This design comes from an exercise in tuning for small area, a short achievable clock period and few clock cycles on the open sky130 flow, not from production work.
The RTL was checked by simulation tests, not by an equivalence proof against the original design.
The series may have gaps, and a smaller design here may also do less where the tests do not look.

`flow/design.v`:
```
`timescale 1ns / 1ps
module div_algo(
   Q,
   R,
   N,
   D);
parameter 							width = 16;
output   	[width - 1 : 0]   Q;
output  		[width - 1 : 0]   R;
input    	[width - 1 : 0]   N;
input    	[width - 1 : 0]   D;
integer 								i;
reg 			[width - 1 : 0] 	q;
reg 			[width - 1 : 0] 	r;
assign Q = q;
assign R = r;
always @(*) begin
	q = 0;
	r = 0;
	if (D != 0) begin
		for(i = width - 1; i >= 0; i = i-1) begin
			r = r << 1;
			r[0] = N[i];
			if(r >= D) begin
				r = r - D;
				q[i] = 1;
			end
		end
	end
end
endmodule
`timescale 1ns / 1ps
module base2_to_base3(
	base3_no,
	done,
	base2_no,
	en,
	rst,
	clk);
parameter width = 16;
output 	 	[2*width - 1 : 0]  	base3_no; 
output 		     	    			 	done;
input    	[width - 1 : 0]	 	base2_no;
input 					 			 	en;
input 					 			 	rst;
input	             	 			 	clk;
localparam READ  = 2'b00;
localparam EXEC  = 2'b01;
localparam EXEC2 = 2'b10;
localparam DONE  = 2'b11;
reg 	[width - 1 : 0] 		state;
reg 	[2*width - 1 : 0] 		base3_no_reg;
reg 	[width - 1 : 0] 			base2_no_r;
wire 	[width - 1 : 0] 		Q;
wire 	[width - 1 : 0]		R;
reg 	[width - 1 : 0] 		N;
wire 	[width - 1 : 0] 		D = 3;
reg 	[width - 1 : 0] 		count;
wire 	[2*width - 1 : 0] 		base3_next = {R[1 : 0], base3_no_reg[2*width - 1 : 2]};
div_algo #(.width(width)) DIV(
	.Q(Q),
	.R(R),
	.N(N),
	.D(D));
assign base3_no = base3_no_reg;
assign done = (state == DONE);
always @(posedge clk) begin
	if (rst) begin
		state <= READ;
		count <= 0;
		base3_no_reg <= 0;
	end else begin
		case(state)
			READ: begin
				count <= 0;
				base3_no_reg <= 0;
				if (en == 1) begin
					base2_no_r <= base2_no;
					state <= EXEC;
				end
			end
			EXEC: begin
				N <= base2_no_r;
				count <= count + 1;
				state <= EXEC2;
			end
			EXEC2: begin
				base2_no_r <= Q;
				if (Q != 0) begin
					base3_no_reg <= base3_next;
					state <= EXEC;
				end else begin
					base3_no_reg <= base3_next >> (2*width - 2*count);
					state <= DONE;
				end
			end
			DONE: begin
				state <= READ;
			end
			default: state <= READ;
		endcase
	end
end
endmodule
```
`flow/run.sh`:
```
#!/bin/bash
# synth_recipe.tcl (not shown) runs the flow's synth.tcl, then flattens the netlist and writes it again
# the make line also repeats each setting of config.mk as NAME=value (left out here)
make -C /OpenROAD-flow-scripts/flow DESIGN_CONFIG=/design/flow/config.mk WORK_HOME=/design/flow/orfs CLKGATE_MAP_FILE= SYNTH_SCRIPT=/design/flow/synth_recipe.tcl finish
```
`flow/config.mk`:
```
export PLATFORM = sky130hd
export DESIGN_NAME = base2_to_base3
export DESIGN_NICKNAME = base2_to_base3
export VERILOG_FILES = /design/flow/design.v
export SDC_FILE = /design/flow/constraint.sdc
export NUM_CORES = 4
export LEC_CHECK = 0
export CAP_MARGIN = 20
export CORE_MARGIN = 2
export CORE_UTILIZATION = 40
export SLEW_MARGIN = 20
```
`flow/constraint.sdc`:
```
create_clock -name core_clock -period 19.0 [get_ports {clk}]
set_input_delay 3.8000 -clock core_clock [delete_from_list [all_inputs] [get_ports {clk}]]
set_output_delay 3.8000 -clock core_clock [all_outputs]
set_load 0.01 [all_outputs]
```
==> results.ini, run 1 <==
[run_status]
status = no timing/DRC/antenna violations

[yosys]
synth_edf_count = 32
netlist_area_sq_um = 11450
ys_seq_area_frac = 0.1713
synthArstFlopShare = 0
yosysWarnings = 2
ys_ff_latch = 82

[place]
gp_congestion = 0.9776
dpl_cell_area_sq_um = 12770
dp_hpwl_microns = 30130

[worst_setup_path]
cp_data_required_time_ns = 19.25
critical-path-top-delay-family = simple AND/OR/NAND/NOR gates
slowest_delay_ns = 0.58
crit_cells = 88
timing.rr.start = N[14]
cp_slowest_cell = or4_4
crit_path_start_kind = flip-flop

[min_path]
whs_path_depth = 0
hold_class = flip-flop to flip-flop

[sta]
fin_crit_ns = 18.17
slew_headroom = 0.2217
setup_slack_ns = 0.8258
worst_slew_pin_slew_ns = 1.162
maxSlewViolCount = 0
clock.fmax_ghz = 0.05502
fin_crit_sh = 0.9565

[global_routing]
grt_max_degree = 42
track_usage = 0.2511
grt_overflow = 0

[route]
drc_errors = 0
vias_per_cell = 6.500

[final_layout]
final_area_sq_um = 13610
drive_above_1_share = 0.1813
insertedDiodeCount = 0
largest_reg_flops = 32

[clocking]
cts_hold_buf = 0
cts_buffer_depth = 2
clk_latency_ns = 0.34

[floorplan]
die-area_sq_um = 30000
initial_utilization = 0.4089

Testbench counts for the RTL of run 1, summed over its fixed seeds: cycles 34,002.
## run 1: layer usage
layer	up-vias	part of all wire	wire length, microns	track usage
li1	6166	-	-	-
met1	6123	0.45	18290	0.3669
met2	663	0.44	17820	0.3877
met3	80	0.079	3161	0.02873
met4	0	0.024	976	0.07239
met5	-	0	0	0
## run 1: kinds of logic (layout without fill, tap and decap cells)
group           after synthesis  after routing  synth area share
compound gates              517            517            0.3378
xor+xnor                     55             55           0.04206
fa+ha+maj                    17             17           0.01857
buf+inv                     110            192           0.04282
flops                        82             82            0.1713
mux                          68             68           0.07101
simple gates                696            696            0.3165
## run 1: through the flow
stage | setup TNS [ns] | utilization | cells | hold slack [ns]
2_1_floorplan | 0 | - | 1545 | 0.4003
3_3_place_gp | 0 | 0.4558 | 1952 | 0.4009
3_5_place_dp | -4.829 | 0.4558 | 1952 | 0.4071
4_1_cts | 0 | 0.4678 | 1970 | 0.4215
5_1_grt | -2.245 | 0.4860 | 2005 | 0.4295
6_report | 0 | 0.4860 | 2005 | 0.4187
## run 1: path summary, 6_finish.rpt
check,to,slack (ns)
hold reg to reg,N[6],0.42
setup / recovery,base3_no_reg[6],0.83
setup reg to reg,base3_no_reg[6],0.83
hold / removal,N[6],0.42
## run 1: cells in the mapped netlist, types with 9 or more instances
| library cell | count | share of area |
|---|---|---|
| nor3_1 | 71 | 0.031 |
| buf_2 | 14 | 0.0061 |
| nand2_1 | 159 | 0.052 |
| o211ai_1 | 12 | 0.0079 |
| o22ai_1 | 12 | 0.0066 |
| nor4_1 | 20 | 0.011 |
| mux2_2 | 17 | 0.017 |
| a22oi_1 | 21 | 0.014 |
| inv_1 | 34 | 0.011 |
| a21boi_0 | 9 | 0.0059 |
| nand3_1 | 70 | 0.031 |
| clkbuf_1 | 41 | 0.013 |
| ha_1 | 17 | 0.019 |
| a32oi_1 | 10 | 0.0076 |
| o31a_1 | 10 | 0.0076 |
| a31oi_1 | 30 | 0.016 |
| a22o_1 | 10 | 0.0076 |
| o21ai_1 | 24 | 0.010 |
| mux2i_1 | 39 | 0.034 |
| or4_1 | 14 | 0.0092 |
| and2_1 | 31 | 0.017 |
| o31ai_1 | 25 | 0.016 |
| nand2b_1 | 14 | 0.0076 |
| nor2b_1 | 13 | 0.0071 |
| xnor2_1 | 34 | 0.026 |
| o21ai_0 | 73 | 0.032 |
| and3_1 | 37 | 0.020 |
| a211o_1 | 12 | 0.0092 |
| or3_1 | 19 | 0.010 |
| dfxtp_1 | 50 | 0.087 |
| or2_2 | 16 | 0.0087 |
| a21oi_1 | 86 | 0.038 |
| edfxtp_1 | 32 | 0.084 |
| nor2_1 | 148 | 0.049 |
| a41oi_1 | 9 | 0.0069 |
| nand4_1 | 28 | 0.015 |
| o21a_1 | 13 | 0.0085 |
| xor2_1 | 21 | 0.016 |
| a21o_1 | 17 | 0.011 |
| a211oi_1 | 26 | 0.017 |
## run 1: final cells by class
cell class / instances / area (sq um)
tap: 378 / 473.0
inverter: 37 / 138.9
fill: 2756 / 14400
clock buffer: 10 / 250.2
timing repair buffer: 139 / 1169
sequential: 82 / 1962
multi-input combinational: 1353 / 9549
clock inverter: 6 / 70.07
## run 1: what timing repair did
| item | 4_1_cts | 5_1_grt |
|---|---|---|
| setup buffers | 2 | 35 |
| pin swaps | 2 | 22 |
| gates resized for setup | 1 | 41 |
| endpoints found under the setup margin | 29 | 34 |
| endpoints found under the hold margin | 0 | 0 |
## run 1: cell usage in the layout (no fill, tap or decap), drive strengths merged, types with 16 or more instances in the layout
cell	instances
nand2	161
nor2	150
o21ai	98
a21oi	90
buf	87
nor3	78
nand3	76
clkdlybuf4s50	51
dfxtp	50
mux2i	40
inv	38
and3	38
xnor2	34
edfxtp	32
and2	32
a31oi	31
a211oi	31
nand4	28
o31ai	28
nor4	26
a22oi	22
xor2	21
mux2	20
or3	20
or2	19
a21o	17
ha	17
nand2b	16
### Cell placement, run 1

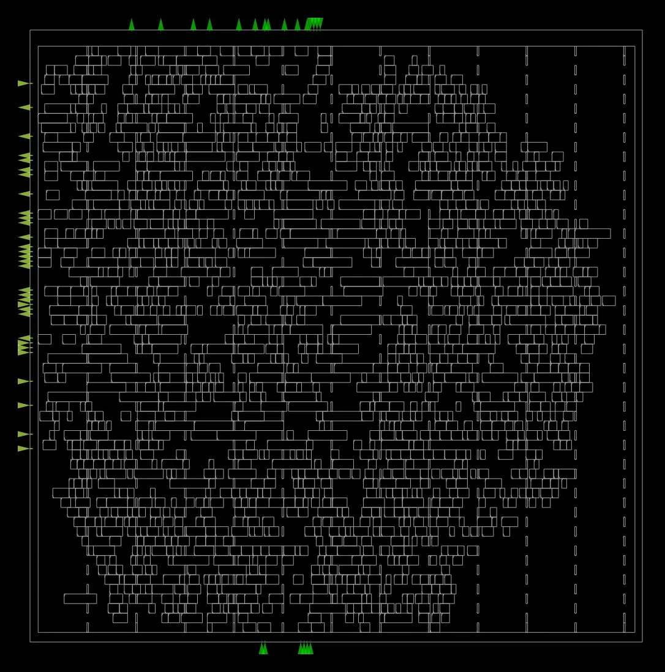
Fill cells: 2,756
row cnt: 61
sequential share of cell area: 0.1441
Seq Cell Count: 82
tap cells: 378

### Met4 routing, run 1

Supply wires on this layer in grey.
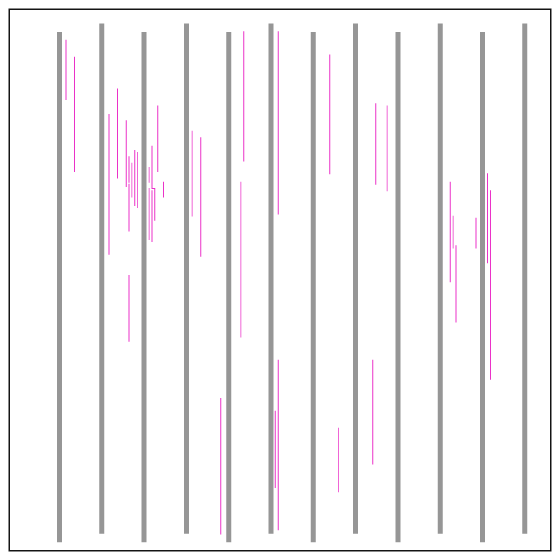
wire length on this layer: 976 microns
share of all routed wire: 2.4%
routed wire length: 40,250 microns
DR vias: 13,030

### Sequential cells grouped by signal name, run 1

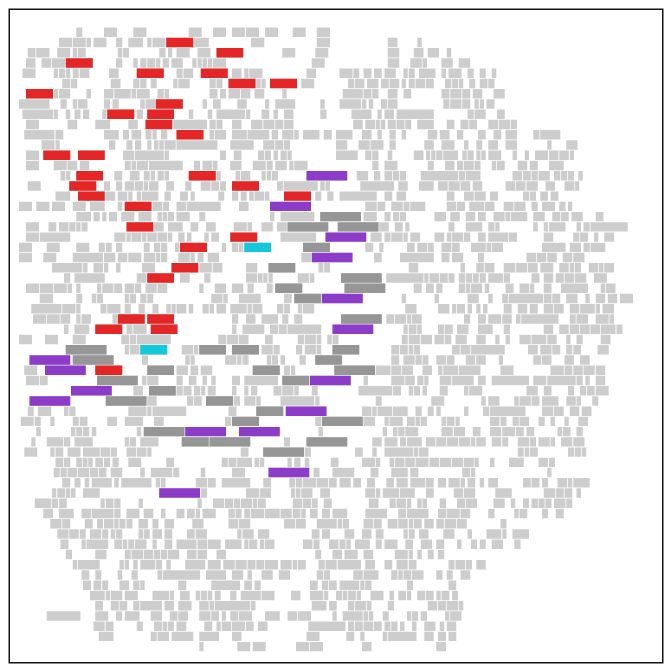
legend:
  cyan:
    name_in_the_netlist: `state`
    sequential_cells: 2
  purple:
    name_in_the_netlist: `base2_no_r`
    sequential_cells: 16
  red:
    name_in_the_netlist: `base3_no_reg`
    sequential_cells: 32
register area: 1962 sq um
Layout Utilization: 0.4860

### Close-up of the layout, run 1

Window x 77 to 97, y 111 to 131 microns. Cells in grey, sequential cells in the stronger grey; small squares are vias.
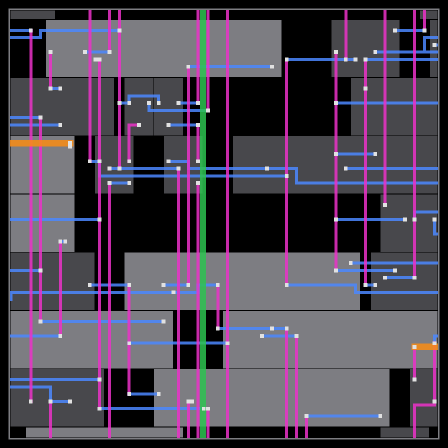
legend:
  green:
    layer: metal 4
  magenta:
    layer: metal 2
  blue:
    layer: metal 1
  orange:
    layer: metal 3
cells with their middle in the window: 14
netlist names of flops here include: `N` (3), `base2_no_r` (2)
sequential cells in the window: 5
most frequent: edfxtp_1 (5), nand2_1 (2), o21ai_0 (2)

### Congestion heat map, run 1

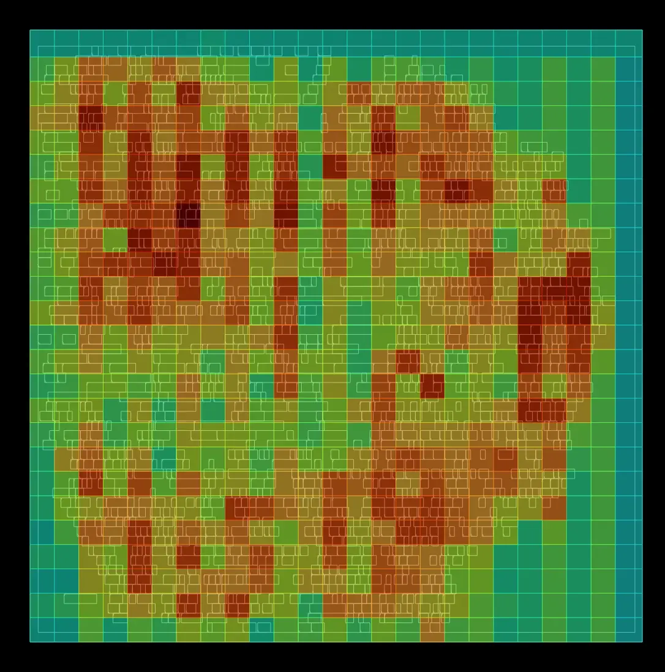

==> run 2: changes to the inputs <==
==> flow/design.v (replaced) <==
`timescale 1ns / 1ps
module div_algo(
   Q,
   T,
   N);
parameter NW   = 16;    
parameter ROWS = 4;     
parameter QW   = 10;    
localparam ND = NW / 2;   
output   [QW - 1 : 0]     Q;
output   [2*ROWS - 1 : 0] T;
input    [NW - 1 : 0]     N;
integer k, i, a, b;
reg [4*ND - 1 : 0]   v, q;    
reg [2 : 0]          r, rn;   
reg [2*ROWS - 1 : 0] t;
reg [NW - 1 : 0]     qb;
assign T = t;
assign Q = qb[QW - 1 : 0];
always @(*) begin
	for (i = 0; i < ND; i = i + 1)
		for (b = 0; b < 4; b = b + 1)
			v[4*i + b] = (N[2*i +: 2] == b);
	t = 0;
	for (k = 0; k < ROWS; k = k + 1) begin
		r = 3'b001;
		q = 0;
		for (i = ND - 1; i >= 0; i = i - 1) begin
			rn = 3'b000;
			for (a = 0; a < 3; a = a + 1)
				for (b = 0; b < 4; b = b + 1) begin
					q[4*i + (4*a + b) / 3] = q[4*i + (4*a + b) / 3] | (r[a] & v[4*i + b]);
					rn[(a + b) % 3] = rn[(a + b) % 3] | (r[a] & v[4*i + b]);
				end
			r = rn;
		end
		t[2*k +: 2] = {r[2], r[1]};
		v = q;
	end
	for (i = 0; i < ND; i = i + 1)
		qb[2*i +: 2] = {v[4*i + 3] | v[4*i + 2], v[4*i + 3] | v[4*i + 1]};
end
endmodule
`timescale 1ns / 1ps
module base2_to_base3(
	base3_no,
	done,
	base2_no,
	en,
	rst,
	clk);
parameter width = 16;
output 	 	[2*width - 1 : 0]  	base3_no;
output 		     	    			 	done;
input    	[width - 1 : 0]	 	base2_no;
input 					 			 	en;
input 					 			 	rst;
input	             	 			 	clk;
localparam ROWS1 = 4;     
localparam QW1   = 10;    
localparam ROWS2 = 6;     
localparam QW2   = 1;     
wire 	[QW1 - 1 : 0]		q1;
wire 	[2*ROWS1 - 1 : 0]	t1;
wire 	[QW2 - 1 : 0]		q2;
wire 	[2*ROWS2 - 1 : 0]	t2;
reg 	[QW1 - 1 : 0]		q1_r;
reg 	[2*ROWS1 - 1 : 0]	t1_r;
reg 						done_r;
div_algo #(.NW(width), .ROWS(ROWS1), .QW(QW1)) DIV1(
	.Q(q1),
	.T(t1),
	.N(base2_no));
div_algo #(.NW(QW1), .ROWS(ROWS2), .QW(QW2)) DIV2(
	.Q(q2),
	.T(t2),
	.N(q1_r));
always @(posedge clk) begin
	q1_r <= q1;
	t1_r <= t1;
	if (rst)
		done_r <= 1'b0;
	else
		done_r <= en;
end
assign done = done_r;
assign base3_no = {{(2*width - 22){1'b0}}, 1'b0, q2, t2, t1_r};
endmodule
### Congestion heat map, run 2

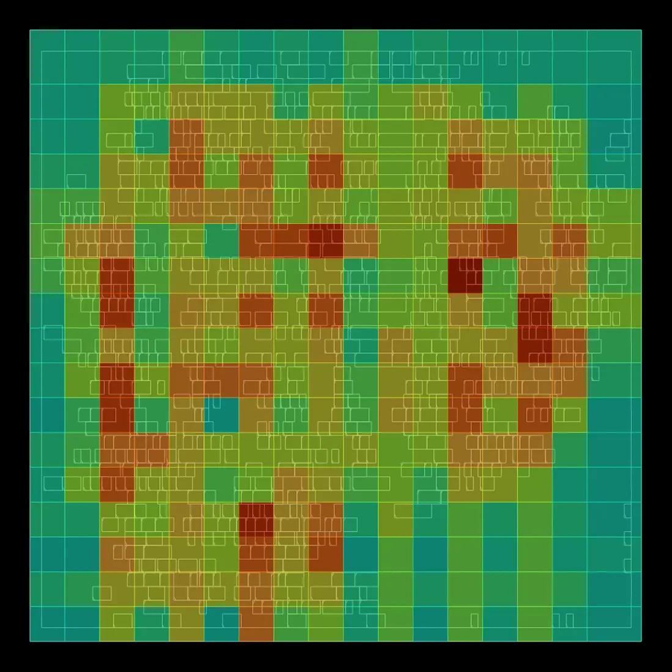
Layout Utilization: 0.4462
M2 GR Usage: 0.3202
total track usage: 0.1912
layer with the highest usage: met2
Wirelength per Cell: 14.51 microns

### Sequential cells grouped by signal name, run 2

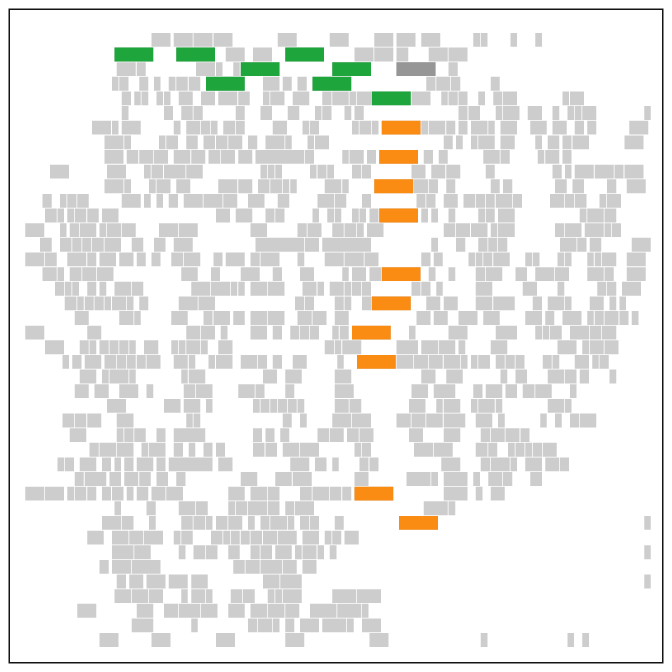
legend:
  orange:
    name_in_the_netlist: `q1_r`
    sequential_cells: 10
  green:
    name_in_the_netlist: `t1_r`
    sequential_cells: 8
    where: top centre
register area: 380.4 sq um

==> run 2 against run 1 <==
Against the previous run:
- still clean
- synthesized area decreased by 52%
- critical path depth decreased by 73
- cell area decreased by 56%
- hold slack improved by 3.7 ns
- sequential share of layout area decreased by 8.0 points
- highest routed layer unchanged
==> results.ini, run 2 <==
[sta]
finalSetupTns_ns = 0  ; unchanged
fin_crit_ns = 10.04  ; -8.139 ns
fin_crit_sh = 0.5282  ; -0.4284
clock.fmax_ghz = 0.09965  ; +81%
maxSlewViolCount = 0  ; unchanged
worst_slew_pin_slew_ns = 1.124  ; -0.03789 ns
slew_headroom = 0.2505  ; +0.02877

[final_layout]
layout_common_cells = 79 x o21ai_0, 73 x nand2_1, 73 x nor2_1
fill_cells = 1425  ; -48%
final_common_cell = o21ai_0
insertedDiodeCount = 0  ; unchanged
drive_above_1_share = 0.05542  ; -0.1259

[place]
gp_congestion = 0.9325  ; -4.6%

[yosys]
netlist_area_sq_um = 5489  ; -52%
synthTopCellsByArea = o21ai_0 7.2%, dfxtp_1 6.9%, a21oi_1 5.0%
ys_ff_latch = 19  ; -77%
synthArstFlopShare = 0  ; unchanged
synth_edf_count = 0  ; -100%
synthTopCellsByCount = 79 x o21ai_0, 73 x nand2_1, 73 x nor2_1
yosysMostFrequentCell = o21ai_0
synth_area_leader_cell = o21ai_0
yosysWarnings = 3  ; +1

[worst_setup_path]
slowest_delay_ns = 1.15  ; +0.57 ns
critical_path.cell_chain = clkdlybuf4s50_1 > mux2_4 > a221o_1 > nor2_2 > a222oi_1 > a22oi_1 > o32ai_1 > or2_2 > a222oi_1 > o22ai_1 > a21o_1 > or3_1 > o32a_1 > o21ai_1 > o221ai_1
crit_path_start_kind = input port
cp_data_required_time_ns = 19.12  ; -0.13 ns

[clocking]
cts_buffer_depth = 2  ; unchanged
cts_resized = 0  ; -1
post_cts_buffers = 0  ; -2

[floorplan]
initial_utilization = 0.4112  ; +0.002332
die-area_sq_um = 14680  ; -51%

[route]
routed-via-count = 6491  ; -50%
wirelength_microns = 14600  ; -64%
drc_errors = 0  ; unchanged

[min_path]
whs_path_depth = 2  ; +2
hold_class = input port to flip-flop

[global_routing]
grt_max_degree = 34  ; -19%

[run_status]
status = no timing/DRC/antenna violations

Testbench counts for the RTL of run 2, summed over its fixed seeds: cycles 3,200.
### Cell placement, run 2

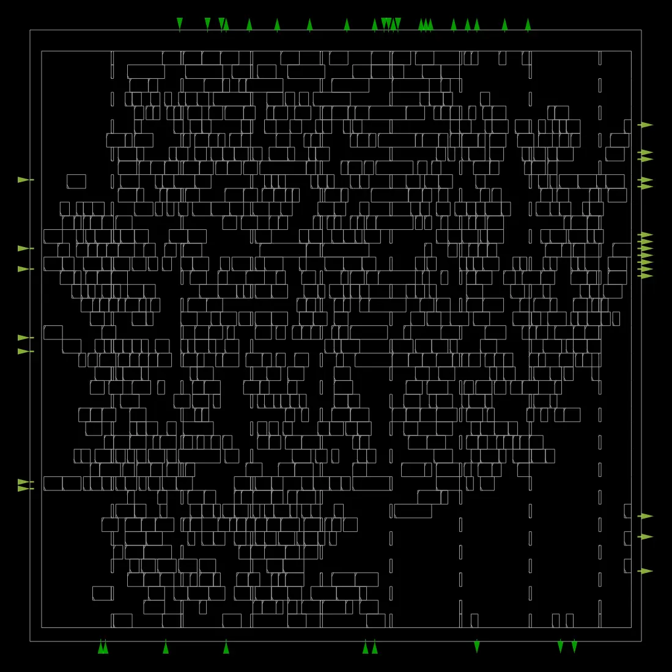
row cnt: 42
Finished Layout Cells: 1,006

## run 2: cell types whose count changed after synthesis, moves of 34 or more
cell	previous run	this run
nand3_1	70	14
nor2_1	148	73
xnor2_1	34	0
nand2_1	159	73
nor3_1	71	25
and3_1	37	1
## run 2: cell type report
type,instances,area (sq um),share of cell area
Clock buffer,3,75.07,0.01261
Inverter,37,138.9,0.02332
Multi-Input combinational cell,730,4736,0.7952
Timing Repair Buffer,40,400.4,0.06723
Clock inverter,1,5.005,0.0008403
Tap cell,176,220.2,0.03697
Sequential cell,19,380.4,0.06387
## run 2: kinds of logic (layout without fill, tap and decap cells)
logic type	count (synthesis)	in the layout	share of synthesized area
mux	22	22	0.04445
simple gates	273	273	0.2453
compound gates	412	412	0.5409
buf+inv	86	81	0.07477
flops	19	19	0.06929
other cells	1	11	0.0006832
xor+xnor	4	4	0.006382
fa+ha+maj	8	8	0.01824
## run 2: critical path: cells and delay by family
kind / cells / cell delay (ns)
compound gates: 10 / 3.70
buf+inv: 1 / 1.15
simple gates: 3 / 1.13
mux: 1 / 0.36
## run 2: how the worst max path moves through the flow
stage / to / cells past startpoint / slack, ns
final: t1_r[6] / 15 / 8.96
after global routing: t1_r[6] / 15 / 8.58
after CTS: t1_r[6] / 15 / 9.13
after detailed placement: t1_r[6] / 15 / 8.89
after global placement: t1_r[6] / 15 / 8.92
after floorplan: t1_r[6] / 18 / 10.55
## run 2: layer usage
layer  vias to the layer above  track usage  part of all wire  routed length [microns]
met5                         -            0                 0                        0
met4                         0      0.03017            0.0098                      143
met3                        14     0.009868             0.034                      500
met2                       166       0.3202              0.46                     6758
met1                      3018       0.2753              0.49                     7197
li1                       3293            -                 -                        -
## run 2: per-stage QoR
stage | instances | util | cell area [sq um] | setup slack, ns | hold slack (ns)
detailed placement | 1002 | 0.4402 | 5876 | 8.893 | 4.336
finish | 1006 | 0.4462 | 5956 | 8.965 | 4.074
global route | 1006 | 0.4462 | 5956 | 8.582 | 4.086
CTS | 1006 | 0.4462 | 5956 | 9.129 | 4.078
floorplan | 835 | - | 5527 | 10.55 | 3.872
global placement | 1002 | 0.4402 | 5876 | 8.917 | 4.334
### Wire density map, run 2

The die is cut into 24 by 24 equal tiles; dark purple is low, yellow is high, scaled to the fullest tile. Values are wire area over tile area, all layers added.
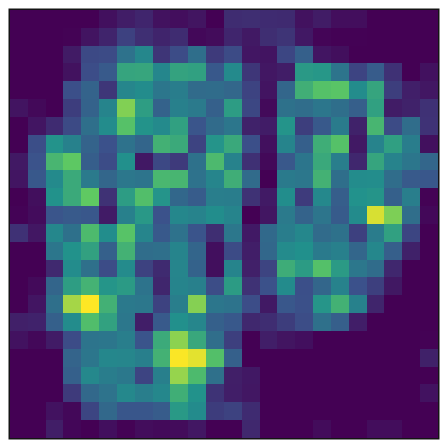

==> run 3: changes to the inputs <==
--- a/flow/config.mk
+++ b/flow/config.mk
@@ -7,2 +7,3 @@
 export LEC_CHECK = 0
+export ABC_AREA = 1
 export CAP_MARGIN = 20
### Wire density map, run 3

The die is cut into 23 by 23 equal tiles; dark purple is low, yellow is high, scaled to the fullest tile. Values are wire area over tile area, all layers added.
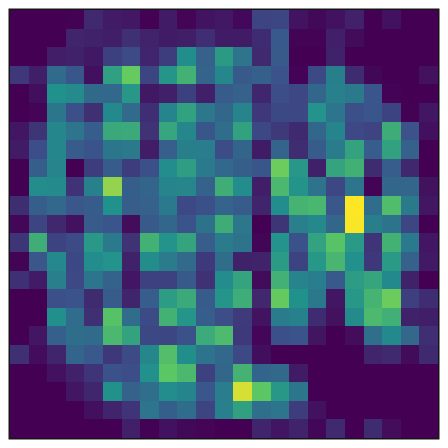
nearly empty tiles: 20%
tiles over half the peak: 15%
emptiest ninth of the die: lower right
mean over tiles: 0.14
total track usage: 0.1848
Wirelength per Cell: 9.612 microns
DR vias: 6,128
routed wire length: 11,770 microns

### Cell placement, run 3

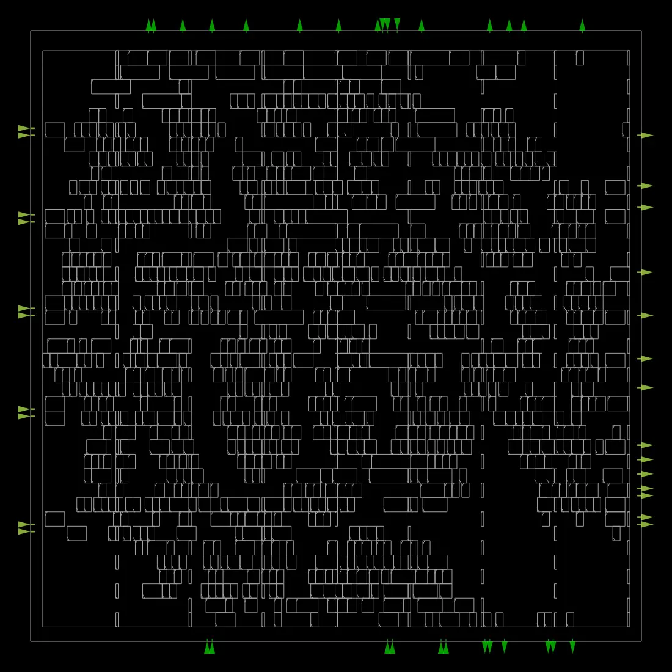
Layout Utilization: 0.4621
Finished Layout Cells: 1,224
sequential share of cell area: 0.06824
tap cells: 168

### Congestion heat map, run 3

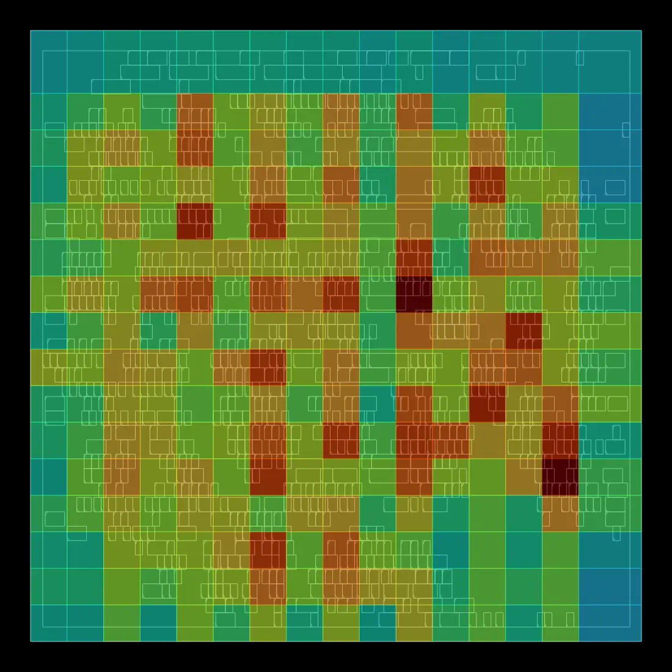
grt met1 use: 0.2435
M2 GR Usage: 0.3298
M3 GR Usage: 0.008962

==> run 3 against run 2 <==
Against the previous run:
- critical path type is now flip-flop to primary output
- worst setup slack better by 2.1 ns
- still clean on timing, DRC and antenna
==> results.ini, run 3 <==
[min_path]
hold_class = input port to flip-flop

[global_routing]
antenna_found_initial = 0
grt_max_degree = 12  ; -65%

[floorplan]
initial_utilization = 0.4111  ; about the same
die-area_sq_um = 13300  ; -9.4%
fp-row-count = 40  ; -4.8%
coreArea_sq_um = 12060
die-height_microns = 115.3

[yosys]
synthTopCellsByCount = 488 x nand2_1, 97 x inv_1, 96 x nand3_1
yosysMostFrequentCell = nand2_1
ys_ff_latch = 19  ; unchanged
synthArstFlopShare = 0  ; unchanged
synth_area_leader_cell = nand2_1
netlist_area_sq_um = 4959  ; -9.7%
synthMuxAreaShare = 0  ; -0.04445
synth_cells = 1016
synth_fa_ha_area_frac = 0.02019  ; +0.001951
synth-compound-area-share = 0.09740  ; -0.4435
synthTopCellsByArea = nand2_1 37%, nand3_1 9.7%, dfxtp_1 7.7%
synth_xor_area_frac = 0  ; -0.006382
synth-simple-area-share = 0.6927  ; +0.4474
yosysWarnings = 3  ; unchanged
synth-main-ff-cell = dfxtp_1
synth_top_family_by_area = simple AND/OR/NAND/NOR gates
synth_edf_count = 0  ; unchanged

[sta]
finalSetupTns_ns = 0  ; unchanged
holdWs_ns = 4.071  ; -0.003080 ns
fin_crit_ns = 7.897  ; -2.138 ns
maxSlewViolCount = 0  ; unchanged
fin_crit_sh = 0.4156  ; -0.1125
setup_slack_ns = 11.10  ; +2.138 ns
clock.fmax_ghz = 0.1266  ; +27%

[place]
gp_congestion = 0.9143  ; -2.0%
post-place-ws_ns = 11.34  ; +2.452 ns
place_inst = 1220  ; +22%

[final_layout]
final_common_cell = nand2_1
syn2layout_area_growth_pct = 12.41
insertedDiodeCount = 0  ; unchanged
layout_common_cells = 488 x nand2_1, 97 x inv_1, 96 x nand3_1
drive_above_1_share = 0.08333  ; +0.02791

[clocking]
cts.htree.levels = 1
clk_pin_slew_ns = 0.06
cts_tree = built
post_cts_buffers = 0  ; unchanged
cts_resized = 0  ; unchanged
cts_buffer_depth = 2  ; unchanged

[worst_setup_path]
cp_data_required_time_ns = 15.20  ; -3.92 ns
crit_path_start_kind = flip-flop

[route]
drc_errors = 0  ; unchanged

[run_status]
status = no timing/DRC/antenna violations

-- run 3: logic make-up (layout without fill, tap and decap cells) --
family | count (synthesis) | in the layout
compound gates | 88 | 88
flops | 19 | 19
buf+inv | 131 | 161
simple gates | 769 | 769
other cells | 1 | 11
fa+ha+maj | 8 | 8
-- run 3: final timing paths --
path	start	end	slack [ns]	cells after the start
hold / removal	en	done_r	4.07	3
setup / recovery	q1_r[8]	base3_no[20]	11.10	23
-- run 3: routing by layer --
| layer | routed length (microns) | GRT usage | up-vias |
|---|---|---|---|
| li1 | - | - | 3343 |
| met5 | 0 | 0 | - |
| met4 | 138 | 0.04498 | 0 |
| met3 | 262 | 0.008962 | 12 |
| met2 | 5553 | 0.3298 | 113 |
| met1 | 5810 | 0.2435 | 2660 |
-- run 3: layout make-up --
cell class | count | area, sq um
fillers | 1314 | 6487
multi-input cells | 876 | 4059
inverters | 117 | 444.2
repair buffers | 40 | 400.4
flip-flops and latches | 19 | 380.4
well taps | 168 | 210.2
clock buffers | 3 | 75.07
clock inverters | 1 | 5.005
-- run 3: critical path, stage by stage (launching register included) --
cell,delay [ns]
dfxtp_1,0.38
inv_1,0.06
ha_1,0.32
inv_1,0.12
o22ai_1,0.10
nor2_1,0.23
inv_1,0.12
a22oi_1,0.16
o21ai_1,0.16
inv_1,0.09
o21ai_0,0.12
nand2_1,0.11
nand3_1,0.15
nand2_1,0.12
nand3_1,0.15
nand2_1,0.12
nand4_1,0.20
nand2_1,0.15
nand3_1,0.15
nand2_1,0.09
nand3_1,0.09
nand2_1,0.09
nand4_1,0.08
clkdlybuf4s50_1,0.48
-- run 3: per-stage QoR --
step / area [sq um]
floorplan: 4996
global placement: 5494
detailed placement: 5494
CTS: 5574
global route: 5574
finish: 5574
## Run 4: files that changed since run 3, shown whole
==> flow/design.v <==
`timescale 1ns / 1ps
module div_algo(
   q,
   rn1,
   rn0,
   r1,
   r0,
   b);
output q;
output rn1;
output rn0;
input  r1;
input  r0;
input  b;
assign q   = r1 | (r0 & b);
assign rn1 = b ? r1 : r0;
assign rn0 = b ? ~(r1 | r0) : r1;
endmodule
module div_half(
   q,
   rn1,
   rn0,
   r0,
   b);
output q;
output rn1;
output rn0;
input  r0;
input  b;
assign q   = r0 & b;
assign rn1 = r0 & ~b;
assign rn0 = ~r0 & b;
endmodule
`timescale 1ns / 1ps
module base2_to_base3(
	base3_no,
	done,
	base2_no,
	en,
	rst,
	clk);
parameter width = 16;
output 	[2*width - 1 : 0]	base3_no;
output 					done;
input  	[width - 1 : 0]		base2_no;
input  					en;
input  					rst;
input  					clk;
wire [15:0] v0;    
wire [14:0] v1;    
wire [12:0] v2;    
wire [11:0] v3;    
wire [9:0] v4;    
wire [8:0] v5;    
wire [6:0] v6;    
wire [4:0] v7;    
wire [3:0] v8;    
wire [1:0] v9;    
wire [0:0] v10;    
wire [1:0] t0;
wire [1:0] t1;
wire [1:0] t2;
wire [1:0] t3;
wire [1:0] t4;
wire [1:0] t5;
wire [1:0] t6;
wire [1:0] t7;
wire [1:0] t8;
wire [1:0] t9;
reg  [9:0] v4_r;
reg  [7:0] t_r;
reg  done_r;
assign v0 = base2_no;
wire c0_14_q, c0_14_r1, c0_14_r0;
div_half c0_14 (.q(c0_14_q), .rn1(c0_14_r1), .rn0(c0_14_r0), .r0(v0[15]), .b(v0[14]));
wire c0_13_q, c0_13_r1, c0_13_r0;
div_algo c0_13 (.q(c0_13_q), .rn1(c0_13_r1), .rn0(c0_13_r0), .r1(c0_14_r1), .r0(c0_14_r0), .b(v0[13]));
wire c0_12_q, c0_12_r1, c0_12_r0;
div_algo c0_12 (.q(c0_12_q), .rn1(c0_12_r1), .rn0(c0_12_r0), .r1(c0_13_r1), .r0(c0_13_r0), .b(v0[12]));
wire c0_11_q, c0_11_r1, c0_11_r0;
div_algo c0_11 (.q(c0_11_q), .rn1(c0_11_r1), .rn0(c0_11_r0), .r1(c0_12_r1), .r0(c0_12_r0), .b(v0[11]));
wire c0_10_q, c0_10_r1, c0_10_r0;
div_algo c0_10 (.q(c0_10_q), .rn1(c0_10_r1), .rn0(c0_10_r0), .r1(c0_11_r1), .r0(c0_11_r0), .b(v0[10]));
wire c0_9_q, c0_9_r1, c0_9_r0;
div_algo c0_9 (.q(c0_9_q), .rn1(c0_9_r1), .rn0(c0_9_r0), .r1(c0_10_r1), .r0(c0_10_r0), .b(v0[9]));
wire c0_8_q, c0_8_r1, c0_8_r0;
div_algo c0_8 (.q(c0_8_q), .rn1(c0_8_r1), .rn0(c0_8_r0), .r1(c0_9_r1), .r0(c0_9_r0), .b(v0[8]));
wire c0_7_q, c0_7_r1, c0_7_r0;
div_algo c0_7 (.q(c0_7_q), .rn1(c0_7_r1), .rn0(c0_7_r0), .r1(c0_8_r1), .r0(c0_8_r0), .b(v0[7]));
wire c0_6_q, c0_6_r1, c0_6_r0;
div_algo c0_6 (.q(c0_6_q), .rn1(c0_6_r1), .rn0(c0_6_r0), .r1(c0_7_r1), .r0(c0_7_r0), .b(v0[6]));
wire c0_5_q, c0_5_r1, c0_5_r0;
div_algo c0_5 (.q(c0_5_q), .rn1(c0_5_r1), .rn0(c0_5_r0), .r1(c0_6_r1), .r0(c0_6_r0), .b(v0[5]));
wire c0_4_q, c0_4_r1, c0_4_r0;
div_algo c0_4 (.q(c0_4_q), .rn1(c0_4_r1), .rn0(c0_4_r0), .r1(c0_5_r1), .r0(c0_5_r0), .b(v0[4]));
wire c0_3_q, c0_3_r1, c0_3_r0;
div_algo c0_3 (.q(c0_3_q), .rn1(c0_3_r1), .rn0(c0_3_r0), .r1(c0_4_r1), .r0(c0_4_r0), .b(v0[3]));
wire c0_2_q, c0_2_r1, c0_2_r0;
div_algo c0_2 (.q(c0_2_q), .rn1(c0_2_r1), .rn0(c0_2_r0), .r1(c0_3_r1), .r0(c0_3_r0), .b(v0[2]));
wire c0_1_q, c0_1_r1, c0_1_r0;
div_algo c0_1 (.q(c0_1_q), .rn1(c0_1_r1), .rn0(c0_1_r0), .r1(c0_2_r1), .r0(c0_2_r0), .b(v0[1]));
wire c0_0_q, c0_0_r1, c0_0_r0;
div_algo c0_0 (.q(c0_0_q), .rn1(c0_0_r1), .rn0(c0_0_r0), .r1(c0_1_r1), .r0(c0_1_r0), .b(v0[0]));
assign t0 = {c0_0_r1, c0_0_r0};
assign v1 = {c0_14_q, c0_13_q, c0_12_q, c0_11_q, c0_10_q, c0_9_q, c0_8_q, c0_7_q, c0_6_q, c0_5_q, c0_4_q, c0_3_q, c0_2_q, c0_1_q, c0_0_q};
wire c1_13_q, c1_13_r1, c1_13_r0;
div_half c1_13 (.q(c1_13_q), .rn1(c1_13_r1), .rn0(c1_13_r0), .r0(v1[14]), .b(v1[13]));
wire c1_12_q, c1_12_r1, c1_12_r0;
div_algo c1_12 (.q(c1_12_q), .rn1(c1_12_r1), .rn0(c1_12_r0), .r1(c1_13_r1), .r0(c1_13_r0), .b(v1[12]));
wire c1_11_q, c1_11_r1, c1_11_r0;
div_algo c1_11 (.q(c1_11_q), .rn1(c1_11_r1), .rn0(c1_11_r0), .r1(c1_12_r1), .r0(c1_12_r0), .b(v1[11]));
wire c1_10_q, c1_10_r1, c1_10_r0;
div_algo c1_10 (.q(c1_10_q), .rn1(c1_10_r1), .rn0(c1_10_r0), .r1(c1_11_r1), .r0(c1_11_r0), .b(v1[10]));
wire c1_9_q, c1_9_r1, c1_9_r0;
div_algo c1_9 (.q(c1_9_q), .rn1(c1_9_r1), .rn0(c1_9_r0), .r1(c1_10_r1), .r0(c1_10_r0), .b(v1[9]));
wire c1_8_q, c1_8_r1, c1_8_r0;
div_algo c1_8 (.q(c1_8_q), .rn1(c1_8_r1), .rn0(c1_8_r0), .r1(c1_9_r1), .r0(c1_9_r0), .b(v1[8]));
wire c1_7_q, c1_7_r1, c1_7_r0;
div_algo c1_7 (.q(c1_7_q), .rn1(c1_7_r1), .rn0(c1_7_r0), .r1(c1_8_r1), .r0(c1_8_r0), .b(v1[7]));
wire c1_6_q, c1_6_r1, c1_6_r0;
div_algo c1_6 (.q(c1_6_q), .rn1(c1_6_r1), .rn0(c1_6_r0), .r1(c1_7_r1), .r0(c1_7_r0), .b(v1[6]));
wire c1_5_q, c1_5_r1, c1_5_r0;
div_algo c1_5 (.q(c1_5_q), .rn1(c1_5_r1), .rn0(c1_5_r0), .r1(c1_6_r1), .r0(c1_6_r0), .b(v1[5]));
wire c1_4_q, c1_4_r1, c1_4_r0;
div_algo c1_4 (.q(c1_4_q), .rn1(c1_4_r1), .rn0(c1_4_r0), .r1(c1_5_r1), .r0(c1_5_r0), .b(v1[4]));
wire c1_3_q, c1_3_r1, c1_3_r0;
div_algo c1_3 (.q(c1_3_q), .rn1(c1_3_r1), .rn0(c1_3_r0), .r1(c1_4_r1), .r0(c1_4_r0), .b(v1[3]));
wire c1_2_q, c1_2_r1, c1_2_r0;
div_algo c1_2 (.q(c1_2_q), .rn1(c1_2_r1), .rn0(c1_2_r0), .r1(c1_3_r1), .r0(c1_3_r0), .b(v1[2]));
wire c1_1_q, c1_1_r1, c1_1_r0;
div_algo c1_1 (.q(c1_1_q), .rn1(c1_1_r1), .rn0(c1_1_r0), .r1(c1_2_r1), .r0(c1_2_r0), .b(v1[1]));
wire c1_0_q, c1_0_r1, c1_0_r0;
div_algo c1_0 (.q(c1_0_q), .rn1(c1_0_r1), .rn0(c1_0_r0), .r1(c1_1_r1), .r0(c1_1_r0), .b(v1[0]));
assign t1 = {c1_0_r1, c1_0_r0};
assign v2 = {c1_12_q, c1_11_q, c1_10_q, c1_9_q, c1_8_q, c1_7_q, c1_6_q, c1_5_q, c1_4_q, c1_3_q, c1_2_q, c1_1_q, c1_0_q};
wire c2_11_q, c2_11_r1, c2_11_r0;
div_half c2_11 (.q(c2_11_q), .rn1(c2_11_r1), .rn0(c2_11_r0), .r0(v2[12]), .b(v2[11]));
wire c2_10_q, c2_10_r1, c2_10_r0;
div_algo c2_10 (.q(c2_10_q), .rn1(c2_10_r1), .rn0(c2_10_r0), .r1(c2_11_r1), .r0(c2_11_r0), .b(v2[10]));
wire c2_9_q, c2_9_r1, c2_9_r0;
div_algo c2_9 (.q(c2_9_q), .rn1(c2_9_r1), .rn0(c2_9_r0), .r1(c2_10_r1), .r0(c2_10_r0), .b(v2[9]));
wire c2_8_q, c2_8_r1, c2_8_r0;
div_algo c2_8 (.q(c2_8_q), .rn1(c2_8_r1), .rn0(c2_8_r0), .r1(c2_9_r1), .r0(c2_9_r0), .b(v2[8]));
wire c2_7_q, c2_7_r1, c2_7_r0;
div_algo c2_7 (.q(c2_7_q), .rn1(c2_7_r1), .rn0(c2_7_r0), .r1(c2_8_r1), .r0(c2_8_r0), .b(v2[7]));
wire c2_6_q, c2_6_r1, c2_6_r0;
div_algo c2_6 (.q(c2_6_q), .rn1(c2_6_r1), .rn0(c2_6_r0), .r1(c2_7_r1), .r0(c2_7_r0), .b(v2[6]));
wire c2_5_q, c2_5_r1, c2_5_r0;
div_algo c2_5 (.q(c2_5_q), .rn1(c2_5_r1), .rn0(c2_5_r0), .r1(c2_6_r1), .r0(c2_6_r0), .b(v2[5]));
wire c2_4_q, c2_4_r1, c2_4_r0;
div_algo c2_4 (.q(c2_4_q), .rn1(c2_4_r1), .rn0(c2_4_r0), .r1(c2_5_r1), .r0(c2_5_r0), .b(v2[4]));
wire c2_3_q, c2_3_r1, c2_3_r0;
div_algo c2_3 (.q(c2_3_q), .rn1(c2_3_r1), .rn0(c2_3_r0), .r1(c2_4_r1), .r0(c2_4_r0), .b(v2[3]));
wire c2_2_q, c2_2_r1, c2_2_r0;
div_algo c2_2 (.q(c2_2_q), .rn1(c2_2_r1), .rn0(c2_2_r0), .r1(c2_3_r1), .r0(c2_3_r0), .b(v2[2]));
wire c2_1_q, c2_1_r1, c2_1_r0;
div_algo c2_1 (.q(c2_1_q), .rn1(c2_1_r1), .rn0(c2_1_r0), .r1(c2_2_r1), .r0(c2_2_r0), .b(v2[1]));
wire c2_0_q, c2_0_r1, c2_0_r0;
div_algo c2_0 (.q(c2_0_q), .rn1(c2_0_r1), .rn0(c2_0_r0), .r1(c2_1_r1), .r0(c2_1_r0), .b(v2[0]));
assign t2 = {c2_0_r1, c2_0_r0};
assign v3 = {c2_11_q, c2_10_q, c2_9_q, c2_8_q, c2_7_q, c2_6_q, c2_5_q, c2_4_q, c2_3_q, c2_2_q, c2_1_q, c2_0_q};
wire c3_10_q, c3_10_r1, c3_10_r0;
div_half c3_10 (.q(c3_10_q), .rn1(c3_10_r1), .rn0(c3_10_r0), .r0(v3[11]), .b(v3[10]));
wire c3_9_q, c3_9_r1, c3_9_r0;
div_algo c3_9 (.q(c3_9_q), .rn1(c3_9_r1), .rn0(c3_9_r0), .r1(c3_10_r1), .r0(c3_10_r0), .b(v3[9]));
wire c3_8_q, c3_8_r1, c3_8_r0;
div_algo c3_8 (.q(c3_8_q), .rn1(c3_8_r1), .rn0(c3_8_r0), .r1(c3_9_r1), .r0(c3_9_r0), .b(v3[8]));
wire c3_7_q, c3_7_r1, c3_7_r0;
div_algo c3_7 (.q(c3_7_q), .rn1(c3_7_r1), .rn0(c3_7_r0), .r1(c3_8_r1), .r0(c3_8_r0), .b(v3[7]));
wire c3_6_q, c3_6_r1, c3_6_r0;
div_algo c3_6 (.q(c3_6_q), .rn1(c3_6_r1), .rn0(c3_6_r0), .r1(c3_7_r1), .r0(c3_7_r0), .b(v3[6]));
wire c3_5_q, c3_5_r1, c3_5_r0;
div_algo c3_5 (.q(c3_5_q), .rn1(c3_5_r1), .rn0(c3_5_r0), .r1(c3_6_r1), .r0(c3_6_r0), .b(v3[5]));
wire c3_4_q, c3_4_r1, c3_4_r0;
div_algo c3_4 (.q(c3_4_q), .rn1(c3_4_r1), .rn0(c3_4_r0), .r1(c3_5_r1), .r0(c3_5_r0), .b(v3[4]));
wire c3_3_q, c3_3_r1, c3_3_r0;
div_algo c3_3 (.q(c3_3_q), .rn1(c3_3_r1), .rn0(c3_3_r0), .r1(c3_4_r1), .r0(c3_4_r0), .b(v3[3]));
wire c3_2_q, c3_2_r1, c3_2_r0;
div_algo c3_2 (.q(c3_2_q), .rn1(c3_2_r1), .rn0(c3_2_r0), .r1(c3_3_r1), .r0(c3_3_r0), .b(v3[2]));
wire c3_1_q, c3_1_r1, c3_1_r0;
div_algo c3_1 (.q(c3_1_q), .rn1(c3_1_r1), .rn0(c3_1_r0), .r1(c3_2_r1), .r0(c3_2_r0), .b(v3[1]));
wire c3_0_q, c3_0_r1, c3_0_r0;
div_algo c3_0 (.q(c3_0_q), .rn1(c3_0_r1), .rn0(c3_0_r0), .r1(c3_1_r1), .r0(c3_1_r0), .b(v3[0]));
assign t3 = {c3_0_r1, c3_0_r0};
assign v4 = {c3_9_q, c3_8_q, c3_7_q, c3_6_q, c3_5_q, c3_4_q, c3_3_q, c3_2_q, c3_1_q, c3_0_q};
wire c4_8_q, c4_8_r1, c4_8_r0;
div_half c4_8 (.q(c4_8_q), .rn1(c4_8_r1), .rn0(c4_8_r0), .r0(v4_r[9]), .b(v4_r[8]));
wire c4_7_q, c4_7_r1, c4_7_r0;
div_algo c4_7 (.q(c4_7_q), .rn1(c4_7_r1), .rn0(c4_7_r0), .r1(c4_8_r1), .r0(c4_8_r0), .b(v4_r[7]));
wire c4_6_q, c4_6_r1, c4_6_r0;
div_algo c4_6 (.q(c4_6_q), .rn1(c4_6_r1), .rn0(c4_6_r0), .r1(c4_7_r1), .r0(c4_7_r0), .b(v4_r[6]));
wire c4_5_q, c4_5_r1, c4_5_r0;
div_algo c4_5 (.q(c4_5_q), .rn1(c4_5_r1), .rn0(c4_5_r0), .r1(c4_6_r1), .r0(c4_6_r0), .b(v4_r[5]));
wire c4_4_q, c4_4_r1, c4_4_r0;
div_algo c4_4 (.q(c4_4_q), .rn1(c4_4_r1), .rn0(c4_4_r0), .r1(c4_5_r1), .r0(c4_5_r0), .b(v4_r[4]));
wire c4_3_q, c4_3_r1, c4_3_r0;
div_algo c4_3 (.q(c4_3_q), .rn1(c4_3_r1), .rn0(c4_3_r0), .r1(c4_4_r1), .r0(c4_4_r0), .b(v4_r[3]));
wire c4_2_q, c4_2_r1, c4_2_r0;
div_algo c4_2 (.q(c4_2_q), .rn1(c4_2_r1), .rn0(c4_2_r0), .r1(c4_3_r1), .r0(c4_3_r0), .b(v4_r[2]));
wire c4_1_q, c4_1_r1, c4_1_r0;
div_algo c4_1 (.q(c4_1_q), .rn1(c4_1_r1), .rn0(c4_1_r0), .r1(c4_2_r1), .r0(c4_2_r0), .b(v4_r[1]));
wire c4_0_q, c4_0_r1, c4_0_r0;
div_algo c4_0 (.q(c4_0_q), .rn1(c4_0_r1), .rn0(c4_0_r0), .r1(c4_1_r1), .r0(c4_1_r0), .b(v4_r[0]));
assign t4 = {c4_0_r1, c4_0_r0};
assign v5 = {c4_8_q, c4_7_q, c4_6_q, c4_5_q, c4_4_q, c4_3_q, c4_2_q, c4_1_q, c4_0_q};
wire c5_7_q, c5_7_r1, c5_7_r0;
div_half c5_7 (.q(c5_7_q), .rn1(c5_7_r1), .rn0(c5_7_r0), .r0(v5[8]), .b(v5[7]));
wire c5_6_q, c5_6_r1, c5_6_r0;
div_algo c5_6 (.q(c5_6_q), .rn1(c5_6_r1), .rn0(c5_6_r0), .r1(c5_7_r1), .r0(c5_7_r0), .b(v5[6]));
wire c5_5_q, c5_5_r1, c5_5_r0;
div_algo c5_5 (.q(c5_5_q), .rn1(c5_5_r1), .rn0(c5_5_r0), .r1(c5_6_r1), .r0(c5_6_r0), .b(v5[5]));
wire c5_4_q, c5_4_r1, c5_4_r0;
div_algo c5_4 (.q(c5_4_q), .rn1(c5_4_r1), .rn0(c5_4_r0), .r1(c5_5_r1), .r0(c5_5_r0), .b(v5[4]));
wire c5_3_q, c5_3_r1, c5_3_r0;
div_algo c5_3 (.q(c5_3_q), .rn1(c5_3_r1), .rn0(c5_3_r0), .r1(c5_4_r1), .r0(c5_4_r0), .b(v5[3]));
wire c5_2_q, c5_2_r1, c5_2_r0;
div_algo c5_2 (.q(c5_2_q), .rn1(c5_2_r1), .rn0(c5_2_r0), .r1(c5_3_r1), .r0(c5_3_r0), .b(v5[2]));
wire c5_1_q, c5_1_r1, c5_1_r0;
div_algo c5_1 (.q(c5_1_q), .rn1(c5_1_r1), .rn0(c5_1_r0), .r1(c5_2_r1), .r0(c5_2_r0), .b(v5[1]));
wire c5_0_q, c5_0_r1, c5_0_r0;
div_algo c5_0 (.q(c5_0_q), .rn1(c5_0_r1), .rn0(c5_0_r0), .r1(c5_1_r1), .r0(c5_1_r0), .b(v5[0]));
assign t5 = {c5_0_r1, c5_0_r0};
assign v6 = {c5_6_q, c5_5_q, c5_4_q, c5_3_q, c5_2_q, c5_1_q, c5_0_q};
wire c6_5_q, c6_5_r1, c6_5_r0;
div_half c6_5 (.q(c6_5_q), .rn1(c6_5_r1), .rn0(c6_5_r0), .r0(v6[6]), .b(v6[5]));
wire c6_4_q, c6_4_r1, c6_4_r0;
div_algo c6_4 (.q(c6_4_q), .rn1(c6_4_r1), .rn0(c6_4_r0), .r1(c6_5_r1), .r0(c6_5_r0), .b(v6[4]));
wire c6_3_q, c6_3_r1, c6_3_r0;
div_algo c6_3 (.q(c6_3_q), .rn1(c6_3_r1), .rn0(c6_3_r0), .r1(c6_4_r1), .r0(c6_4_r0), .b(v6[3]));
wire c6_2_q, c6_2_r1, c6_2_r0;
div_algo c6_2 (.q(c6_2_q), .rn1(c6_2_r1), .rn0(c6_2_r0), .r1(c6_3_r1), .r0(c6_3_r0), .b(v6[2]));
wire c6_1_q, c6_1_r1, c6_1_r0;
div_algo c6_1 (.q(c6_1_q), .rn1(c6_1_r1), .rn0(c6_1_r0), .r1(c6_2_r1), .r0(c6_2_r0), .b(v6[1]));
wire c6_0_q, c6_0_r1, c6_0_r0;
div_algo c6_0 (.q(c6_0_q), .rn1(c6_0_r1), .rn0(c6_0_r0), .r1(c6_1_r1), .r0(c6_1_r0), .b(v6[0]));
assign t6 = {c6_0_r1, c6_0_r0};
assign v7 = {c6_4_q, c6_3_q, c6_2_q, c6_1_q, c6_0_q};
wire c7_3_q, c7_3_r1, c7_3_r0;
div_half c7_3 (.q(c7_3_q), .rn1(c7_3_r1), .rn0(c7_3_r0), .r0(v7[4]), .b(v7[3]));
wire c7_2_q, c7_2_r1, c7_2_r0;
div_algo c7_2 (.q(c7_2_q), .rn1(c7_2_r1), .rn0(c7_2_r0), .r1(c7_3_r1), .r0(c7_3_r0), .b(v7[2]));
wire c7_1_q, c7_1_r1, c7_1_r0;
div_algo c7_1 (.q(c7_1_q), .rn1(c7_1_r1), .rn0(c7_1_r0), .r1(c7_2_r1), .r0(c7_2_r0), .b(v7[1]));
wire c7_0_q, c7_0_r1, c7_0_r0;
div_algo c7_0 (.q(c7_0_q), .rn1(c7_0_r1), .rn0(c7_0_r0), .r1(c7_1_r1), .r0(c7_1_r0), .b(v7[0]));
assign t7 = {c7_0_r1, c7_0_r0};
assign v8 = {c7_3_q, c7_2_q, c7_1_q, c7_0_q};
wire c8_2_q, c8_2_r1, c8_2_r0;
div_half c8_2 (.q(c8_2_q), .rn1(c8_2_r1), .rn0(c8_2_r0), .r0(v8[3]), .b(v8[2]));
wire c8_1_q, c8_1_r1, c8_1_r0;
div_algo c8_1 (.q(c8_1_q), .rn1(c8_1_r1), .rn0(c8_1_r0), .r1(c8_2_r1), .r0(c8_2_r0), .b(v8[1]));
wire c8_0_q, c8_0_r1, c8_0_r0;
div_algo c8_0 (.q(c8_0_q), .rn1(c8_0_r1), .rn0(c8_0_r0), .r1(c8_1_r1), .r0(c8_1_r0), .b(v8[0]));
assign t8 = {c8_0_r1, c8_0_r0};
assign v9 = {c8_1_q, c8_0_q};
wire c9_0_q, c9_0_r1, c9_0_r0;
div_half c9_0 (.q(c9_0_q), .rn1(c9_0_r1), .rn0(c9_0_r0), .r0(v9[1]), .b(v9[0]));
assign t9 = {c9_0_r1, c9_0_r0};
assign v10 = {c9_0_q};
always @(posedge clk) begin
	v4_r <= v4;
	t_r <= {t3, t2, t1, t0};
	if (rst)
		done_r <= 1'b0;
	else
		done_r <= en;
end
assign done = done_r;
assign base3_no = {10'd0, v10[0], t9, t8, t7, t6, t5, t4, t_r};
endmodule
==> flow/config.mk <==
export PLATFORM = sky130hd
export DESIGN_NAME = base2_to_base3
export DESIGN_NICKNAME = base2_to_base3
export VERILOG_FILES = /design/flow/design.v
export SDC_FILE = /design/flow/constraint.sdc
export NUM_CORES = 4
export LEC_CHECK = 0
export ABC_AREA = 1
export CAP_MARGIN = 20
export CORE_MARGIN = 2
export CORE_UTILIZATION = 40
export SLEW_MARGIN = 20
export SYNTH_HIERARCHICAL = 1
export SYNTH_MINIMUM_KEEP_SIZE = 0
### Congestion heat map, run 4

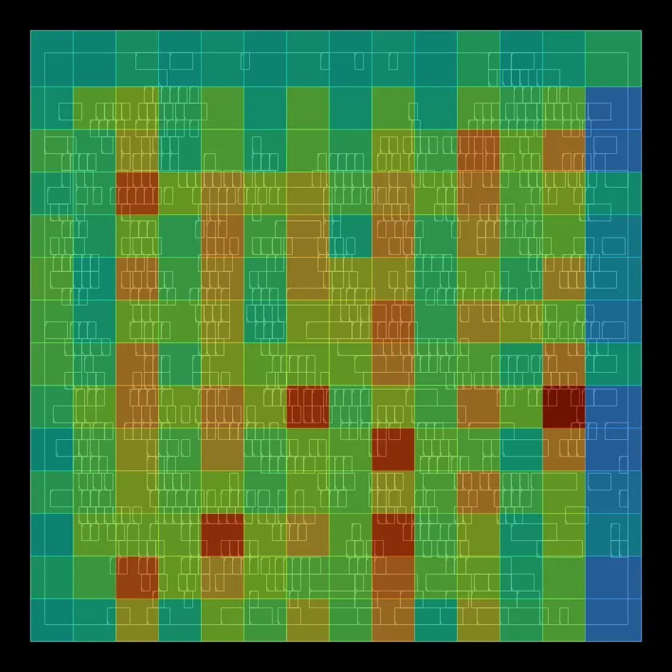
M2 GR Usage: 0.2479
total track usage: 0.1341

### Cell placement, run 4

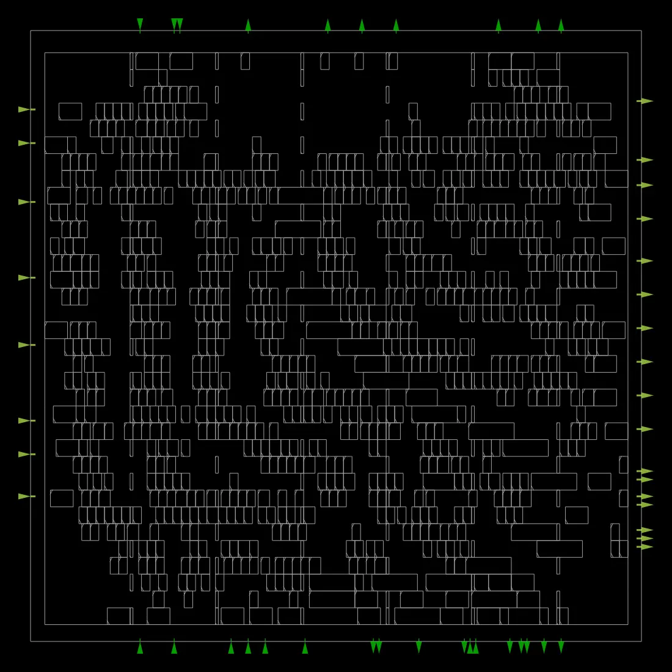
Fill cells: 945
Placeable Area: 8721 sq um

### Placement by cell class, run 4

The bar under the picture is 20 microns long. Fill, decap, tap and diode cells in grey.
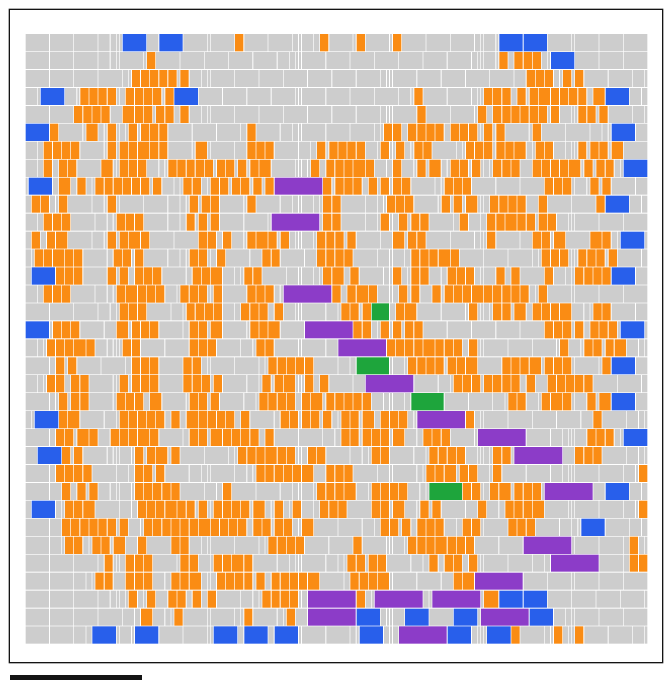
legend:
  orange:
    class: combinational and other logic
    cells: 793
    share_of_their_area: 79%
  green:
    class: clock drivers and dummy loads
    cells: 4
    share_of_their_area: 1.3%
  purple:
    class: flops
    cells: 19
    share_of_their_area: 9.8%
  blue:
    class: other buffers and delay cells
    cells: 40
    share_of_their_area: 10%
Layout Utilization: 0.4627
sequential share of cell area: 0.09426

==> run 4 against run 3 <==
Against the previous run:
- still clean
- wire length decreased by 48%
- first-iteration DRC count decreased by 74%
- clock-buffer cell count unchanged
- critical path depth increased by 15
- die area decreased by 27%
- via count decreased by 33%
- non-clock buffer count unchanged
- sequential share of layout area increased by 2.6 points
- synthesized cell count decreased by 19%
- largest cell class unchanged
==> results.ini, run 4 <==
[global_routing]
antenna_found_initial = 0  ; unchanged
grt_max_degree = 13  ; +1

[route]
drc_errors = 0  ; unchanged
routed-via-count = 4123  ; -33%
dr.pass1.iters = 4
routedWlPerCell_microns = 6.327  ; -34%
wirelength_microns = 6099  ; -48%

[floorplan]
die-area_sq_um = 9757  ; -27%
initial_utilization = 0.4121  ; +0.0009520
die-height_microns = 98.78  ; -14%
fp-row-count = 34  ; -15%

[yosys]
synth_cells = 826  ; -19%
netlist_area_sq_um = 3593  ; -28%
syn-mean-instance-area_sq_um = 4.350
yosysWarnings = 7  ; +4

[final_layout]
insertedDiodeCount = 0  ; unchanged
syn2layout_area_growth_pct = 12.29
largest_registers = v4_r: 10 flops, t_r: 8 flops, done_r: 1 flops
final_common_cell = nand2_1
layout_common_cells = 443 x nand2_1, 99 x inv_1, 93 x nor2_1
drive_above_1_share = 0.09112  ; +0.007788

[clocking]
cts_buffer_depth = 2  ; unchanged
clk_pin_slew_ns = 0.08  ; +0.02 ns
cts_tree = built
cts.htree.levels = 1  ; unchanged
cts_resized = 0  ; unchanged
post_cts_buffers = 0  ; unchanged

[worst_setup_path]
critPathMostFrequentCell = inv_1
cp_data_required_time_ns = 19.15  ; +3.95 ns
cp_slowest_cell = clkdlybuf4s50_1
crit_path_start_kind = input port
crit_arrival_ns = 8.94
slowest_delay_ns = 0.49  ; about the same
worst-setup-path-type = input port to flip-flop
end_kind = flip-flop

[sta]
fin_crit_sh = 0.4624  ; +0.04674
holdWs_ns = 4.065  ; -0.005970 ns
hold_viol = 0
setup_slack_ns = 10.21  ; -0.8881 ns
fin_crit_ns = 8.785  ; +0.8881 ns
clock.fmax_ghz = 0.1138  ; -10%
finalSetupTns_ns = 0  ; unchanged
maxSlewViolCount = 0  ; unchanged

[run_status]
status = no timing/DRC/antenna violations

[place]
gp_congestion = 0.7585  ; -17%
post-place-ws_ns = 9.917  ; -1.428 ns

[min_path]
hold_class = input port to flip-flop

Testbench counts for the RTL of run 4, summed over its fixed seeds: cycles 3,200.
## run 4: metal layers
| layer | wire length [microns] | global-route usage | vias up |
|---|---|---|---|
| met5 | 0 | 0 | - |
| met1 | 2978 | 0.1689 | 1655 |
| met4 | 45 | 0.02950 | 0 |
| met3 | 127 | 0.01064 | 4 |
| li1 | - | - | 2425 |
| met2 | 2947 | 0.2479 | 39 |
## run 4: layout make-up
type | instances | area, sq um | area share
clock buffers | 3 | 41.29 | 0.01023
clock inverters | 1 | 7.507 | 0.001860
well taps | 108 | 135.1 | 0.03349
repair buffers | 40 | 400.4 | 0.09922
flip-flops and latches | 19 | 380.4 | 0.09426
multi-input cells | 621 | 2425 | 0.6009
inverters | 172 | 645.6 | 0.1600
## run 4: critical path, delay by kind of cell
kind | cells | cell delay, ns
AND/OR/NAND/NOR | 6 | 0.62
buffers and inverters | 18 | 1.79
AO/OA/AOI/OAI | 14 | 2.71
## run 4: worst paths after layout
kind	slack [ns]	end	depth (start not counted)	start
setup / recovery	10.21	t_r[7]	38	base2_no[15]
hold / removal	4.07	done_r	3	en
## run 4: per-stage QoR
| step | area, sq um | cells |
|---|---|---|
| detailed placement | 3986 | 960 |
| finish | 4035 | 964 |
| global route | 4035 | 964 |
| floorplan | 3631 | 836 |
| global placement | 3986 | 960 |
| CTS | 4035 | 964 |
--- run 5 (changed files replaced; the others as in run 4) ---
removed: flow/run.sh
==> flow/design.v <==
`timescale 1ns / 1ps
module div_algo(
   q,
   rn1,
   rn0,
   r1,
   r0,
   b);
output q;      
output rn1;    
output rn0;    
input  r1;
input  r0;
input  b;
assign q   = ~(r1 | (r0 & b));
assign rn1 = ~(b ? r1 : r0);
assign rn0 = ~(b ? ~(r1 | r0) : r1);
endmodule
module div_algo_n(
   q,
   rn1,
   rn0,
   r1,
   r0,
   b);
output q;      
output rn1;    
output rn0;    
input  r1;     
input  r0;     
input  b;      
assign q   = ~(r1 & (r0 | b));
assign rn1 = b ? ~r0 : ~r1;
assign rn0 = b ? ~r1 : (r1 & r0);
endmodule
module div_half(
   q,
   rn1,
   rn0,
   r0,
   b);
output q;      
output rn1;    
output rn0;    
input  r0;
input  b;
assign q   = ~(r0 & b);
assign rn1 = ~(r0 & ~b);
assign rn0 = ~(~r0 & b);
endmodule
module div_half_n(
   q,
   rn1,
   rn0,
   r0,
   b);
output q;      
output rn1;    
output rn0;    
input  r0;     
input  b;      
assign q   = ~(r0 | b);
assign rn1 = ~r0 & b;
assign rn0 = r0 & ~b;
endmodule
`timescale 1ns / 1ps
module base2_to_base3(
	base3_no,
	done,
	base2_no,
	en,
	rst,
	clk);
parameter width = 16;
output	[2*width - 1 : 0]	base3_no;
output				done;
input	[width - 1 : 0]		base2_no;
input				en;
input				rst;
input				clk;
reg  [18:0] cut_r;
reg  done_r;
wire c0_14_q, c0_14_r1, c0_14_r0;
div_half c0_14 (.q(c0_14_q), .rn1(c0_14_r1), .rn0(c0_14_r0), .r0(base2_no[15]), .b(base2_no[14]));
wire c0_13_q, c0_13_r1, c0_13_r0;
div_algo_n c0_13 (.q(c0_13_q), .rn1(c0_13_r1), .rn0(c0_13_r0), .r1(c0_14_r1), .r0(c0_14_r0), .b(~base2_no[13]));
wire c0_12_q, c0_12_r1, c0_12_r0;
div_algo c0_12 (.q(c0_12_q), .rn1(c0_12_r1), .rn0(c0_12_r0), .r1(c0_13_r1), .r0(c0_13_r0), .b(base2_no[12]));
wire c0_11_q, c0_11_r1, c0_11_r0;
div_algo_n c0_11 (.q(c0_11_q), .rn1(c0_11_r1), .rn0(c0_11_r0), .r1(c0_12_r1), .r0(c0_12_r0), .b(~base2_no[11]));
wire c0_10_q, c0_10_r1, c0_10_r0;
div_algo c0_10 (.q(c0_10_q), .rn1(c0_10_r1), .rn0(c0_10_r0), .r1(c0_11_r1), .r0(c0_11_r0), .b(base2_no[10]));
wire c0_9_q, c0_9_r1, c0_9_r0;
div_algo_n c0_9 (.q(c0_9_q), .rn1(c0_9_r1), .rn0(c0_9_r0), .r1(c0_10_r1), .r0(c0_10_r0), .b(~base2_no[9]));
wire c0_8_q, c0_8_r1, c0_8_r0;
div_algo c0_8 (.q(c0_8_q), .rn1(c0_8_r1), .rn0(c0_8_r0), .r1(c0_9_r1), .r0(c0_9_r0), .b(base2_no[8]));
wire c0_7_q, c0_7_r1, c0_7_r0;
div_algo_n c0_7 (.q(c0_7_q), .rn1(c0_7_r1), .rn0(c0_7_r0), .r1(c0_8_r1), .r0(c0_8_r0), .b(~base2_no[7]));
wire c0_6_q, c0_6_r1, c0_6_r0;
div_algo c0_6 (.q(c0_6_q), .rn1(c0_6_r1), .rn0(c0_6_r0), .r1(c0_7_r1), .r0(c0_7_r0), .b(base2_no[6]));
wire c0_5_q, c0_5_r1, c0_5_r0;
div_algo_n c0_5 (.q(c0_5_q), .rn1(c0_5_r1), .rn0(c0_5_r0), .r1(c0_6_r1), .r0(c0_6_r0), .b(~base2_no[5]));
wire c0_4_q, c0_4_r1, c0_4_r0;
div_algo c0_4 (.q(c0_4_q), .rn1(c0_4_r1), .rn0(c0_4_r0), .r1(c0_5_r1), .r0(c0_5_r0), .b(base2_no[4]));
wire c0_3_q, c0_3_r1, c0_3_r0;
div_algo_n c0_3 (.q(c0_3_q), .rn1(c0_3_r1), .rn0(c0_3_r0), .r1(c0_4_r1), .r0(c0_4_r0), .b(~base2_no[3]));
wire c0_2_q, c0_2_r1, c0_2_r0;
div_algo c0_2 (.q(c0_2_q), .rn1(c0_2_r1), .rn0(c0_2_r0), .r1(c0_3_r1), .r0(c0_3_r0), .b(base2_no[2]));
wire c0_1_q, c0_1_r1, c0_1_r0;
div_algo_n c0_1 (.q(c0_1_q), .rn1(c0_1_r1), .rn0(c0_1_r0), .r1(cut_r[0]), .r0(cut_r[1]), .b(~cut_r[2]));
wire c0_0_q, c0_0_r1, c0_0_r0;
div_algo c0_0 (.q(c0_0_q), .rn1(c0_0_r1), .rn0(c0_0_r0), .r1(c0_1_r1), .r0(c0_1_r0), .b(cut_r[3]));
wire c1_13_q, c1_13_r1, c1_13_r0;
div_half c1_13 (.q(c1_13_q), .rn1(c1_13_r1), .rn0(c1_13_r0), .r0(~c0_14_q), .b(c0_13_q));
wire c1_12_q, c1_12_r1, c1_12_r0;
div_algo_n c1_12 (.q(c1_12_q), .rn1(c1_12_r1), .rn0(c1_12_r0), .r1(c1_13_r1), .r0(c1_13_r0), .b(c0_12_q));
wire c1_11_q, c1_11_r1, c1_11_r0;
div_algo c1_11 (.q(c1_11_q), .rn1(c1_11_r1), .rn0(c1_11_r0), .r1(c1_12_r1), .r0(c1_12_r0), .b(c0_11_q));
wire c1_10_q, c1_10_r1, c1_10_r0;
div_algo_n c1_10 (.q(c1_10_q), .rn1(c1_10_r1), .rn0(c1_10_r0), .r1(c1_11_r1), .r0(c1_11_r0), .b(c0_10_q));
wire c1_9_q, c1_9_r1, c1_9_r0;
div_algo c1_9 (.q(c1_9_q), .rn1(c1_9_r1), .rn0(c1_9_r0), .r1(c1_10_r1), .r0(c1_10_r0), .b(c0_9_q));
wire c1_8_q, c1_8_r1, c1_8_r0;
div_algo_n c1_8 (.q(c1_8_q), .rn1(c1_8_r1), .rn0(c1_8_r0), .r1(c1_9_r1), .r0(c1_9_r0), .b(c0_8_q));
wire c1_7_q, c1_7_r1, c1_7_r0;
div_algo c1_7 (.q(c1_7_q), .rn1(c1_7_r1), .rn0(c1_7_r0), .r1(c1_8_r1), .r0(c1_8_r0), .b(c0_7_q));
wire c1_6_q, c1_6_r1, c1_6_r0;
div_algo_n c1_6 (.q(c1_6_q), .rn1(c1_6_r1), .rn0(c1_6_r0), .r1(c1_7_r1), .r0(c1_7_r0), .b(c0_6_q));
wire c1_5_q, c1_5_r1, c1_5_r0;
div_algo c1_5 (.q(c1_5_q), .rn1(c1_5_r1), .rn0(c1_5_r0), .r1(c1_6_r1), .r0(c1_6_r0), .b(c0_5_q));
wire c1_4_q, c1_4_r1, c1_4_r0;
div_algo_n c1_4 (.q(c1_4_q), .rn1(c1_4_r1), .rn0(c1_4_r0), .r1(c1_5_r1), .r0(c1_5_r0), .b(c0_4_q));
wire c1_3_q, c1_3_r1, c1_3_r0;
div_algo c1_3 (.q(c1_3_q), .rn1(c1_3_r1), .rn0(c1_3_r0), .r1(c1_4_r1), .r0(c1_4_r0), .b(c0_3_q));
wire c1_2_q, c1_2_r1, c1_2_r0;
div_algo_n c1_2 (.q(c1_2_q), .rn1(c1_2_r1), .rn0(c1_2_r0), .r1(cut_r[4]), .r0(cut_r[5]), .b(cut_r[6]));
wire c1_1_q, c1_1_r1, c1_1_r0;
div_algo c1_1 (.q(c1_1_q), .rn1(c1_1_r1), .rn0(c1_1_r0), .r1(c1_2_r1), .r0(c1_2_r0), .b(c0_1_q));
wire c1_0_q, c1_0_r1, c1_0_r0;
div_algo_n c1_0 (.q(c1_0_q), .rn1(c1_0_r1), .rn0(c1_0_r0), .r1(c1_1_r1), .r0(c1_1_r0), .b(c0_0_q));
wire c2_11_q, c2_11_r1, c2_11_r0;
div_half_n c2_11 (.q(c2_11_q), .rn1(c2_11_r1), .rn0(c2_11_r0), .r0(~c1_12_q), .b(c1_11_q));
wire c2_10_q, c2_10_r1, c2_10_r0;
div_algo c2_10 (.q(c2_10_q), .rn1(c2_10_r1), .rn0(c2_10_r0), .r1(c2_11_r1), .r0(c2_11_r0), .b(c1_10_q));
wire c2_9_q, c2_9_r1, c2_9_r0;
div_algo_n c2_9 (.q(c2_9_q), .rn1(c2_9_r1), .rn0(c2_9_r0), .r1(c2_10_r1), .r0(c2_10_r0), .b(c1_9_q));
wire c2_8_q, c2_8_r1, c2_8_r0;
div_algo c2_8 (.q(c2_8_q), .rn1(c2_8_r1), .rn0(c2_8_r0), .r1(c2_9_r1), .r0(c2_9_r0), .b(c1_8_q));
wire c2_7_q, c2_7_r1, c2_7_r0;
div_algo_n c2_7 (.q(c2_7_q), .rn1(c2_7_r1), .rn0(c2_7_r0), .r1(c2_8_r1), .r0(c2_8_r0), .b(c1_7_q));
wire c2_6_q, c2_6_r1, c2_6_r0;
div_algo c2_6 (.q(c2_6_q), .rn1(c2_6_r1), .rn0(c2_6_r0), .r1(c2_7_r1), .r0(c2_7_r0), .b(c1_6_q));
wire c2_5_q, c2_5_r1, c2_5_r0;
div_algo_n c2_5 (.q(c2_5_q), .rn1(c2_5_r1), .rn0(c2_5_r0), .r1(c2_6_r1), .r0(c2_6_r0), .b(c1_5_q));
wire c2_4_q, c2_4_r1, c2_4_r0;
div_algo c2_4 (.q(c2_4_q), .rn1(c2_4_r1), .rn0(c2_4_r0), .r1(c2_5_r1), .r0(c2_5_r0), .b(c1_4_q));
wire c2_3_q, c2_3_r1, c2_3_r0;
div_algo_n c2_3 (.q(c2_3_q), .rn1(c2_3_r1), .rn0(c2_3_r0), .r1(cut_r[7]), .r0(cut_r[8]), .b(cut_r[9]));
wire c2_2_q, c2_2_r1, c2_2_r0;
div_algo c2_2 (.q(c2_2_q), .rn1(c2_2_r1), .rn0(c2_2_r0), .r1(c2_3_r1), .r0(c2_3_r0), .b(c1_2_q));
wire c2_1_q, c2_1_r1, c2_1_r0;
div_algo_n c2_1 (.q(c2_1_q), .rn1(c2_1_r1), .rn0(c2_1_r0), .r1(c2_2_r1), .r0(c2_2_r0), .b(c1_1_q));
wire c2_0_q, c2_0_r1, c2_0_r0;
div_algo c2_0 (.q(c2_0_q), .rn1(c2_0_r1), .rn0(c2_0_r0), .r1(c2_1_r1), .r0(c2_1_r0), .b(c1_0_q));
wire c3_10_q, c3_10_r1, c3_10_r0;
div_half_n c3_10 (.q(c3_10_q), .rn1(c3_10_r1), .rn0(c3_10_r0), .r0(~c2_11_q), .b(c2_10_q));
wire c3_9_q, c3_9_r1, c3_9_r0;
div_algo c3_9 (.q(c3_9_q), .rn1(c3_9_r1), .rn0(c3_9_r0), .r1(c3_10_r1), .r0(c3_10_r0), .b(c2_9_q));
wire c3_8_q, c3_8_r1, c3_8_r0;
div_algo_n c3_8 (.q(c3_8_q), .rn1(c3_8_r1), .rn0(c3_8_r0), .r1(c3_9_r1), .r0(c3_9_r0), .b(c2_8_q));
wire c3_7_q, c3_7_r1, c3_7_r0;
div_algo c3_7 (.q(c3_7_q), .rn1(c3_7_r1), .rn0(c3_7_r0), .r1(c3_8_r1), .r0(c3_8_r0), .b(c2_7_q));
wire c3_6_q, c3_6_r1, c3_6_r0;
div_algo_n c3_6 (.q(c3_6_q), .rn1(c3_6_r1), .rn0(c3_6_r0), .r1(c3_7_r1), .r0(c3_7_r0), .b(c2_6_q));
wire c3_5_q, c3_5_r1, c3_5_r0;
div_algo c3_5 (.q(c3_5_q), .rn1(c3_5_r1), .rn0(c3_5_r0), .r1(c3_6_r1), .r0(c3_6_r0), .b(c2_5_q));
wire c3_4_q, c3_4_r1, c3_4_r0;
div_algo_n c3_4 (.q(c3_4_q), .rn1(c3_4_r1), .rn0(c3_4_r0), .r1(cut_r[10]), .r0(cut_r[11]), .b(cut_r[12]));
wire c3_3_q, c3_3_r1, c3_3_r0;
div_algo c3_3 (.q(c3_3_q), .rn1(c3_3_r1), .rn0(c3_3_r0), .r1(c3_4_r1), .r0(c3_4_r0), .b(c2_3_q));
wire c3_2_q, c3_2_r1, c3_2_r0;
div_algo_n c3_2 (.q(c3_2_q), .rn1(c3_2_r1), .rn0(c3_2_r0), .r1(c3_3_r1), .r0(c3_3_r0), .b(c2_2_q));
wire c3_1_q, c3_1_r1, c3_1_r0;
div_algo c3_1 (.q(c3_1_q), .rn1(c3_1_r1), .rn0(c3_1_r0), .r1(c3_2_r1), .r0(c3_2_r0), .b(c2_1_q));
wire c3_0_q, c3_0_r1, c3_0_r0;
div_algo_n c3_0 (.q(c3_0_q), .rn1(c3_0_r1), .rn0(c3_0_r0), .r1(c3_1_r1), .r0(c3_1_r0), .b(c2_0_q));
wire c4_8_q, c4_8_r1, c4_8_r0;
div_half c4_8 (.q(c4_8_q), .rn1(c4_8_r1), .rn0(c4_8_r0), .r0(~c3_9_q), .b(c3_8_q));
wire c4_7_q, c4_7_r1, c4_7_r0;
div_algo_n c4_7 (.q(c4_7_q), .rn1(c4_7_r1), .rn0(c4_7_r0), .r1(c4_8_r1), .r0(c4_8_r0), .b(c3_7_q));
wire c4_6_q, c4_6_r1, c4_6_r0;
div_algo c4_6 (.q(c4_6_q), .rn1(c4_6_r1), .rn0(c4_6_r0), .r1(c4_7_r1), .r0(c4_7_r0), .b(c3_6_q));
wire c4_5_q, c4_5_r1, c4_5_r0;
div_algo_n c4_5 (.q(c4_5_q), .rn1(c4_5_r1), .rn0(c4_5_r0), .r1(cut_r[13]), .r0(cut_r[14]), .b(cut_r[15]));
wire c4_4_q, c4_4_r1, c4_4_r0;
div_algo c4_4 (.q(c4_4_q), .rn1(c4_4_r1), .rn0(c4_4_r0), .r1(c4_5_r1), .r0(c4_5_r0), .b(c3_4_q));
wire c4_3_q, c4_3_r1, c4_3_r0;
div_algo_n c4_3 (.q(c4_3_q), .rn1(c4_3_r1), .rn0(c4_3_r0), .r1(c4_4_r1), .r0(c4_4_r0), .b(c3_3_q));
wire c4_2_q, c4_2_r1, c4_2_r0;
div_algo c4_2 (.q(c4_2_q), .rn1(c4_2_r1), .rn0(c4_2_r0), .r1(c4_3_r1), .r0(c4_3_r0), .b(c3_2_q));
wire c4_1_q, c4_1_r1, c4_1_r0;
div_algo_n c4_1 (.q(c4_1_q), .rn1(c4_1_r1), .rn0(c4_1_r0), .r1(c4_2_r1), .r0(c4_2_r0), .b(c3_1_q));
wire c4_0_q, c4_0_r1, c4_0_r0;
div_algo c4_0 (.q(c4_0_q), .rn1(c4_0_r1), .rn0(c4_0_r0), .r1(c4_1_r1), .r0(c4_1_r0), .b(c3_0_q));
wire c5_7_q, c5_7_r1, c5_7_r0;
div_half c5_7 (.q(c5_7_q), .rn1(c5_7_r1), .rn0(c5_7_r0), .r0(~c4_8_q), .b(c4_7_q));
wire c5_6_q, c5_6_r1, c5_6_r0;
div_algo_n c5_6 (.q(c5_6_q), .rn1(c5_6_r1), .rn0(c5_6_r0), .r1(cut_r[16]), .r0(cut_r[17]), .b(cut_r[18]));
wire c5_5_q, c5_5_r1, c5_5_r0;
div_algo c5_5 (.q(c5_5_q), .rn1(c5_5_r1), .rn0(c5_5_r0), .r1(c5_6_r1), .r0(c5_6_r0), .b(c4_5_q));
wire c5_4_q, c5_4_r1, c5_4_r0;
div_algo_n c5_4 (.q(c5_4_q), .rn1(c5_4_r1), .rn0(c5_4_r0), .r1(c5_5_r1), .r0(c5_5_r0), .b(c4_4_q));
wire c5_3_q, c5_3_r1, c5_3_r0;
div_algo c5_3 (.q(c5_3_q), .rn1(c5_3_r1), .rn0(c5_3_r0), .r1(c5_4_r1), .r0(c5_4_r0), .b(c4_3_q));
wire c5_2_q, c5_2_r1, c5_2_r0;
div_algo_n c5_2 (.q(c5_2_q), .rn1(c5_2_r1), .rn0(c5_2_r0), .r1(c5_3_r1), .r0(c5_3_r0), .b(c4_2_q));
wire c5_1_q, c5_1_r1, c5_1_r0;
div_algo c5_1 (.q(c5_1_q), .rn1(c5_1_r1), .rn0(c5_1_r0), .r1(c5_2_r1), .r0(c5_2_r0), .b(c4_1_q));
wire c5_0_q, c5_0_r1, c5_0_r0;
div_algo_n c5_0 (.q(c5_0_q), .rn1(c5_0_r1), .rn0(c5_0_r0), .r1(c5_1_r1), .r0(c5_1_r0), .b(c4_0_q));
wire c6_5_q, c6_5_r1, c6_5_r0;
div_half_n c6_5 (.q(c6_5_q), .rn1(c6_5_r1), .rn0(c6_5_r0), .r0(~c5_6_q), .b(c5_5_q));
wire c6_4_q, c6_4_r1, c6_4_r0;
div_algo c6_4 (.q(c6_4_q), .rn1(c6_4_r1), .rn0(c6_4_r0), .r1(c6_5_r1), .r0(c6_5_r0), .b(c5_4_q));
wire c6_3_q, c6_3_r1, c6_3_r0;
div_algo_n c6_3 (.q(c6_3_q), .rn1(c6_3_r1), .rn0(c6_3_r0), .r1(c6_4_r1), .r0(c6_4_r0), .b(c5_3_q));
wire c6_2_q, c6_2_r1, c6_2_r0;
div_algo c6_2 (.q(c6_2_q), .rn1(c6_2_r1), .rn0(c6_2_r0), .r1(c6_3_r1), .r0(c6_3_r0), .b(c5_2_q));
wire c6_1_q, c6_1_r1, c6_1_r0;
div_algo_n c6_1 (.q(c6_1_q), .rn1(c6_1_r1), .rn0(c6_1_r0), .r1(c6_2_r1), .r0(c6_2_r0), .b(c5_1_q));
wire c6_0_q, c6_0_r1, c6_0_r0;
div_algo c6_0 (.q(c6_0_q), .rn1(c6_0_r1), .rn0(c6_0_r0), .r1(c6_1_r1), .r0(c6_1_r0), .b(c5_0_q));
wire c7_3_q, c7_3_r1, c7_3_r0;
div_half c7_3 (.q(c7_3_q), .rn1(c7_3_r1), .rn0(c7_3_r0), .r0(~c6_4_q), .b(c6_3_q));
wire c7_2_q, c7_2_r1, c7_2_r0;
div_algo_n c7_2 (.q(c7_2_q), .rn1(c7_2_r1), .rn0(c7_2_r0), .r1(c7_3_r1), .r0(c7_3_r0), .b(c6_2_q));
wire c7_1_q, c7_1_r1, c7_1_r0;
div_algo c7_1 (.q(c7_1_q), .rn1(c7_1_r1), .rn0(c7_1_r0), .r1(c7_2_r1), .r0(c7_2_r0), .b(c6_1_q));
wire c7_0_q, c7_0_r1, c7_0_r0;
div_algo_n c7_0 (.q(c7_0_q), .rn1(c7_0_r1), .rn0(c7_0_r0), .r1(c7_1_r1), .r0(c7_1_r0), .b(c6_0_q));
wire c8_2_q, c8_2_r1, c8_2_r0;
div_half c8_2 (.q(c8_2_q), .rn1(c8_2_r1), .rn0(c8_2_r0), .r0(~c7_3_q), .b(c7_2_q));
wire c8_1_q, c8_1_r1, c8_1_r0;
div_algo_n c8_1 (.q(c8_1_q), .rn1(c8_1_r1), .rn0(c8_1_r0), .r1(c8_2_r1), .r0(c8_2_r0), .b(c7_1_q));
wire c8_0_q, c8_0_r1, c8_0_r0;
div_algo c8_0 (.q(c8_0_q), .rn1(c8_0_r1), .rn0(c8_0_r0), .r1(c8_1_r1), .r0(c8_1_r0), .b(c7_0_q));
wire c9_0_q, c9_0_r1, c9_0_r0;
div_half_n c9_0 (.q(c9_0_q), .rn1(c9_0_r1), .rn0(c9_0_r0), .r0(~c8_1_q), .b(c8_0_q));
always @(posedge clk) begin
	cut_r <= {c4_6_q, c5_7_r0, c5_7_r1, c3_5_q, c4_6_r0, c4_6_r1, c2_4_q, c3_5_r0, c3_5_r1, c1_3_q, c2_4_r0, c2_4_r1, c0_2_q, c1_3_r0, c1_3_r1, base2_no[0], base2_no[1], c0_2_r0, c0_2_r1};
	if (rst)
		done_r <= 1'b0;
	else
		done_r <= en;
end
assign done = done_r;
assign base3_no = {10'd0, c9_0_q, {c9_0_r1, c9_0_r0}, {~c8_0_r1, ~c8_0_r0}, {c7_0_r1, c7_0_r0}, {~c6_0_r1, ~c6_0_r0}, {c5_0_r1, c5_0_r0}, {~c4_0_r1, ~c4_0_r0}, {c3_0_r1, c3_0_r0}, {~c2_0_r1, ~c2_0_r0}, {c1_0_r1, c1_0_r0}, {~c0_0_r1, ~c0_0_r0}};
endmodule
==> flow/flow/run.sh <==
#!/bin/bash
# Own layout flow: the standard flow (standard synthesis unchanged), with
# the port buffers made of small, fast buffers instead of the default delay
# buffers.
set -euo pipefail
bash standard.sh BUFFER_PORTS_ARGS="-buffer_cell sky130_fd_sc_hd__buf_1" finish > standard_flow.log 2>&1
==> flow/standard.sh <==
#!/bin/bash
# synth_recipe.tcl (not shown) runs the flow's synth.tcl, then flattens the netlist and writes it again
# the make line also repeats each setting of config.mk as NAME=value (left out here)
make -C /OpenROAD-flow-scripts/flow DESIGN_CONFIG=/design/flow/config.mk WORK_HOME=/design/flow/orfs CLKGATE_MAP_FILE= SYNTH_SCRIPT=/design/flow/synth_recipe.tcl "${@:-finish}"
==> flow/config.mk <==
export PLATFORM = sky130hd
export DESIGN_NAME = base2_to_base3
export DESIGN_NICKNAME = base2_to_base3
export VERILOG_FILES = /design/flow/design.v
export SDC_FILE = /design/flow/constraint.sdc
export NUM_CORES = 4
export LEC_CHECK = 0
export CAP_MARGIN = 20
export CORE_MARGIN = 2
export CORE_UTILIZATION = 40
export SLEW_MARGIN = 20
export SYNTH_HIERARCHICAL = 1
export SYNTH_MINIMUM_KEEP_SIZE = 0
### Congestion heat map, run 5

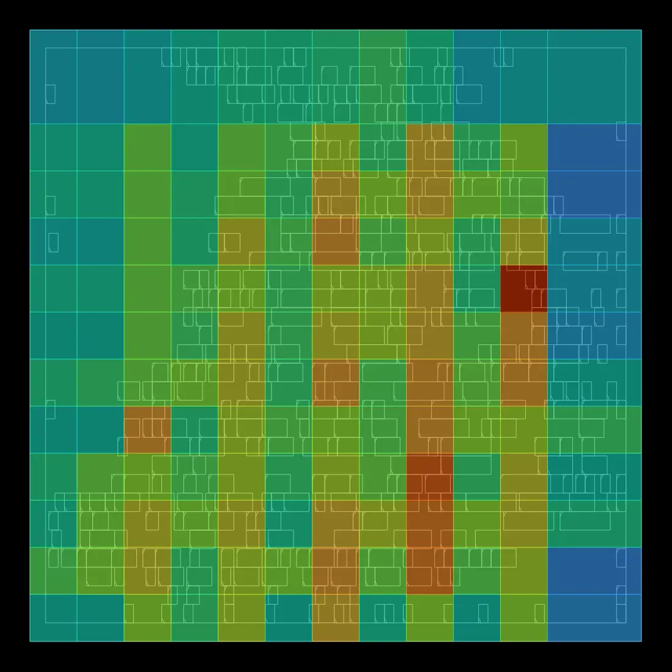
total track usage: 0.1078
M2 GR Usage: 0.2059
M3 GR Usage: 0.01737
Wirelength per Cell: 8.344 microns

### Wire density map, run 5

The die is cut into 18 by 18 equal tiles; dark purple is low, yellow is high, scaled to the fullest tile. Values are wire area over tile area, all layers added.
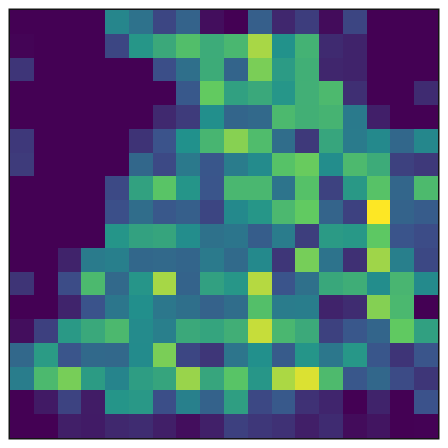
nearly empty tiles: 23%
mean over tiles: 0.085
tiles over half the peak: 29%
fullest tile: 0.27
emptiest ninth of the die: upper left
DR vias: 2,495
routed wire length: 4322 microns

### Placement by cell class, run 5

The bar under the picture is 20 microns long. Fill, decap, tap and diode cells in grey.
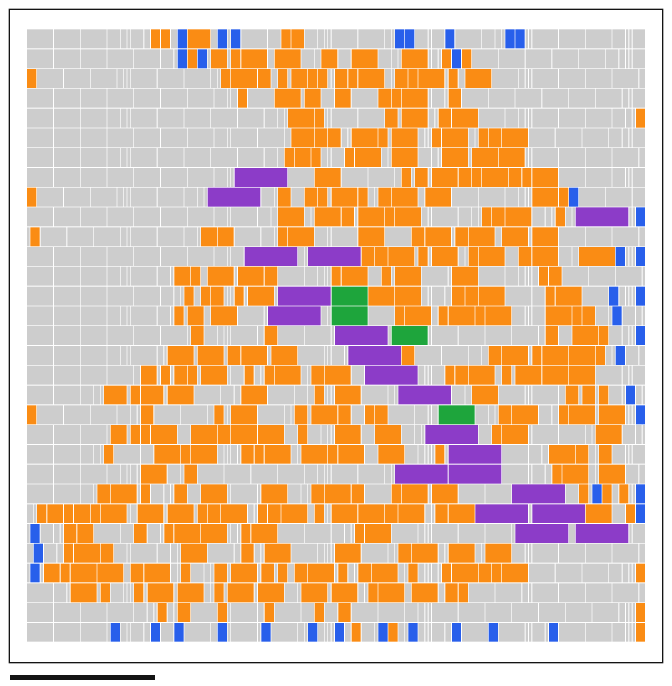
legend:
  orange:
    class: combinational and other logic
    cells: 355
    share_of_their_area: 80%
  green:
    class: clock drivers and dummy loads
    cells: 4
    share_of_their_area: 1.8%
  blue:
    class: other buffers and delay cells
    cells: 40
    share_of_their_area: 5.0%
  purple:
    class: flops
    cells: 20
    share_of_their_area: 13%
Placeable Area: 7176 sq um
design area: 3137 sq um
sequential share of cell area: 0.1276
Layout Utilization: 0.4371

==> run 5 against run 4 <==
Against the previous run:
- synthesized area decreased by 18%
- synthesized cell count decreased by 53%
- sequential cell count increased by 1
- wire length decreased by 29%
- first-iteration DRC count decreased by 35%
- critical path depth decreased by 25
- via count decreased by 39%
- sequential share of layout area increased by 3.3 points
- die area decreased by 18%
- utilization decreased by 2.6 points
- fmax increased by 11%
- non-clock buffer count unchanged
==> results.ini, run 5 <==
[worst_setup_path]
critPathMostFrequentCell = o21ai_0
end_kind = primary output
cp_slowest_cell = o21ai_0
cp_data_required_time_ns = 15.20  ; -3.95 ns
crit_arrival_ns = 4.14  ; -4.80 ns
slowest_delay_ns = 0.44  ; -0.05 ns
worst-setup-path-type = flip-flop to primary output
crit_path_start_kind = flip-flop

[clocking]
cts_buffer_depth = 2  ; unchanged
cts.htree.levels = 1  ; unchanged
cts_resized = 0  ; unchanged
post_cts_buffers = 0  ; unchanged
cts_tree = built
clk_pin_slew_ns = 0.07  ; about the same

[min_path]
worstHoldEndpoint = cut_r[3]
hold_start = base2_no[0]
whs_path_depth = 1  ; -2
hold_class = input port to flip-flop

[sta]
clock.fmax_ghz = 0.1260  ; +11%
slew_headroom = 0.6533
hold_viol = 0  ; unchanged
finalSetupTns_ns = 0  ; unchanged
holdWs_ns = 3.636  ; -0.4287 ns
maxSlewViolCount = 0  ; unchanged

[place]
dpl_cell_area_sq_um = 3082  ; -23%
gp_congestion = 0.6735  ; -11%

[final_layout]
insertedDiodeCount = 0  ; unchanged
syn2layout_area_growth_pct = 6.863
final_common_cell = mux2i_1
layout_common_cells = 146 x mux2i_1, 40 x nand2_1, 40 x buf_1
largest_registers = cut_r: 19 flops, done_r: 1 flops
drive_above_1_share = 0.02148  ; -0.06964

[route]
met1_length_microns = 2013  ; -32%
dr_wl_met2_microns = 2119  ; -28%
highest-signal-layer = met4
dr.pass1.iters = 4  ; unchanged
drc_errors = 0  ; unchanged

[yosys]
yosysWarnings = 7  ; unchanged
synth_cells = 387  ; -53%
netlist_area_sq_um = 2935  ; -18%
syn-mean-instance-area_sq_um = 7.585  ; +74%

[floorplan]
die-area_sq_um = 8040  ; -18%
die-height_microns = 89.67  ; -9.2%

[global_routing]
antenna_found_initial = 0  ; unchanged

[job]
max_cap_violations = 0

[run_status]
status = no timing/DRC/antenna violations

Testbench counts for the RTL of run 5, summed over its fixed seeds: cycles 3,200.
-- run 5: cell type report --
cell class	instances	area, sq um
Tap cell	99	123.9
Clock buffer	4	55.05
Timing Repair Buffer	40	150.1
Multi-Input combinational cell	329	2310
Fill cell	771	4039
Sequential cell	20	400.4
Inverter	26	97.59
-- run 5: metrics by stage --
stage | cells | setup slack [ns]
floorplan | 397 | 11.83
global placement | 514 | 11.43
detailed placement | 514 | 11.27
CTS | 518 | 11.01
global route | 518 | 10.54
finish | 518 | 11.06
-- run 5: worst max-delay path: cells and delay by family, from the launching register on --
kind | cells | cell delay (ns)
flops | 1 | 0.31
simple gates | 1 | 0.17
buf+inv | 2 | 0.20
mux | 1 | 0.35
compound gates | 9 | 2.84
-- run 5: routing by layer --
metal | global-route usage | vias up
met5 | 0 | -
met3 | 0.01737 | 4
met1 | 0.1222 | 1072
met4 | 0.02985 | 0
met2 | 0.2059 | 30
li1 | - | 1389
-- run 5: worst max-delay path by stage --
stage,slack (ns),start,end
after detailed placement,11.27,base2_no[14],cut_r[14]
final,11.06,cut_r[2],base3_no[19]
after global routing,10.54,cut_r[9],base3_no[19]
after floorplan,11.83,cut_r[2],base3_no[19]
after global placement,11.43,cut_r[2],base3_no[19]
after CTS,11.01,cut_r[2],base3_no[19]
### Cell placement, run 5

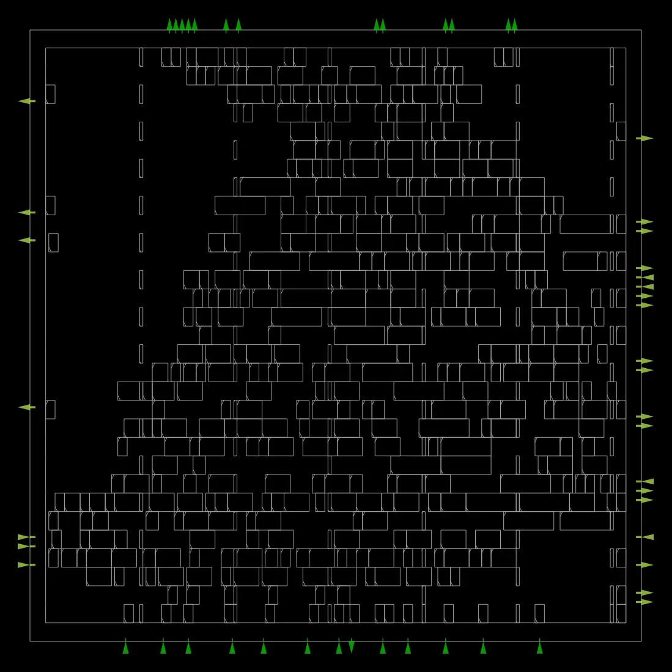

==> run 6: changes to the inputs <==
--- a/flow/flow/run.sh
+++ b/flow/flow/run.sh
@@ -5,2 +5,2 @@
 set -euo pipefail
-bash standard.sh BUFFER_PORTS_ARGS="-buffer_cell sky130_fd_sc_hd__buf_1" finish > standard_flow.log 2>&1
+bash standard.sh BUFFER_PORTS_ARGS="-buffer_cell sky130_fd_sc_hd__buf_1" SETUP_SLACK_MARGIN=11.8 finish > standard_flow.log 2>&1
### Cell placement, run 6

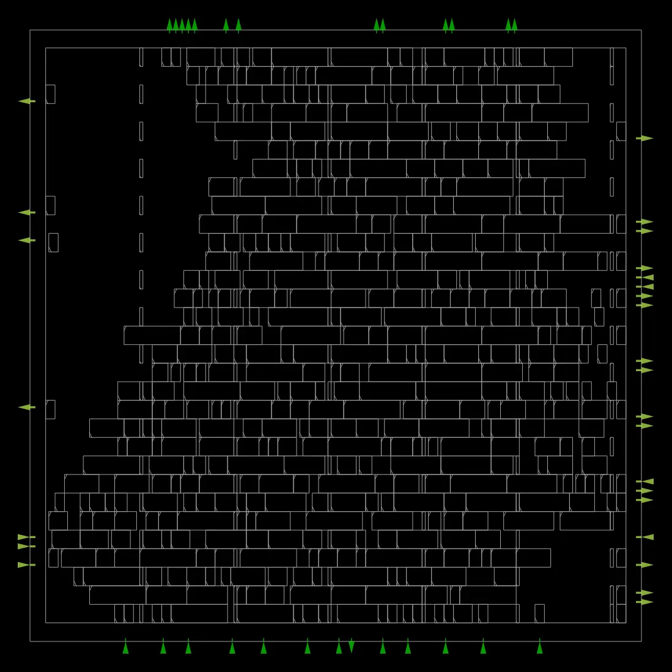
Seq Cell Count: 20
Finished Layout Cells: 599
sequential share of cell area: 0.08479

### Met4 routing, run 6

Supply wires on this layer in grey.
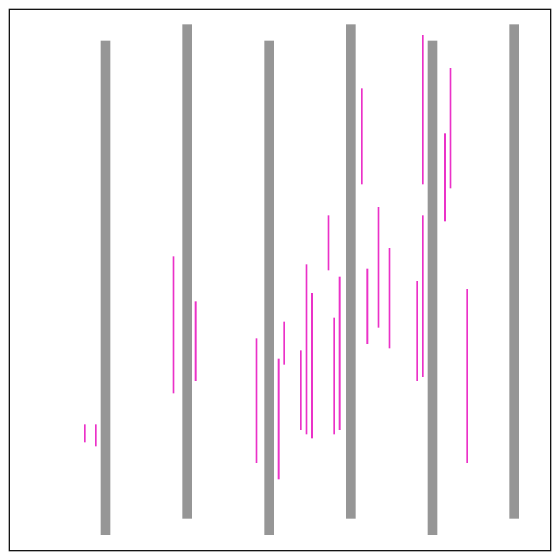
longest straight run: 28.6 microns
nets with wire on the layer: 22
share of all routed wire: 4.0%
wire length on this layer: 400 microns
main direction: vertical
routed wire length: 10,100 microns
DR vias: 3,346

### Wire density map, run 6

The die is cut into 18 by 18 equal tiles; dark purple is low, yellow is high, scaled to the fullest tile. Values are wire area over tile area, all layers added.
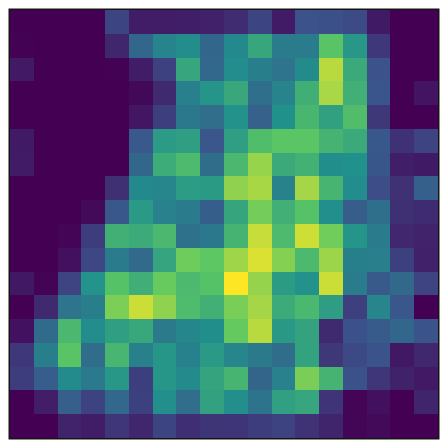
densest ninth of the die: centre
fullest tile: 0.59
mean over tiles: 0.20
total track usage: 0.1886
Wirelength per Cell: 16.87 microns

==> run 6 against run 5 <==
Against the previous run:
- global-route usage up 8.1 points
- sequential cell count unchanged
- die area unchanged
- cell count up 16%
- synthesized area unchanged
- fmax down 0.63%
- synthesized cell count unchanged
- sequential share of layout area down 4.3 points
- critical endpoint is now cut_r[11]
==> results.ini, run 6 <==
[worst_setup_path]
cp_slowest_cell = mux2i_1
crit_arrival_ns = 8.17  ; +4.03 ns
cp_data_required_time_ns = 19.18  ; +3.98 ns
critical-path-top-delay-family = multiplexers
worst-setup-path-type = input port to flip-flop
critical_path_buf_inv_count = 4  ; +2
slowest_delay_ns = 0.45  ; about the same

[run_status]
status = no timing/DRC/antenna violations

[job]
max_cap_violations = 0  ; unchanged

[clocking]
clk_pin_slew_ns = 0.08  ; about the same
cts_tree = built
cts.htree.levels = 1  ; unchanged
cts_buffer_depth = 2  ; unchanged

[final_layout]
layout_common_cells = 72 x buf_4, 64 x mux2i_1, 46 x mux2i_4
insertedDiodeCount = 0  ; unchanged
final_common_cell = buf_4
largest_registers = cut_r: 19 flops, done_r: 1 flops
syn2layout_area_growth_pct = 67.90

[yosys]
netlist_area_sq_um = 2935  ; unchanged
syn-mean-instance-area_sq_um = 7.585  ; unchanged
yosysWarnings = 7  ; unchanged

[min_path]
worstHoldEndpoint = cut_r[3]
hold_class = input port to flip-flop

[floorplan]
coreArea_sq_um = 7176  ; unchanged
die-area_sq_um = 8040  ; unchanged
die-height_microns = 89.67  ; unchanged

[place]
place_inst = 514  ; unchanged
gp_congestion = 0.6735  ; unchanged
post-place-ws_ns = 11.27  ; unchanged

[route]
dr.pass1.iters = 5  ; +1
detail-route-antenna-nets = 0
drc_errors = 0  ; unchanged

[sta]
maxSlewViolCount = 0  ; unchanged
hold_viol = 0  ; unchanged
finalSetupTns_ns = 0  ; unchanged
clock.fmax_ghz = 0.1252  ; -0.63%
setup_slack_ns = 11.01  ; -0.05040 ns
fin_crit_sh = 0.4204
slew_headroom = 0.6757  ; +0.02243

[global_routing]
antenna_found_initial = 0  ; unchanged

## run 6: area by class of cell
cell class              count  area, sq um
inverters                  26        97.59
flip-flops and latches     20        417.9
multi-input cells         329         3397
fillers                   476         2247
repair buffers            121        837.1
well taps                  99        123.9
clock buffers               4        55.05
## run 6: worst max-delay path by stage
stage | startpoint | to | cells past startpoint
final | base2_no[14] | cut_r[11] | 22
after global routing | base2_no[13] | cut_r[5] | 24
after detailed placement | base2_no[14] | cut_r[14] | 20
after CTS | cut_r[15] | base3_no[16] | 17
after floorplan | cut_r[2] | base3_no[19] | 13
after global placement | cut_r[2] | base3_no[19] | 13
## run 6: layer usage
layer | track usage | vias to the layer above | routed length [microns]
li1 | - | 1570 | -
met1 | 0.1883 | 1598 | 3759
met2 | 0.3897 | 132 | 5538
met3 | 0.02285 | 46 | 407
met4 | 0.06649 | 0 | 399
met5 | 0 | - | 0
## run 6: timing repair
action,4_1_cts,5_1_grt
setup buffers,56,25
setup endpoints to repair,24,27
resized for setup,187,95
pin swaps,19,27
## run 6: metrics by stage
| stage | util | area (sq um) |
|---|---|---|
| after floorplan | - | 2973 |
| after global placement | 0.4295 | 3082 |
| after detailed placement | 0.4295 | 3082 |
| after CTS | 0.6028 | 4325 |
| after global routing | 0.6868 | 4928 |
| final | 0.6868 | 4928 |
==> run 7: changes to the inputs <==
==> flow/run.sh (new file) <==
#!/bin/bash
# synth_recipe.tcl (not shown) runs the flow's synth.tcl, then flattens the netlist and writes it again
# the make line also repeats each setting of config.mk as NAME=value (left out here)
make -C /OpenROAD-flow-scripts/flow DESIGN_CONFIG=/design/flow/config.mk WORK_HOME=/design/flow/orfs CLKGATE_MAP_FILE= SYNTH_SCRIPT=/design/flow/synth_recipe.tcl finish
removed: flow/flow/run.sh
removed: flow/standard.sh
### Close-up of the layout, run 7

Window x 35 to 55, y 53 to 73 microns. Cells in grey, sequential cells in the stronger grey; small squares are vias.
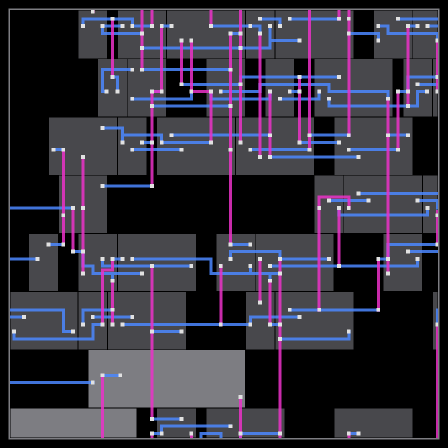
legend:
  magenta:
    layer: metal 2
  blue:
    layer: metal 1
netlist names of flops here include: `cut_r` (2)
sequential cells in the window: 2
cells with their middle in the window: 36
most frequent: mux2i_1 (14)

### Congestion heat map, run 7

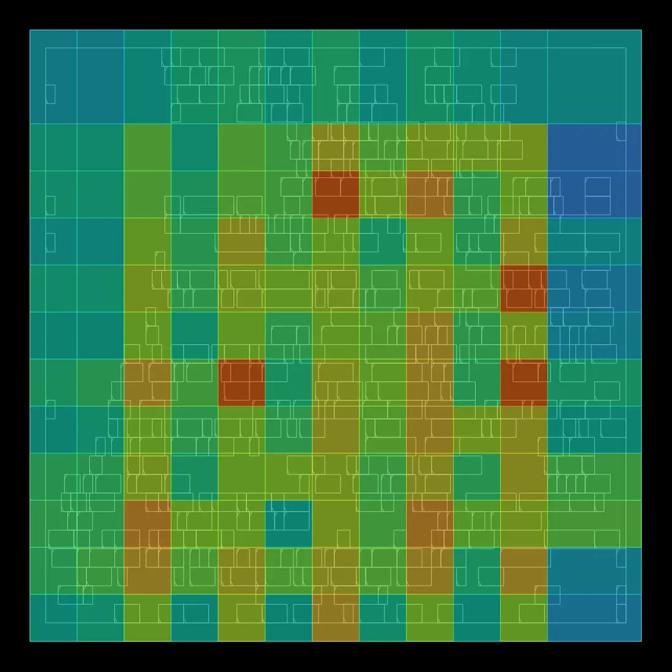
grt met1 use: 0.1333
M2 GR Usage: 0.1979
Wirelength per Cell: 8.315 microns

### Wire density map, run 7

The die is cut into 18 by 18 equal tiles; dark purple is low, yellow is high, scaled to the fullest tile. Values are wire area over tile area, all layers added.
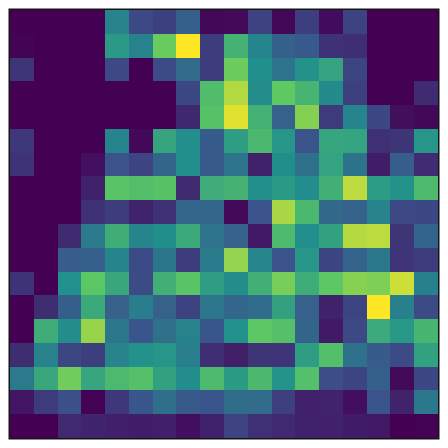
nearly empty tiles: 19%
emptiest ninth of the die: upper left
tiles over half the peak: 26%
fullest tile: 0.27
routed wire length: 4307 microns
DR vias: 2,448
total track usage: 0.1067

==> run 7 against run 6 <==
Against the previous run:
- non-clock buffer count decreased by 81
- synthesized area stayed put
- critical path depth shrank 9
- sequential share of layout area rose by 3.3 points
- first-iteration DRC count is 51% lower
- cell count decreased by 14%
- global-route usage shrank 8.2 points
- largest cell class unchanged
- critical path type is now flip-flop to primary output
- die area did not move
- cell area down 31%
- clock-buffer cell count did not move
==> results.ini, run 7 <==
[global_routing]
grt_overflow = 0
grt_pass1_vias = 1909
antenna_found_initial = 0  ; unchanged
grt_max_degree = 12

[clocking]
cts_buffer_depth = 2  ; unchanged
cts_root_buffer = clkbuf_8
clk_pin_slew_ns = 0.07  ; about the same
numCtsBuffers = 3
cts_resized = 0  ; -100%
cts_hold_buf = 0
cts.htree.levels = 1  ; unchanged
cts_tree = built
post_cts_buffers = 0  ; -100%

[worst_setup_path]
cp_data_required_time_ns = 15.20  ; -3.98 ns
worst-setup-path-type = flip-flop to primary output
crit_path_start_kind = flip-flop
crit_fanout = 4
end_kind = primary output
crit_arrival_ns = 4.55  ; -3.62 ns

[floorplan]
coreArea_sq_um = 7176  ; unchanged
die-height_microns = 89.67  ; unchanged
die_w_microns = 89.67
die-area_sq_um = 8040  ; unchanged

[final_layout]
drive_above_1_share = 0.02148
largest_reg_flops = 19
layout_common_cells = 146 x mux2i_1, 40 x nand2_1, 40 x clkdlybuf4s50_1
largest_registers = cut_r: 19 flops, done_r: 1 flops
syn2layout_area_growth_pct = 15.39
final_area_sq_um = 3387  ; -31%
insertedDiodeCount = 0  ; unchanged
final_common_cell = mux2i_1
layout.cells.non_filler = 518  ; -14%

[sta]
fin_crit_sh = 0.4392  ; +0.01885
slew_headroom = 0.6681  ; -0.007639
hold_viol = 0  ; unchanged
clock.fmax_ghz = 0.1198  ; -4.3%
setup_viol = 0
fin_crit_ns = 8.345
finalSetupTns_ns = 0  ; unchanged
maxSlewViolCount = 0  ; unchanged

[run_status]
status = no timing/DRC/antenna violations

[route]
drc_errors = 0  ; unchanged
dr.pass1.iters = 4  ; -1
detail-route-antenna-nets = 0  ; unchanged
vias_per_cell = 4.726

[place]
dpl_cell_area_sq_um = 3332  ; +8.1%
place_inst = 514  ; unchanged
gp_congestion = 0.6911  ; +2.6%

[yosys]
yosysWarnings = 7  ; unchanged
netlist_area_sq_um = 2935  ; unchanged
syn-mean-instance-area_sq_um = 7.585  ; unchanged

[job]
max_cap_violations = 0  ; unchanged

[min_path]
hold_class = input port to flip-flop

## run 7: cell type report
cell class,count,area [sq um]
Timing Repair Buffer,40,400.4
Tap cell,99,123.9
Fill cell,706,3789
Multi-Input combinational cell,329,2310
Sequential cell,20,400.4
Inverter,26,97.59
Clock buffer,4,55.05
## run 7: worst paths after layout
| check | startpoint | end | slack, ns | cells past startpoint |
|---|---|---|---|---|
| max | cut_r[2] | base3_no[19] | 10.65 | 13 |
| min | base2_no[0] | cut_r[3] | 3.99 | 1 |
## run 7: critical path: stages, from the launching register on
cell and delay [ns]:
dfxtp_1 0.31, inv_1 0.07, o21ai_0 0.40, a21oi_1 0.21, o21ai_0 0.43, a21oi_1 0.22
o21ai_0 0.43, a21oi_1 0.21, o21ai_0 0.42, mux2i_1 0.36, o21ai_0 0.25, a21oi_1 0.27
and2b_2 0.17, clkdlybuf4s50_1 0.53
## run 7: routing by layer
layer | share of wire | track usage
met5 | 0 | 0
met4 | 0.0035 | 0.01221
met3 | 0.031 | 0.01645
met2 | 0.47 | 0.1979
met1 | 0.49 | 0.1333
## run 7: stage by stage
stage / setup slack (ns) / hold WS (ns) / util
after floorplan: 11.83 / 3.828 / -
after global placement: 11.06 / 4.255 / 0.4643
after detailed placement: 10.89 / 4.270 / 0.4643
after CTS: 10.59 / 3.986 / 0.4720
after global routing: 10.14 / 3.996 / 0.4720
final: 10.65 / 3.987 / 0.4720
==> run 8: changes to the inputs <==
--- a/flow/design.v
+++ b/flow/design.v
@@ -109,5 +109,5 @@
 wire c0_1_q, c0_1_r1, c0_1_r0;
-div_algo_n c0_1 (.q(c0_1_q), .rn1(c0_1_r1), .rn0(c0_1_r0), .r1(cut_r[0]), .r0(cut_r[1]), .b(~cut_r[2]));
+div_algo_n c0_1 (.q(c0_1_q), .rn1(c0_1_r1), .rn0(c0_1_r0), .r1(c0_2_r1), .r0(c0_2_r0), .b(~base2_no[1]));
 wire c0_0_q, c0_0_r1, c0_0_r0;
-div_algo c0_0 (.q(c0_0_q), .rn1(c0_0_r1), .rn0(c0_0_r0), .r1(c0_1_r1), .r0(c0_1_r0), .b(cut_r[3]));
+div_algo c0_0 (.q(c0_0_q), .rn1(c0_0_r1), .rn0(c0_0_r0), .r1(cut_r[0]), .r0(cut_r[1]), .b(cut_r[2]));
 wire c1_13_q, c1_13_r1, c1_13_r0;
@@ -135,5 +135,5 @@
 wire c1_2_q, c1_2_r1, c1_2_r0;
-div_algo_n c1_2 (.q(c1_2_q), .rn1(c1_2_r1), .rn0(c1_2_r0), .r1(cut_r[4]), .r0(cut_r[5]), .b(cut_r[6]));
+div_algo_n c1_2 (.q(c1_2_q), .rn1(c1_2_r1), .rn0(c1_2_r0), .r1(c1_3_r1), .r0(c1_3_r0), .b(c0_2_q));
 wire c1_1_q, c1_1_r1, c1_1_r0;
-div_algo c1_1 (.q(c1_1_q), .rn1(c1_1_r1), .rn0(c1_1_r0), .r1(c1_2_r1), .r0(c1_2_r0), .b(c0_1_q));
+div_algo c1_1 (.q(c1_1_q), .rn1(c1_1_r1), .rn0(c1_1_r0), .r1(cut_r[3]), .r0(cut_r[4]), .b(cut_r[5]));
 wire c1_0_q, c1_0_r1, c1_0_r0;
@@ -157,5 +157,5 @@
 wire c2_3_q, c2_3_r1, c2_3_r0;
-div_algo_n c2_3 (.q(c2_3_q), .rn1(c2_3_r1), .rn0(c2_3_r0), .r1(cut_r[7]), .r0(cut_r[8]), .b(cut_r[9]));
+div_algo_n c2_3 (.q(c2_3_q), .rn1(c2_3_r1), .rn0(c2_3_r0), .r1(c2_4_r1), .r0(c2_4_r0), .b(c1_3_q));
 wire c2_2_q, c2_2_r1, c2_2_r0;
-div_algo c2_2 (.q(c2_2_q), .rn1(c2_2_r1), .rn0(c2_2_r0), .r1(c2_3_r1), .r0(c2_3_r0), .b(c1_2_q));
+div_algo c2_2 (.q(c2_2_q), .rn1(c2_2_r1), .rn0(c2_2_r0), .r1(cut_r[6]), .r0(cut_r[7]), .b(cut_r[8]));
 wire c2_1_q, c2_1_r1, c2_1_r0;
@@ -177,5 +177,5 @@
 wire c3_4_q, c3_4_r1, c3_4_r0;
-div_algo_n c3_4 (.q(c3_4_q), .rn1(c3_4_r1), .rn0(c3_4_r0), .r1(cut_r[10]), .r0(cut_r[11]), .b(cut_r[12]));
+div_algo_n c3_4 (.q(c3_4_q), .rn1(c3_4_r1), .rn0(c3_4_r0), .r1(c3_5_r1), .r0(c3_5_r0), .b(c2_4_q));
 wire c3_3_q, c3_3_r1, c3_3_r0;
-div_algo c3_3 (.q(c3_3_q), .rn1(c3_3_r1), .rn0(c3_3_r0), .r1(c3_4_r1), .r0(c3_4_r0), .b(c2_3_q));
+div_algo c3_3 (.q(c3_3_q), .rn1(c3_3_r1), .rn0(c3_3_r0), .r1(cut_r[9]), .r0(cut_r[10]), .b(cut_r[11]));
 wire c3_2_q, c3_2_r1, c3_2_r0;
@@ -193,5 +193,5 @@
 wire c4_5_q, c4_5_r1, c4_5_r0;
-div_algo_n c4_5 (.q(c4_5_q), .rn1(c4_5_r1), .rn0(c4_5_r0), .r1(cut_r[13]), .r0(cut_r[14]), .b(cut_r[15]));
+div_algo_n c4_5 (.q(c4_5_q), .rn1(c4_5_r1), .rn0(c4_5_r0), .r1(c4_6_r1), .r0(c4_6_r0), .b(c3_5_q));
 wire c4_4_q, c4_4_r1, c4_4_r0;
-div_algo c4_4 (.q(c4_4_q), .rn1(c4_4_r1), .rn0(c4_4_r0), .r1(c4_5_r1), .r0(c4_5_r0), .b(c3_4_q));
+div_algo c4_4 (.q(c4_4_q), .rn1(c4_4_r1), .rn0(c4_4_r0), .r1(cut_r[12]), .r0(cut_r[13]), .b(cut_r[14]));
 wire c4_3_q, c4_3_r1, c4_3_r0;
@@ -207,5 +207,5 @@
 wire c5_6_q, c5_6_r1, c5_6_r0;
-div_algo_n c5_6 (.q(c5_6_q), .rn1(c5_6_r1), .rn0(c5_6_r0), .r1(cut_r[16]), .r0(cut_r[17]), .b(cut_r[18]));
+div_algo_n c5_6 (.q(c5_6_q), .rn1(c5_6_r1), .rn0(c5_6_r0), .r1(c5_7_r1), .r0(c5_7_r0), .b(c4_6_q));
 wire c5_5_q, c5_5_r1, c5_5_r0;
-div_algo c5_5 (.q(c5_5_q), .rn1(c5_5_r1), .rn0(c5_5_r0), .r1(c5_6_r1), .r0(c5_6_r0), .b(c4_5_q));
+div_algo c5_5 (.q(c5_5_q), .rn1(c5_5_r1), .rn0(c5_5_r0), .r1(cut_r[15]), .r0(cut_r[16]), .b(cut_r[17]));
 wire c5_4_q, c5_4_r1, c5_4_r0;
@@ -221,3 +221,3 @@
 wire c6_5_q, c6_5_r1, c6_5_r0;
-div_half_n c6_5 (.q(c6_5_q), .rn1(c6_5_r1), .rn0(c6_5_r0), .r0(~c5_6_q), .b(c5_5_q));
+div_half_n c6_5 (.q(c6_5_q), .rn1(c6_5_r1), .rn0(c6_5_r0), .r0(~cut_r[18]), .b(c5_5_q));
 wire c6_4_q, c6_4_r1, c6_4_r0;
@@ -249,3 +249,3 @@
 always @(posedge clk) begin
-	cut_r <= {c4_6_q, c5_7_r0, c5_7_r1, c3_5_q, c4_6_r0, c4_6_r1, c2_4_q, c3_5_r0, c3_5_r1, c1_3_q, c2_4_r0, c2_4_r1, c0_2_q, c1_3_r0, c1_3_r1, base2_no[0], base2_no[1], c0_2_r0, c0_2_r1};
+	cut_r <= {c5_6_q, c4_5_q, c5_6_r0, c5_6_r1, c3_4_q, c4_5_r0, c4_5_r1, c2_3_q, c3_4_r0, c3_4_r1, c1_2_q, c2_3_r0, c2_3_r1, c0_1_q, c1_2_r0, c1_2_r1, base2_no[0], c0_1_r0, c0_1_r1};
 	if (rst)
==> flow/flow/run.sh (new file) <==
#!/bin/bash
# Own layout flow: the standard flow (standard synthesis unchanged), with
# the port buffers made of small, fast buffers instead of the default delay
# buffers.
set -euo pipefail
bash standard.sh BUFFER_PORTS_ARGS="-buffer_cell sky130_fd_sc_hd__buf_1" finish > standard_flow.log 2>&1
==> flow/standard.sh (new file) <==
#!/bin/bash
# synth_recipe.tcl (not shown) runs the flow's synth.tcl, then flattens the netlist and writes it again
# the make line also repeats each setting of config.mk as NAME=value (left out here)
make -C /OpenROAD-flow-scripts/flow DESIGN_CONFIG=/design/flow/config.mk WORK_HOME=/design/flow/orfs CLKGATE_MAP_FILE= SYNTH_SCRIPT=/design/flow/synth_recipe.tcl "${@:-finish}"
--- a/flow/config.mk
+++ b/flow/config.mk
@@ -10,2 +10,3 @@
 export CORE_UTILIZATION = 40
+export CTS_BUF_LIST = sky130_fd_sc_hd__clkbuf_2 sky130_fd_sc_hd__clkbuf_4
 export SLEW_MARGIN = 20
removed: flow/run.sh
### Wire density map, run 8

The die is cut into 18 by 18 equal tiles; dark purple is low, yellow is high, scaled to the fullest tile. Values are wire area over tile area, all layers added.
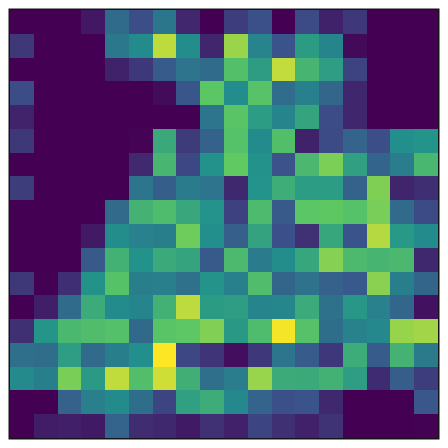
nearly empty tiles: 23%
tiles over half the peak: 30%
densest ninth of the die: middle right
mean over tiles: 0.082
fullest tile: 0.25
emptiest ninth of the die: upper left
routed wire length: 4258 microns
DR vias: 2,462
Wirelength per Cell: 8.220 microns

### Cell placement, run 8

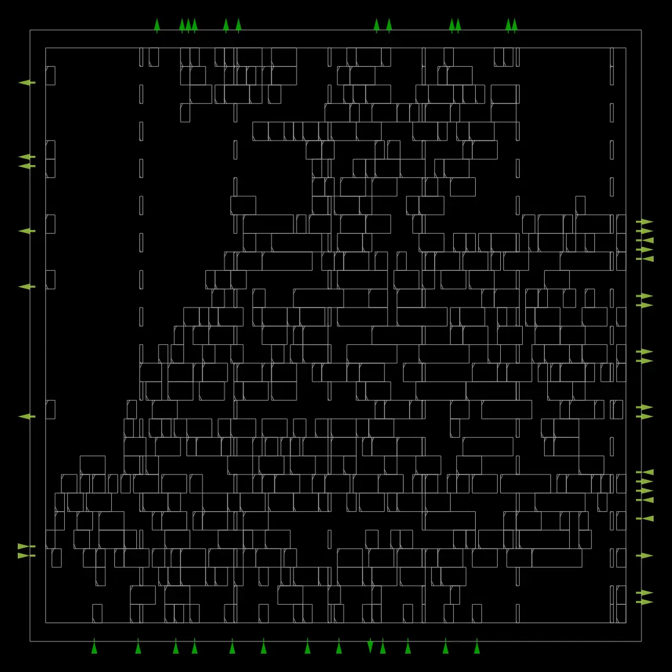
Layout Utilization: 0.4331
tap cells: 99
Fill cells: 773

### Gate families picked out, run 8

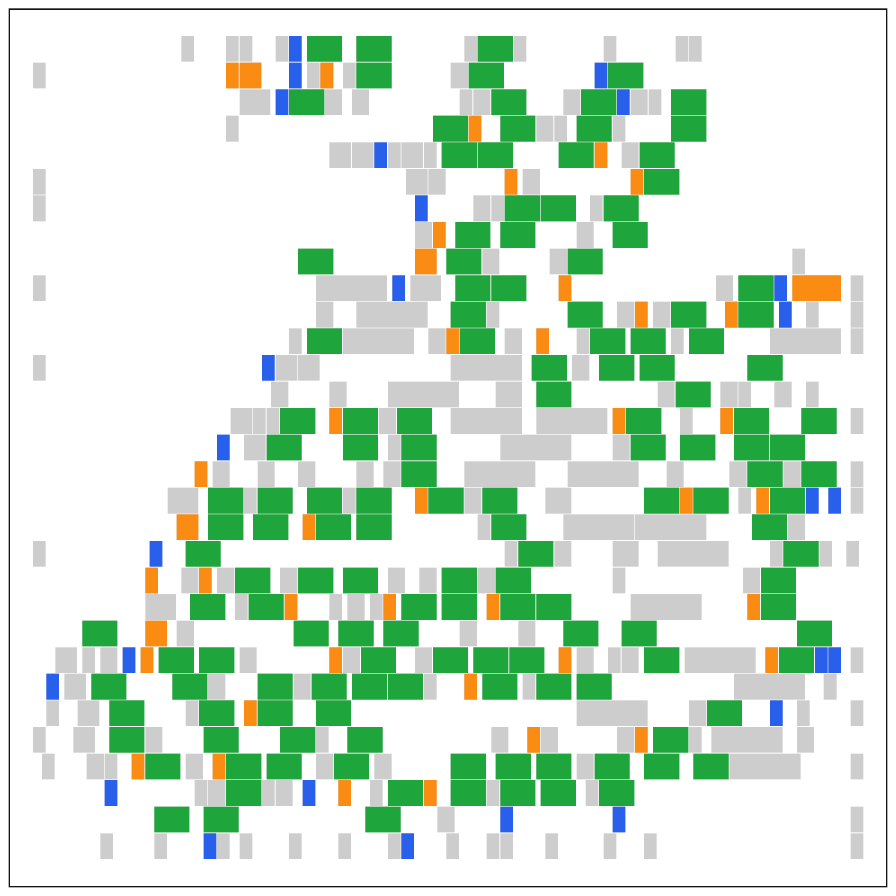
legend:
  orange:
    family: NOR gates
    cells: 43
    where: all over the die
  green:
    family: multiplexers
    cells: 146
  blue:
    family: inverters
    cells: 26
    where: all over the die
Finished Layout Cells: 518
commonest non-fill, non-tap cell in the layout: mux2i_1
multi-input combinational area share: 0.7432

==> run 8 against run 7 <==
Against the previous run:
- still clean on timing, DRC and antenna
- fmax rose by 8.5%
- hold slack got worse by 0.37 ns
- synthesized cell count did not move
- wire length fell by 1.1%
- non-clock buffer count did not move
- first-iteration DRC count fell by 26%
- cell count did not move
- sequential share of layout area rose by 1.1 points
- critical endpoint is now cut_r[15]
==> results.ini, run 8 <==
[run_status]
status = no timing/DRC/antenna violations

[clocking]
cts_hold_buf = 0  ; unchanged
cts_resized = 0  ; unchanged
cts_root_buffer = clkbuf_4
cts.htree.levels = 1  ; unchanged
cts_buffer_depth = 2  ; unchanged
post_cts_buffers = 0  ; unchanged

[sta]
clock.fmax_ghz = 0.1300  ; +8.5%
fin_crit_ns = 7.690  ; -0.6559 ns
setup_viol = 0  ; unchanged

[worst_setup_path]
end_kind = flip-flop
cp_data_required_time_ns = 19.23  ; +4.03 ns
crit_arrival_ns = 7.92  ; +3.37 ns

[final_layout]
final_area_sq_um = 3108  ; -8.2%
multi_input_area_sq_um = 2310  ; unchanged
syn2layout_area_growth_pct = 5.882
drive_above_1_share = 0.01909  ; -0.002387
largest_registers = cut_r: 19 flops, done_r: 1 flops
seq_area_sq_um = 400.4  ; unchanged
layout_common_cells = 146 x mux2i_1, 40 x nand2_1, 40 x buf_1
largest_reg_flops = 19  ; unchanged

[floorplan]
die-area_sq_um = 8040  ; unchanged

[route]
drc_errors = 0  ; unchanged
dr.pass1.iters = 4  ; unchanged

[global_routing]
antenna_found_initial = 0  ; unchanged

[yosys]
netlist_area_sq_um = 2935  ; unchanged
syn-mean-instance-area_sq_um = 7.585  ; unchanged

[job]
max_cap_violations = 0  ; unchanged

[min_path]
hold_class = input port to flip-flop

Testbench counts for the RTL of run 8, summed over its fixed seeds: cycles 3,200.
## run 8: stage by stage
| stage | worst slack [ns] | std cells | utilization |
|---|---|---|---|
| 6_report | 11.31 | 518 | 0.4331 |
| 5_1_grt | 10.55 | 518 | 0.4331 |
| 4_1_cts | 11.28 | 518 | 0.4331 |
| 3_5_place_dp | 10.96 | 514 | 0.4295 |
| 3_3_place_gp | 11.12 | 514 | 0.4295 |
| 2_1_floorplan | 11.60 | 397 | - |
## run 8: area by class of cell
| class | instances | share of cell area |
|---|---|---|
| Timing Repair Buffer | 40 | 0.04831 |
| Sequential cell | 20 | 0.1288 |
| Multi-Input combinational cell | 329 | 0.7432 |
| Inverter | 26 | 0.03140 |
| Clock buffer | 3 | 0.007246 |
| Clock inverter | 1 | 0.001208 |
| Tap cell | 99 | 0.03986 |
## run 8: path summary, 6_finish.rpt
kind | cells after the start | startpoint | end
max | 18 | base2_no[15] | cut_r[15]
min | 1 | base2_no[0] | cut_r[2]
## run 8: worst max-delay path, cell delays in order
cell and delay, ns:
buf_1 0.09, nand2b_1 0.17, mux2i_1 0.28, mux2i_1 0.16, o21ai_0 0.42, mux2i_1 0.35
nand2_1 0.08, mux2i_1 0.21, nor2_1 0.08, mux2i_1 0.23, nand2_1 0.08, mux2i_1 0.22
a21oi_1 0.17, o21ai_0 0.44, mux2i_1 0.35, o21ai_0 0.24, a21oi_1 0.33, mux2i_1 0.23
## run 8: metal layers
| metal | vias to the layer above | part of all wire | GRT usage |
|---|---|---|---|
| li1 | 1393 | - | - |
| met1 | 1040 | 0.50 | 0.1300 |
| met2 | 27 | 0.47 | 0.2066 |
| met3 | 2 | 0.025 | 0.01645 |
| met4 | 0 | 0.0028 | 0.02035 |
| met5 | - | 0 | 0 |

port drivers added, routing unchanged:
The flow's constraints put no driver on any port. The routed layouts listed below were extracted and timed again, unchanged, in two steps.
Step 1 (the two cells are an assumption about what drives the block):
set clk [get_ports {clk}]
set_driving_cell -lib_cell sky130_fd_sc_hd__clkbuf_16 $clk
set_driving_cell -lib_cell sky130_fd_sc_hd__buf_2 [delete_from_list [all_inputs] $clk]
Step 2 adds t to the input delays and takes it off the output delays; t is the mean of the earliest and latest rising clock arrival at the registers after step 1. Input paths then give back, and output paths get back, about the clock's delay inside the block.
a / b / c = no drivers / after step 1 / after step 2; a / b = the first two.
run | shift t [ns] | setup WS [ns] | worst setup path after step 2 | latest minus earliest clock arrival (ns) | cell pins on the clock port's net
run 1 | 0.379 | 0.826 / 0.826 / 0.826 | register to register | 0.010 / 0.010 | 1
run 2 | 0.283 | 8.965 / 8.977 / 8.694 | input to register | 0.004 / 0.004 | 1
run 3 | 0.286 | 11.103 / 11.067 / 11.255 | input to register | 0.004 / 0.003 | 1
run 4 | 0.280 | 10.215 / 10.218 / 9.938 | input to register | 0.007 / 0.007 | 1
run 5 | 0.278 | 11.063 / 11.035 / 11.313 | register to output | 0.007 / 0.007 | 1
run 6 | 0.296 | 11.013 / 11.011 / 10.715 | input to register | 0.001 / 0.002 | 1
run 7 | 0.278 | 10.655 / 10.628 / 10.906 | register to output | 0.009 / 0.008 | 1
run 8 | 0.313 | 11.310 / 11.313 / 11.000 | input to register | 0.012 / 0.012 | 1
After both steps every run listed still meets setup and hold. For run 8, which loses most, drivers alone change the setup slack by +0.003 ns; drivers and shift together by -0.310 ns.
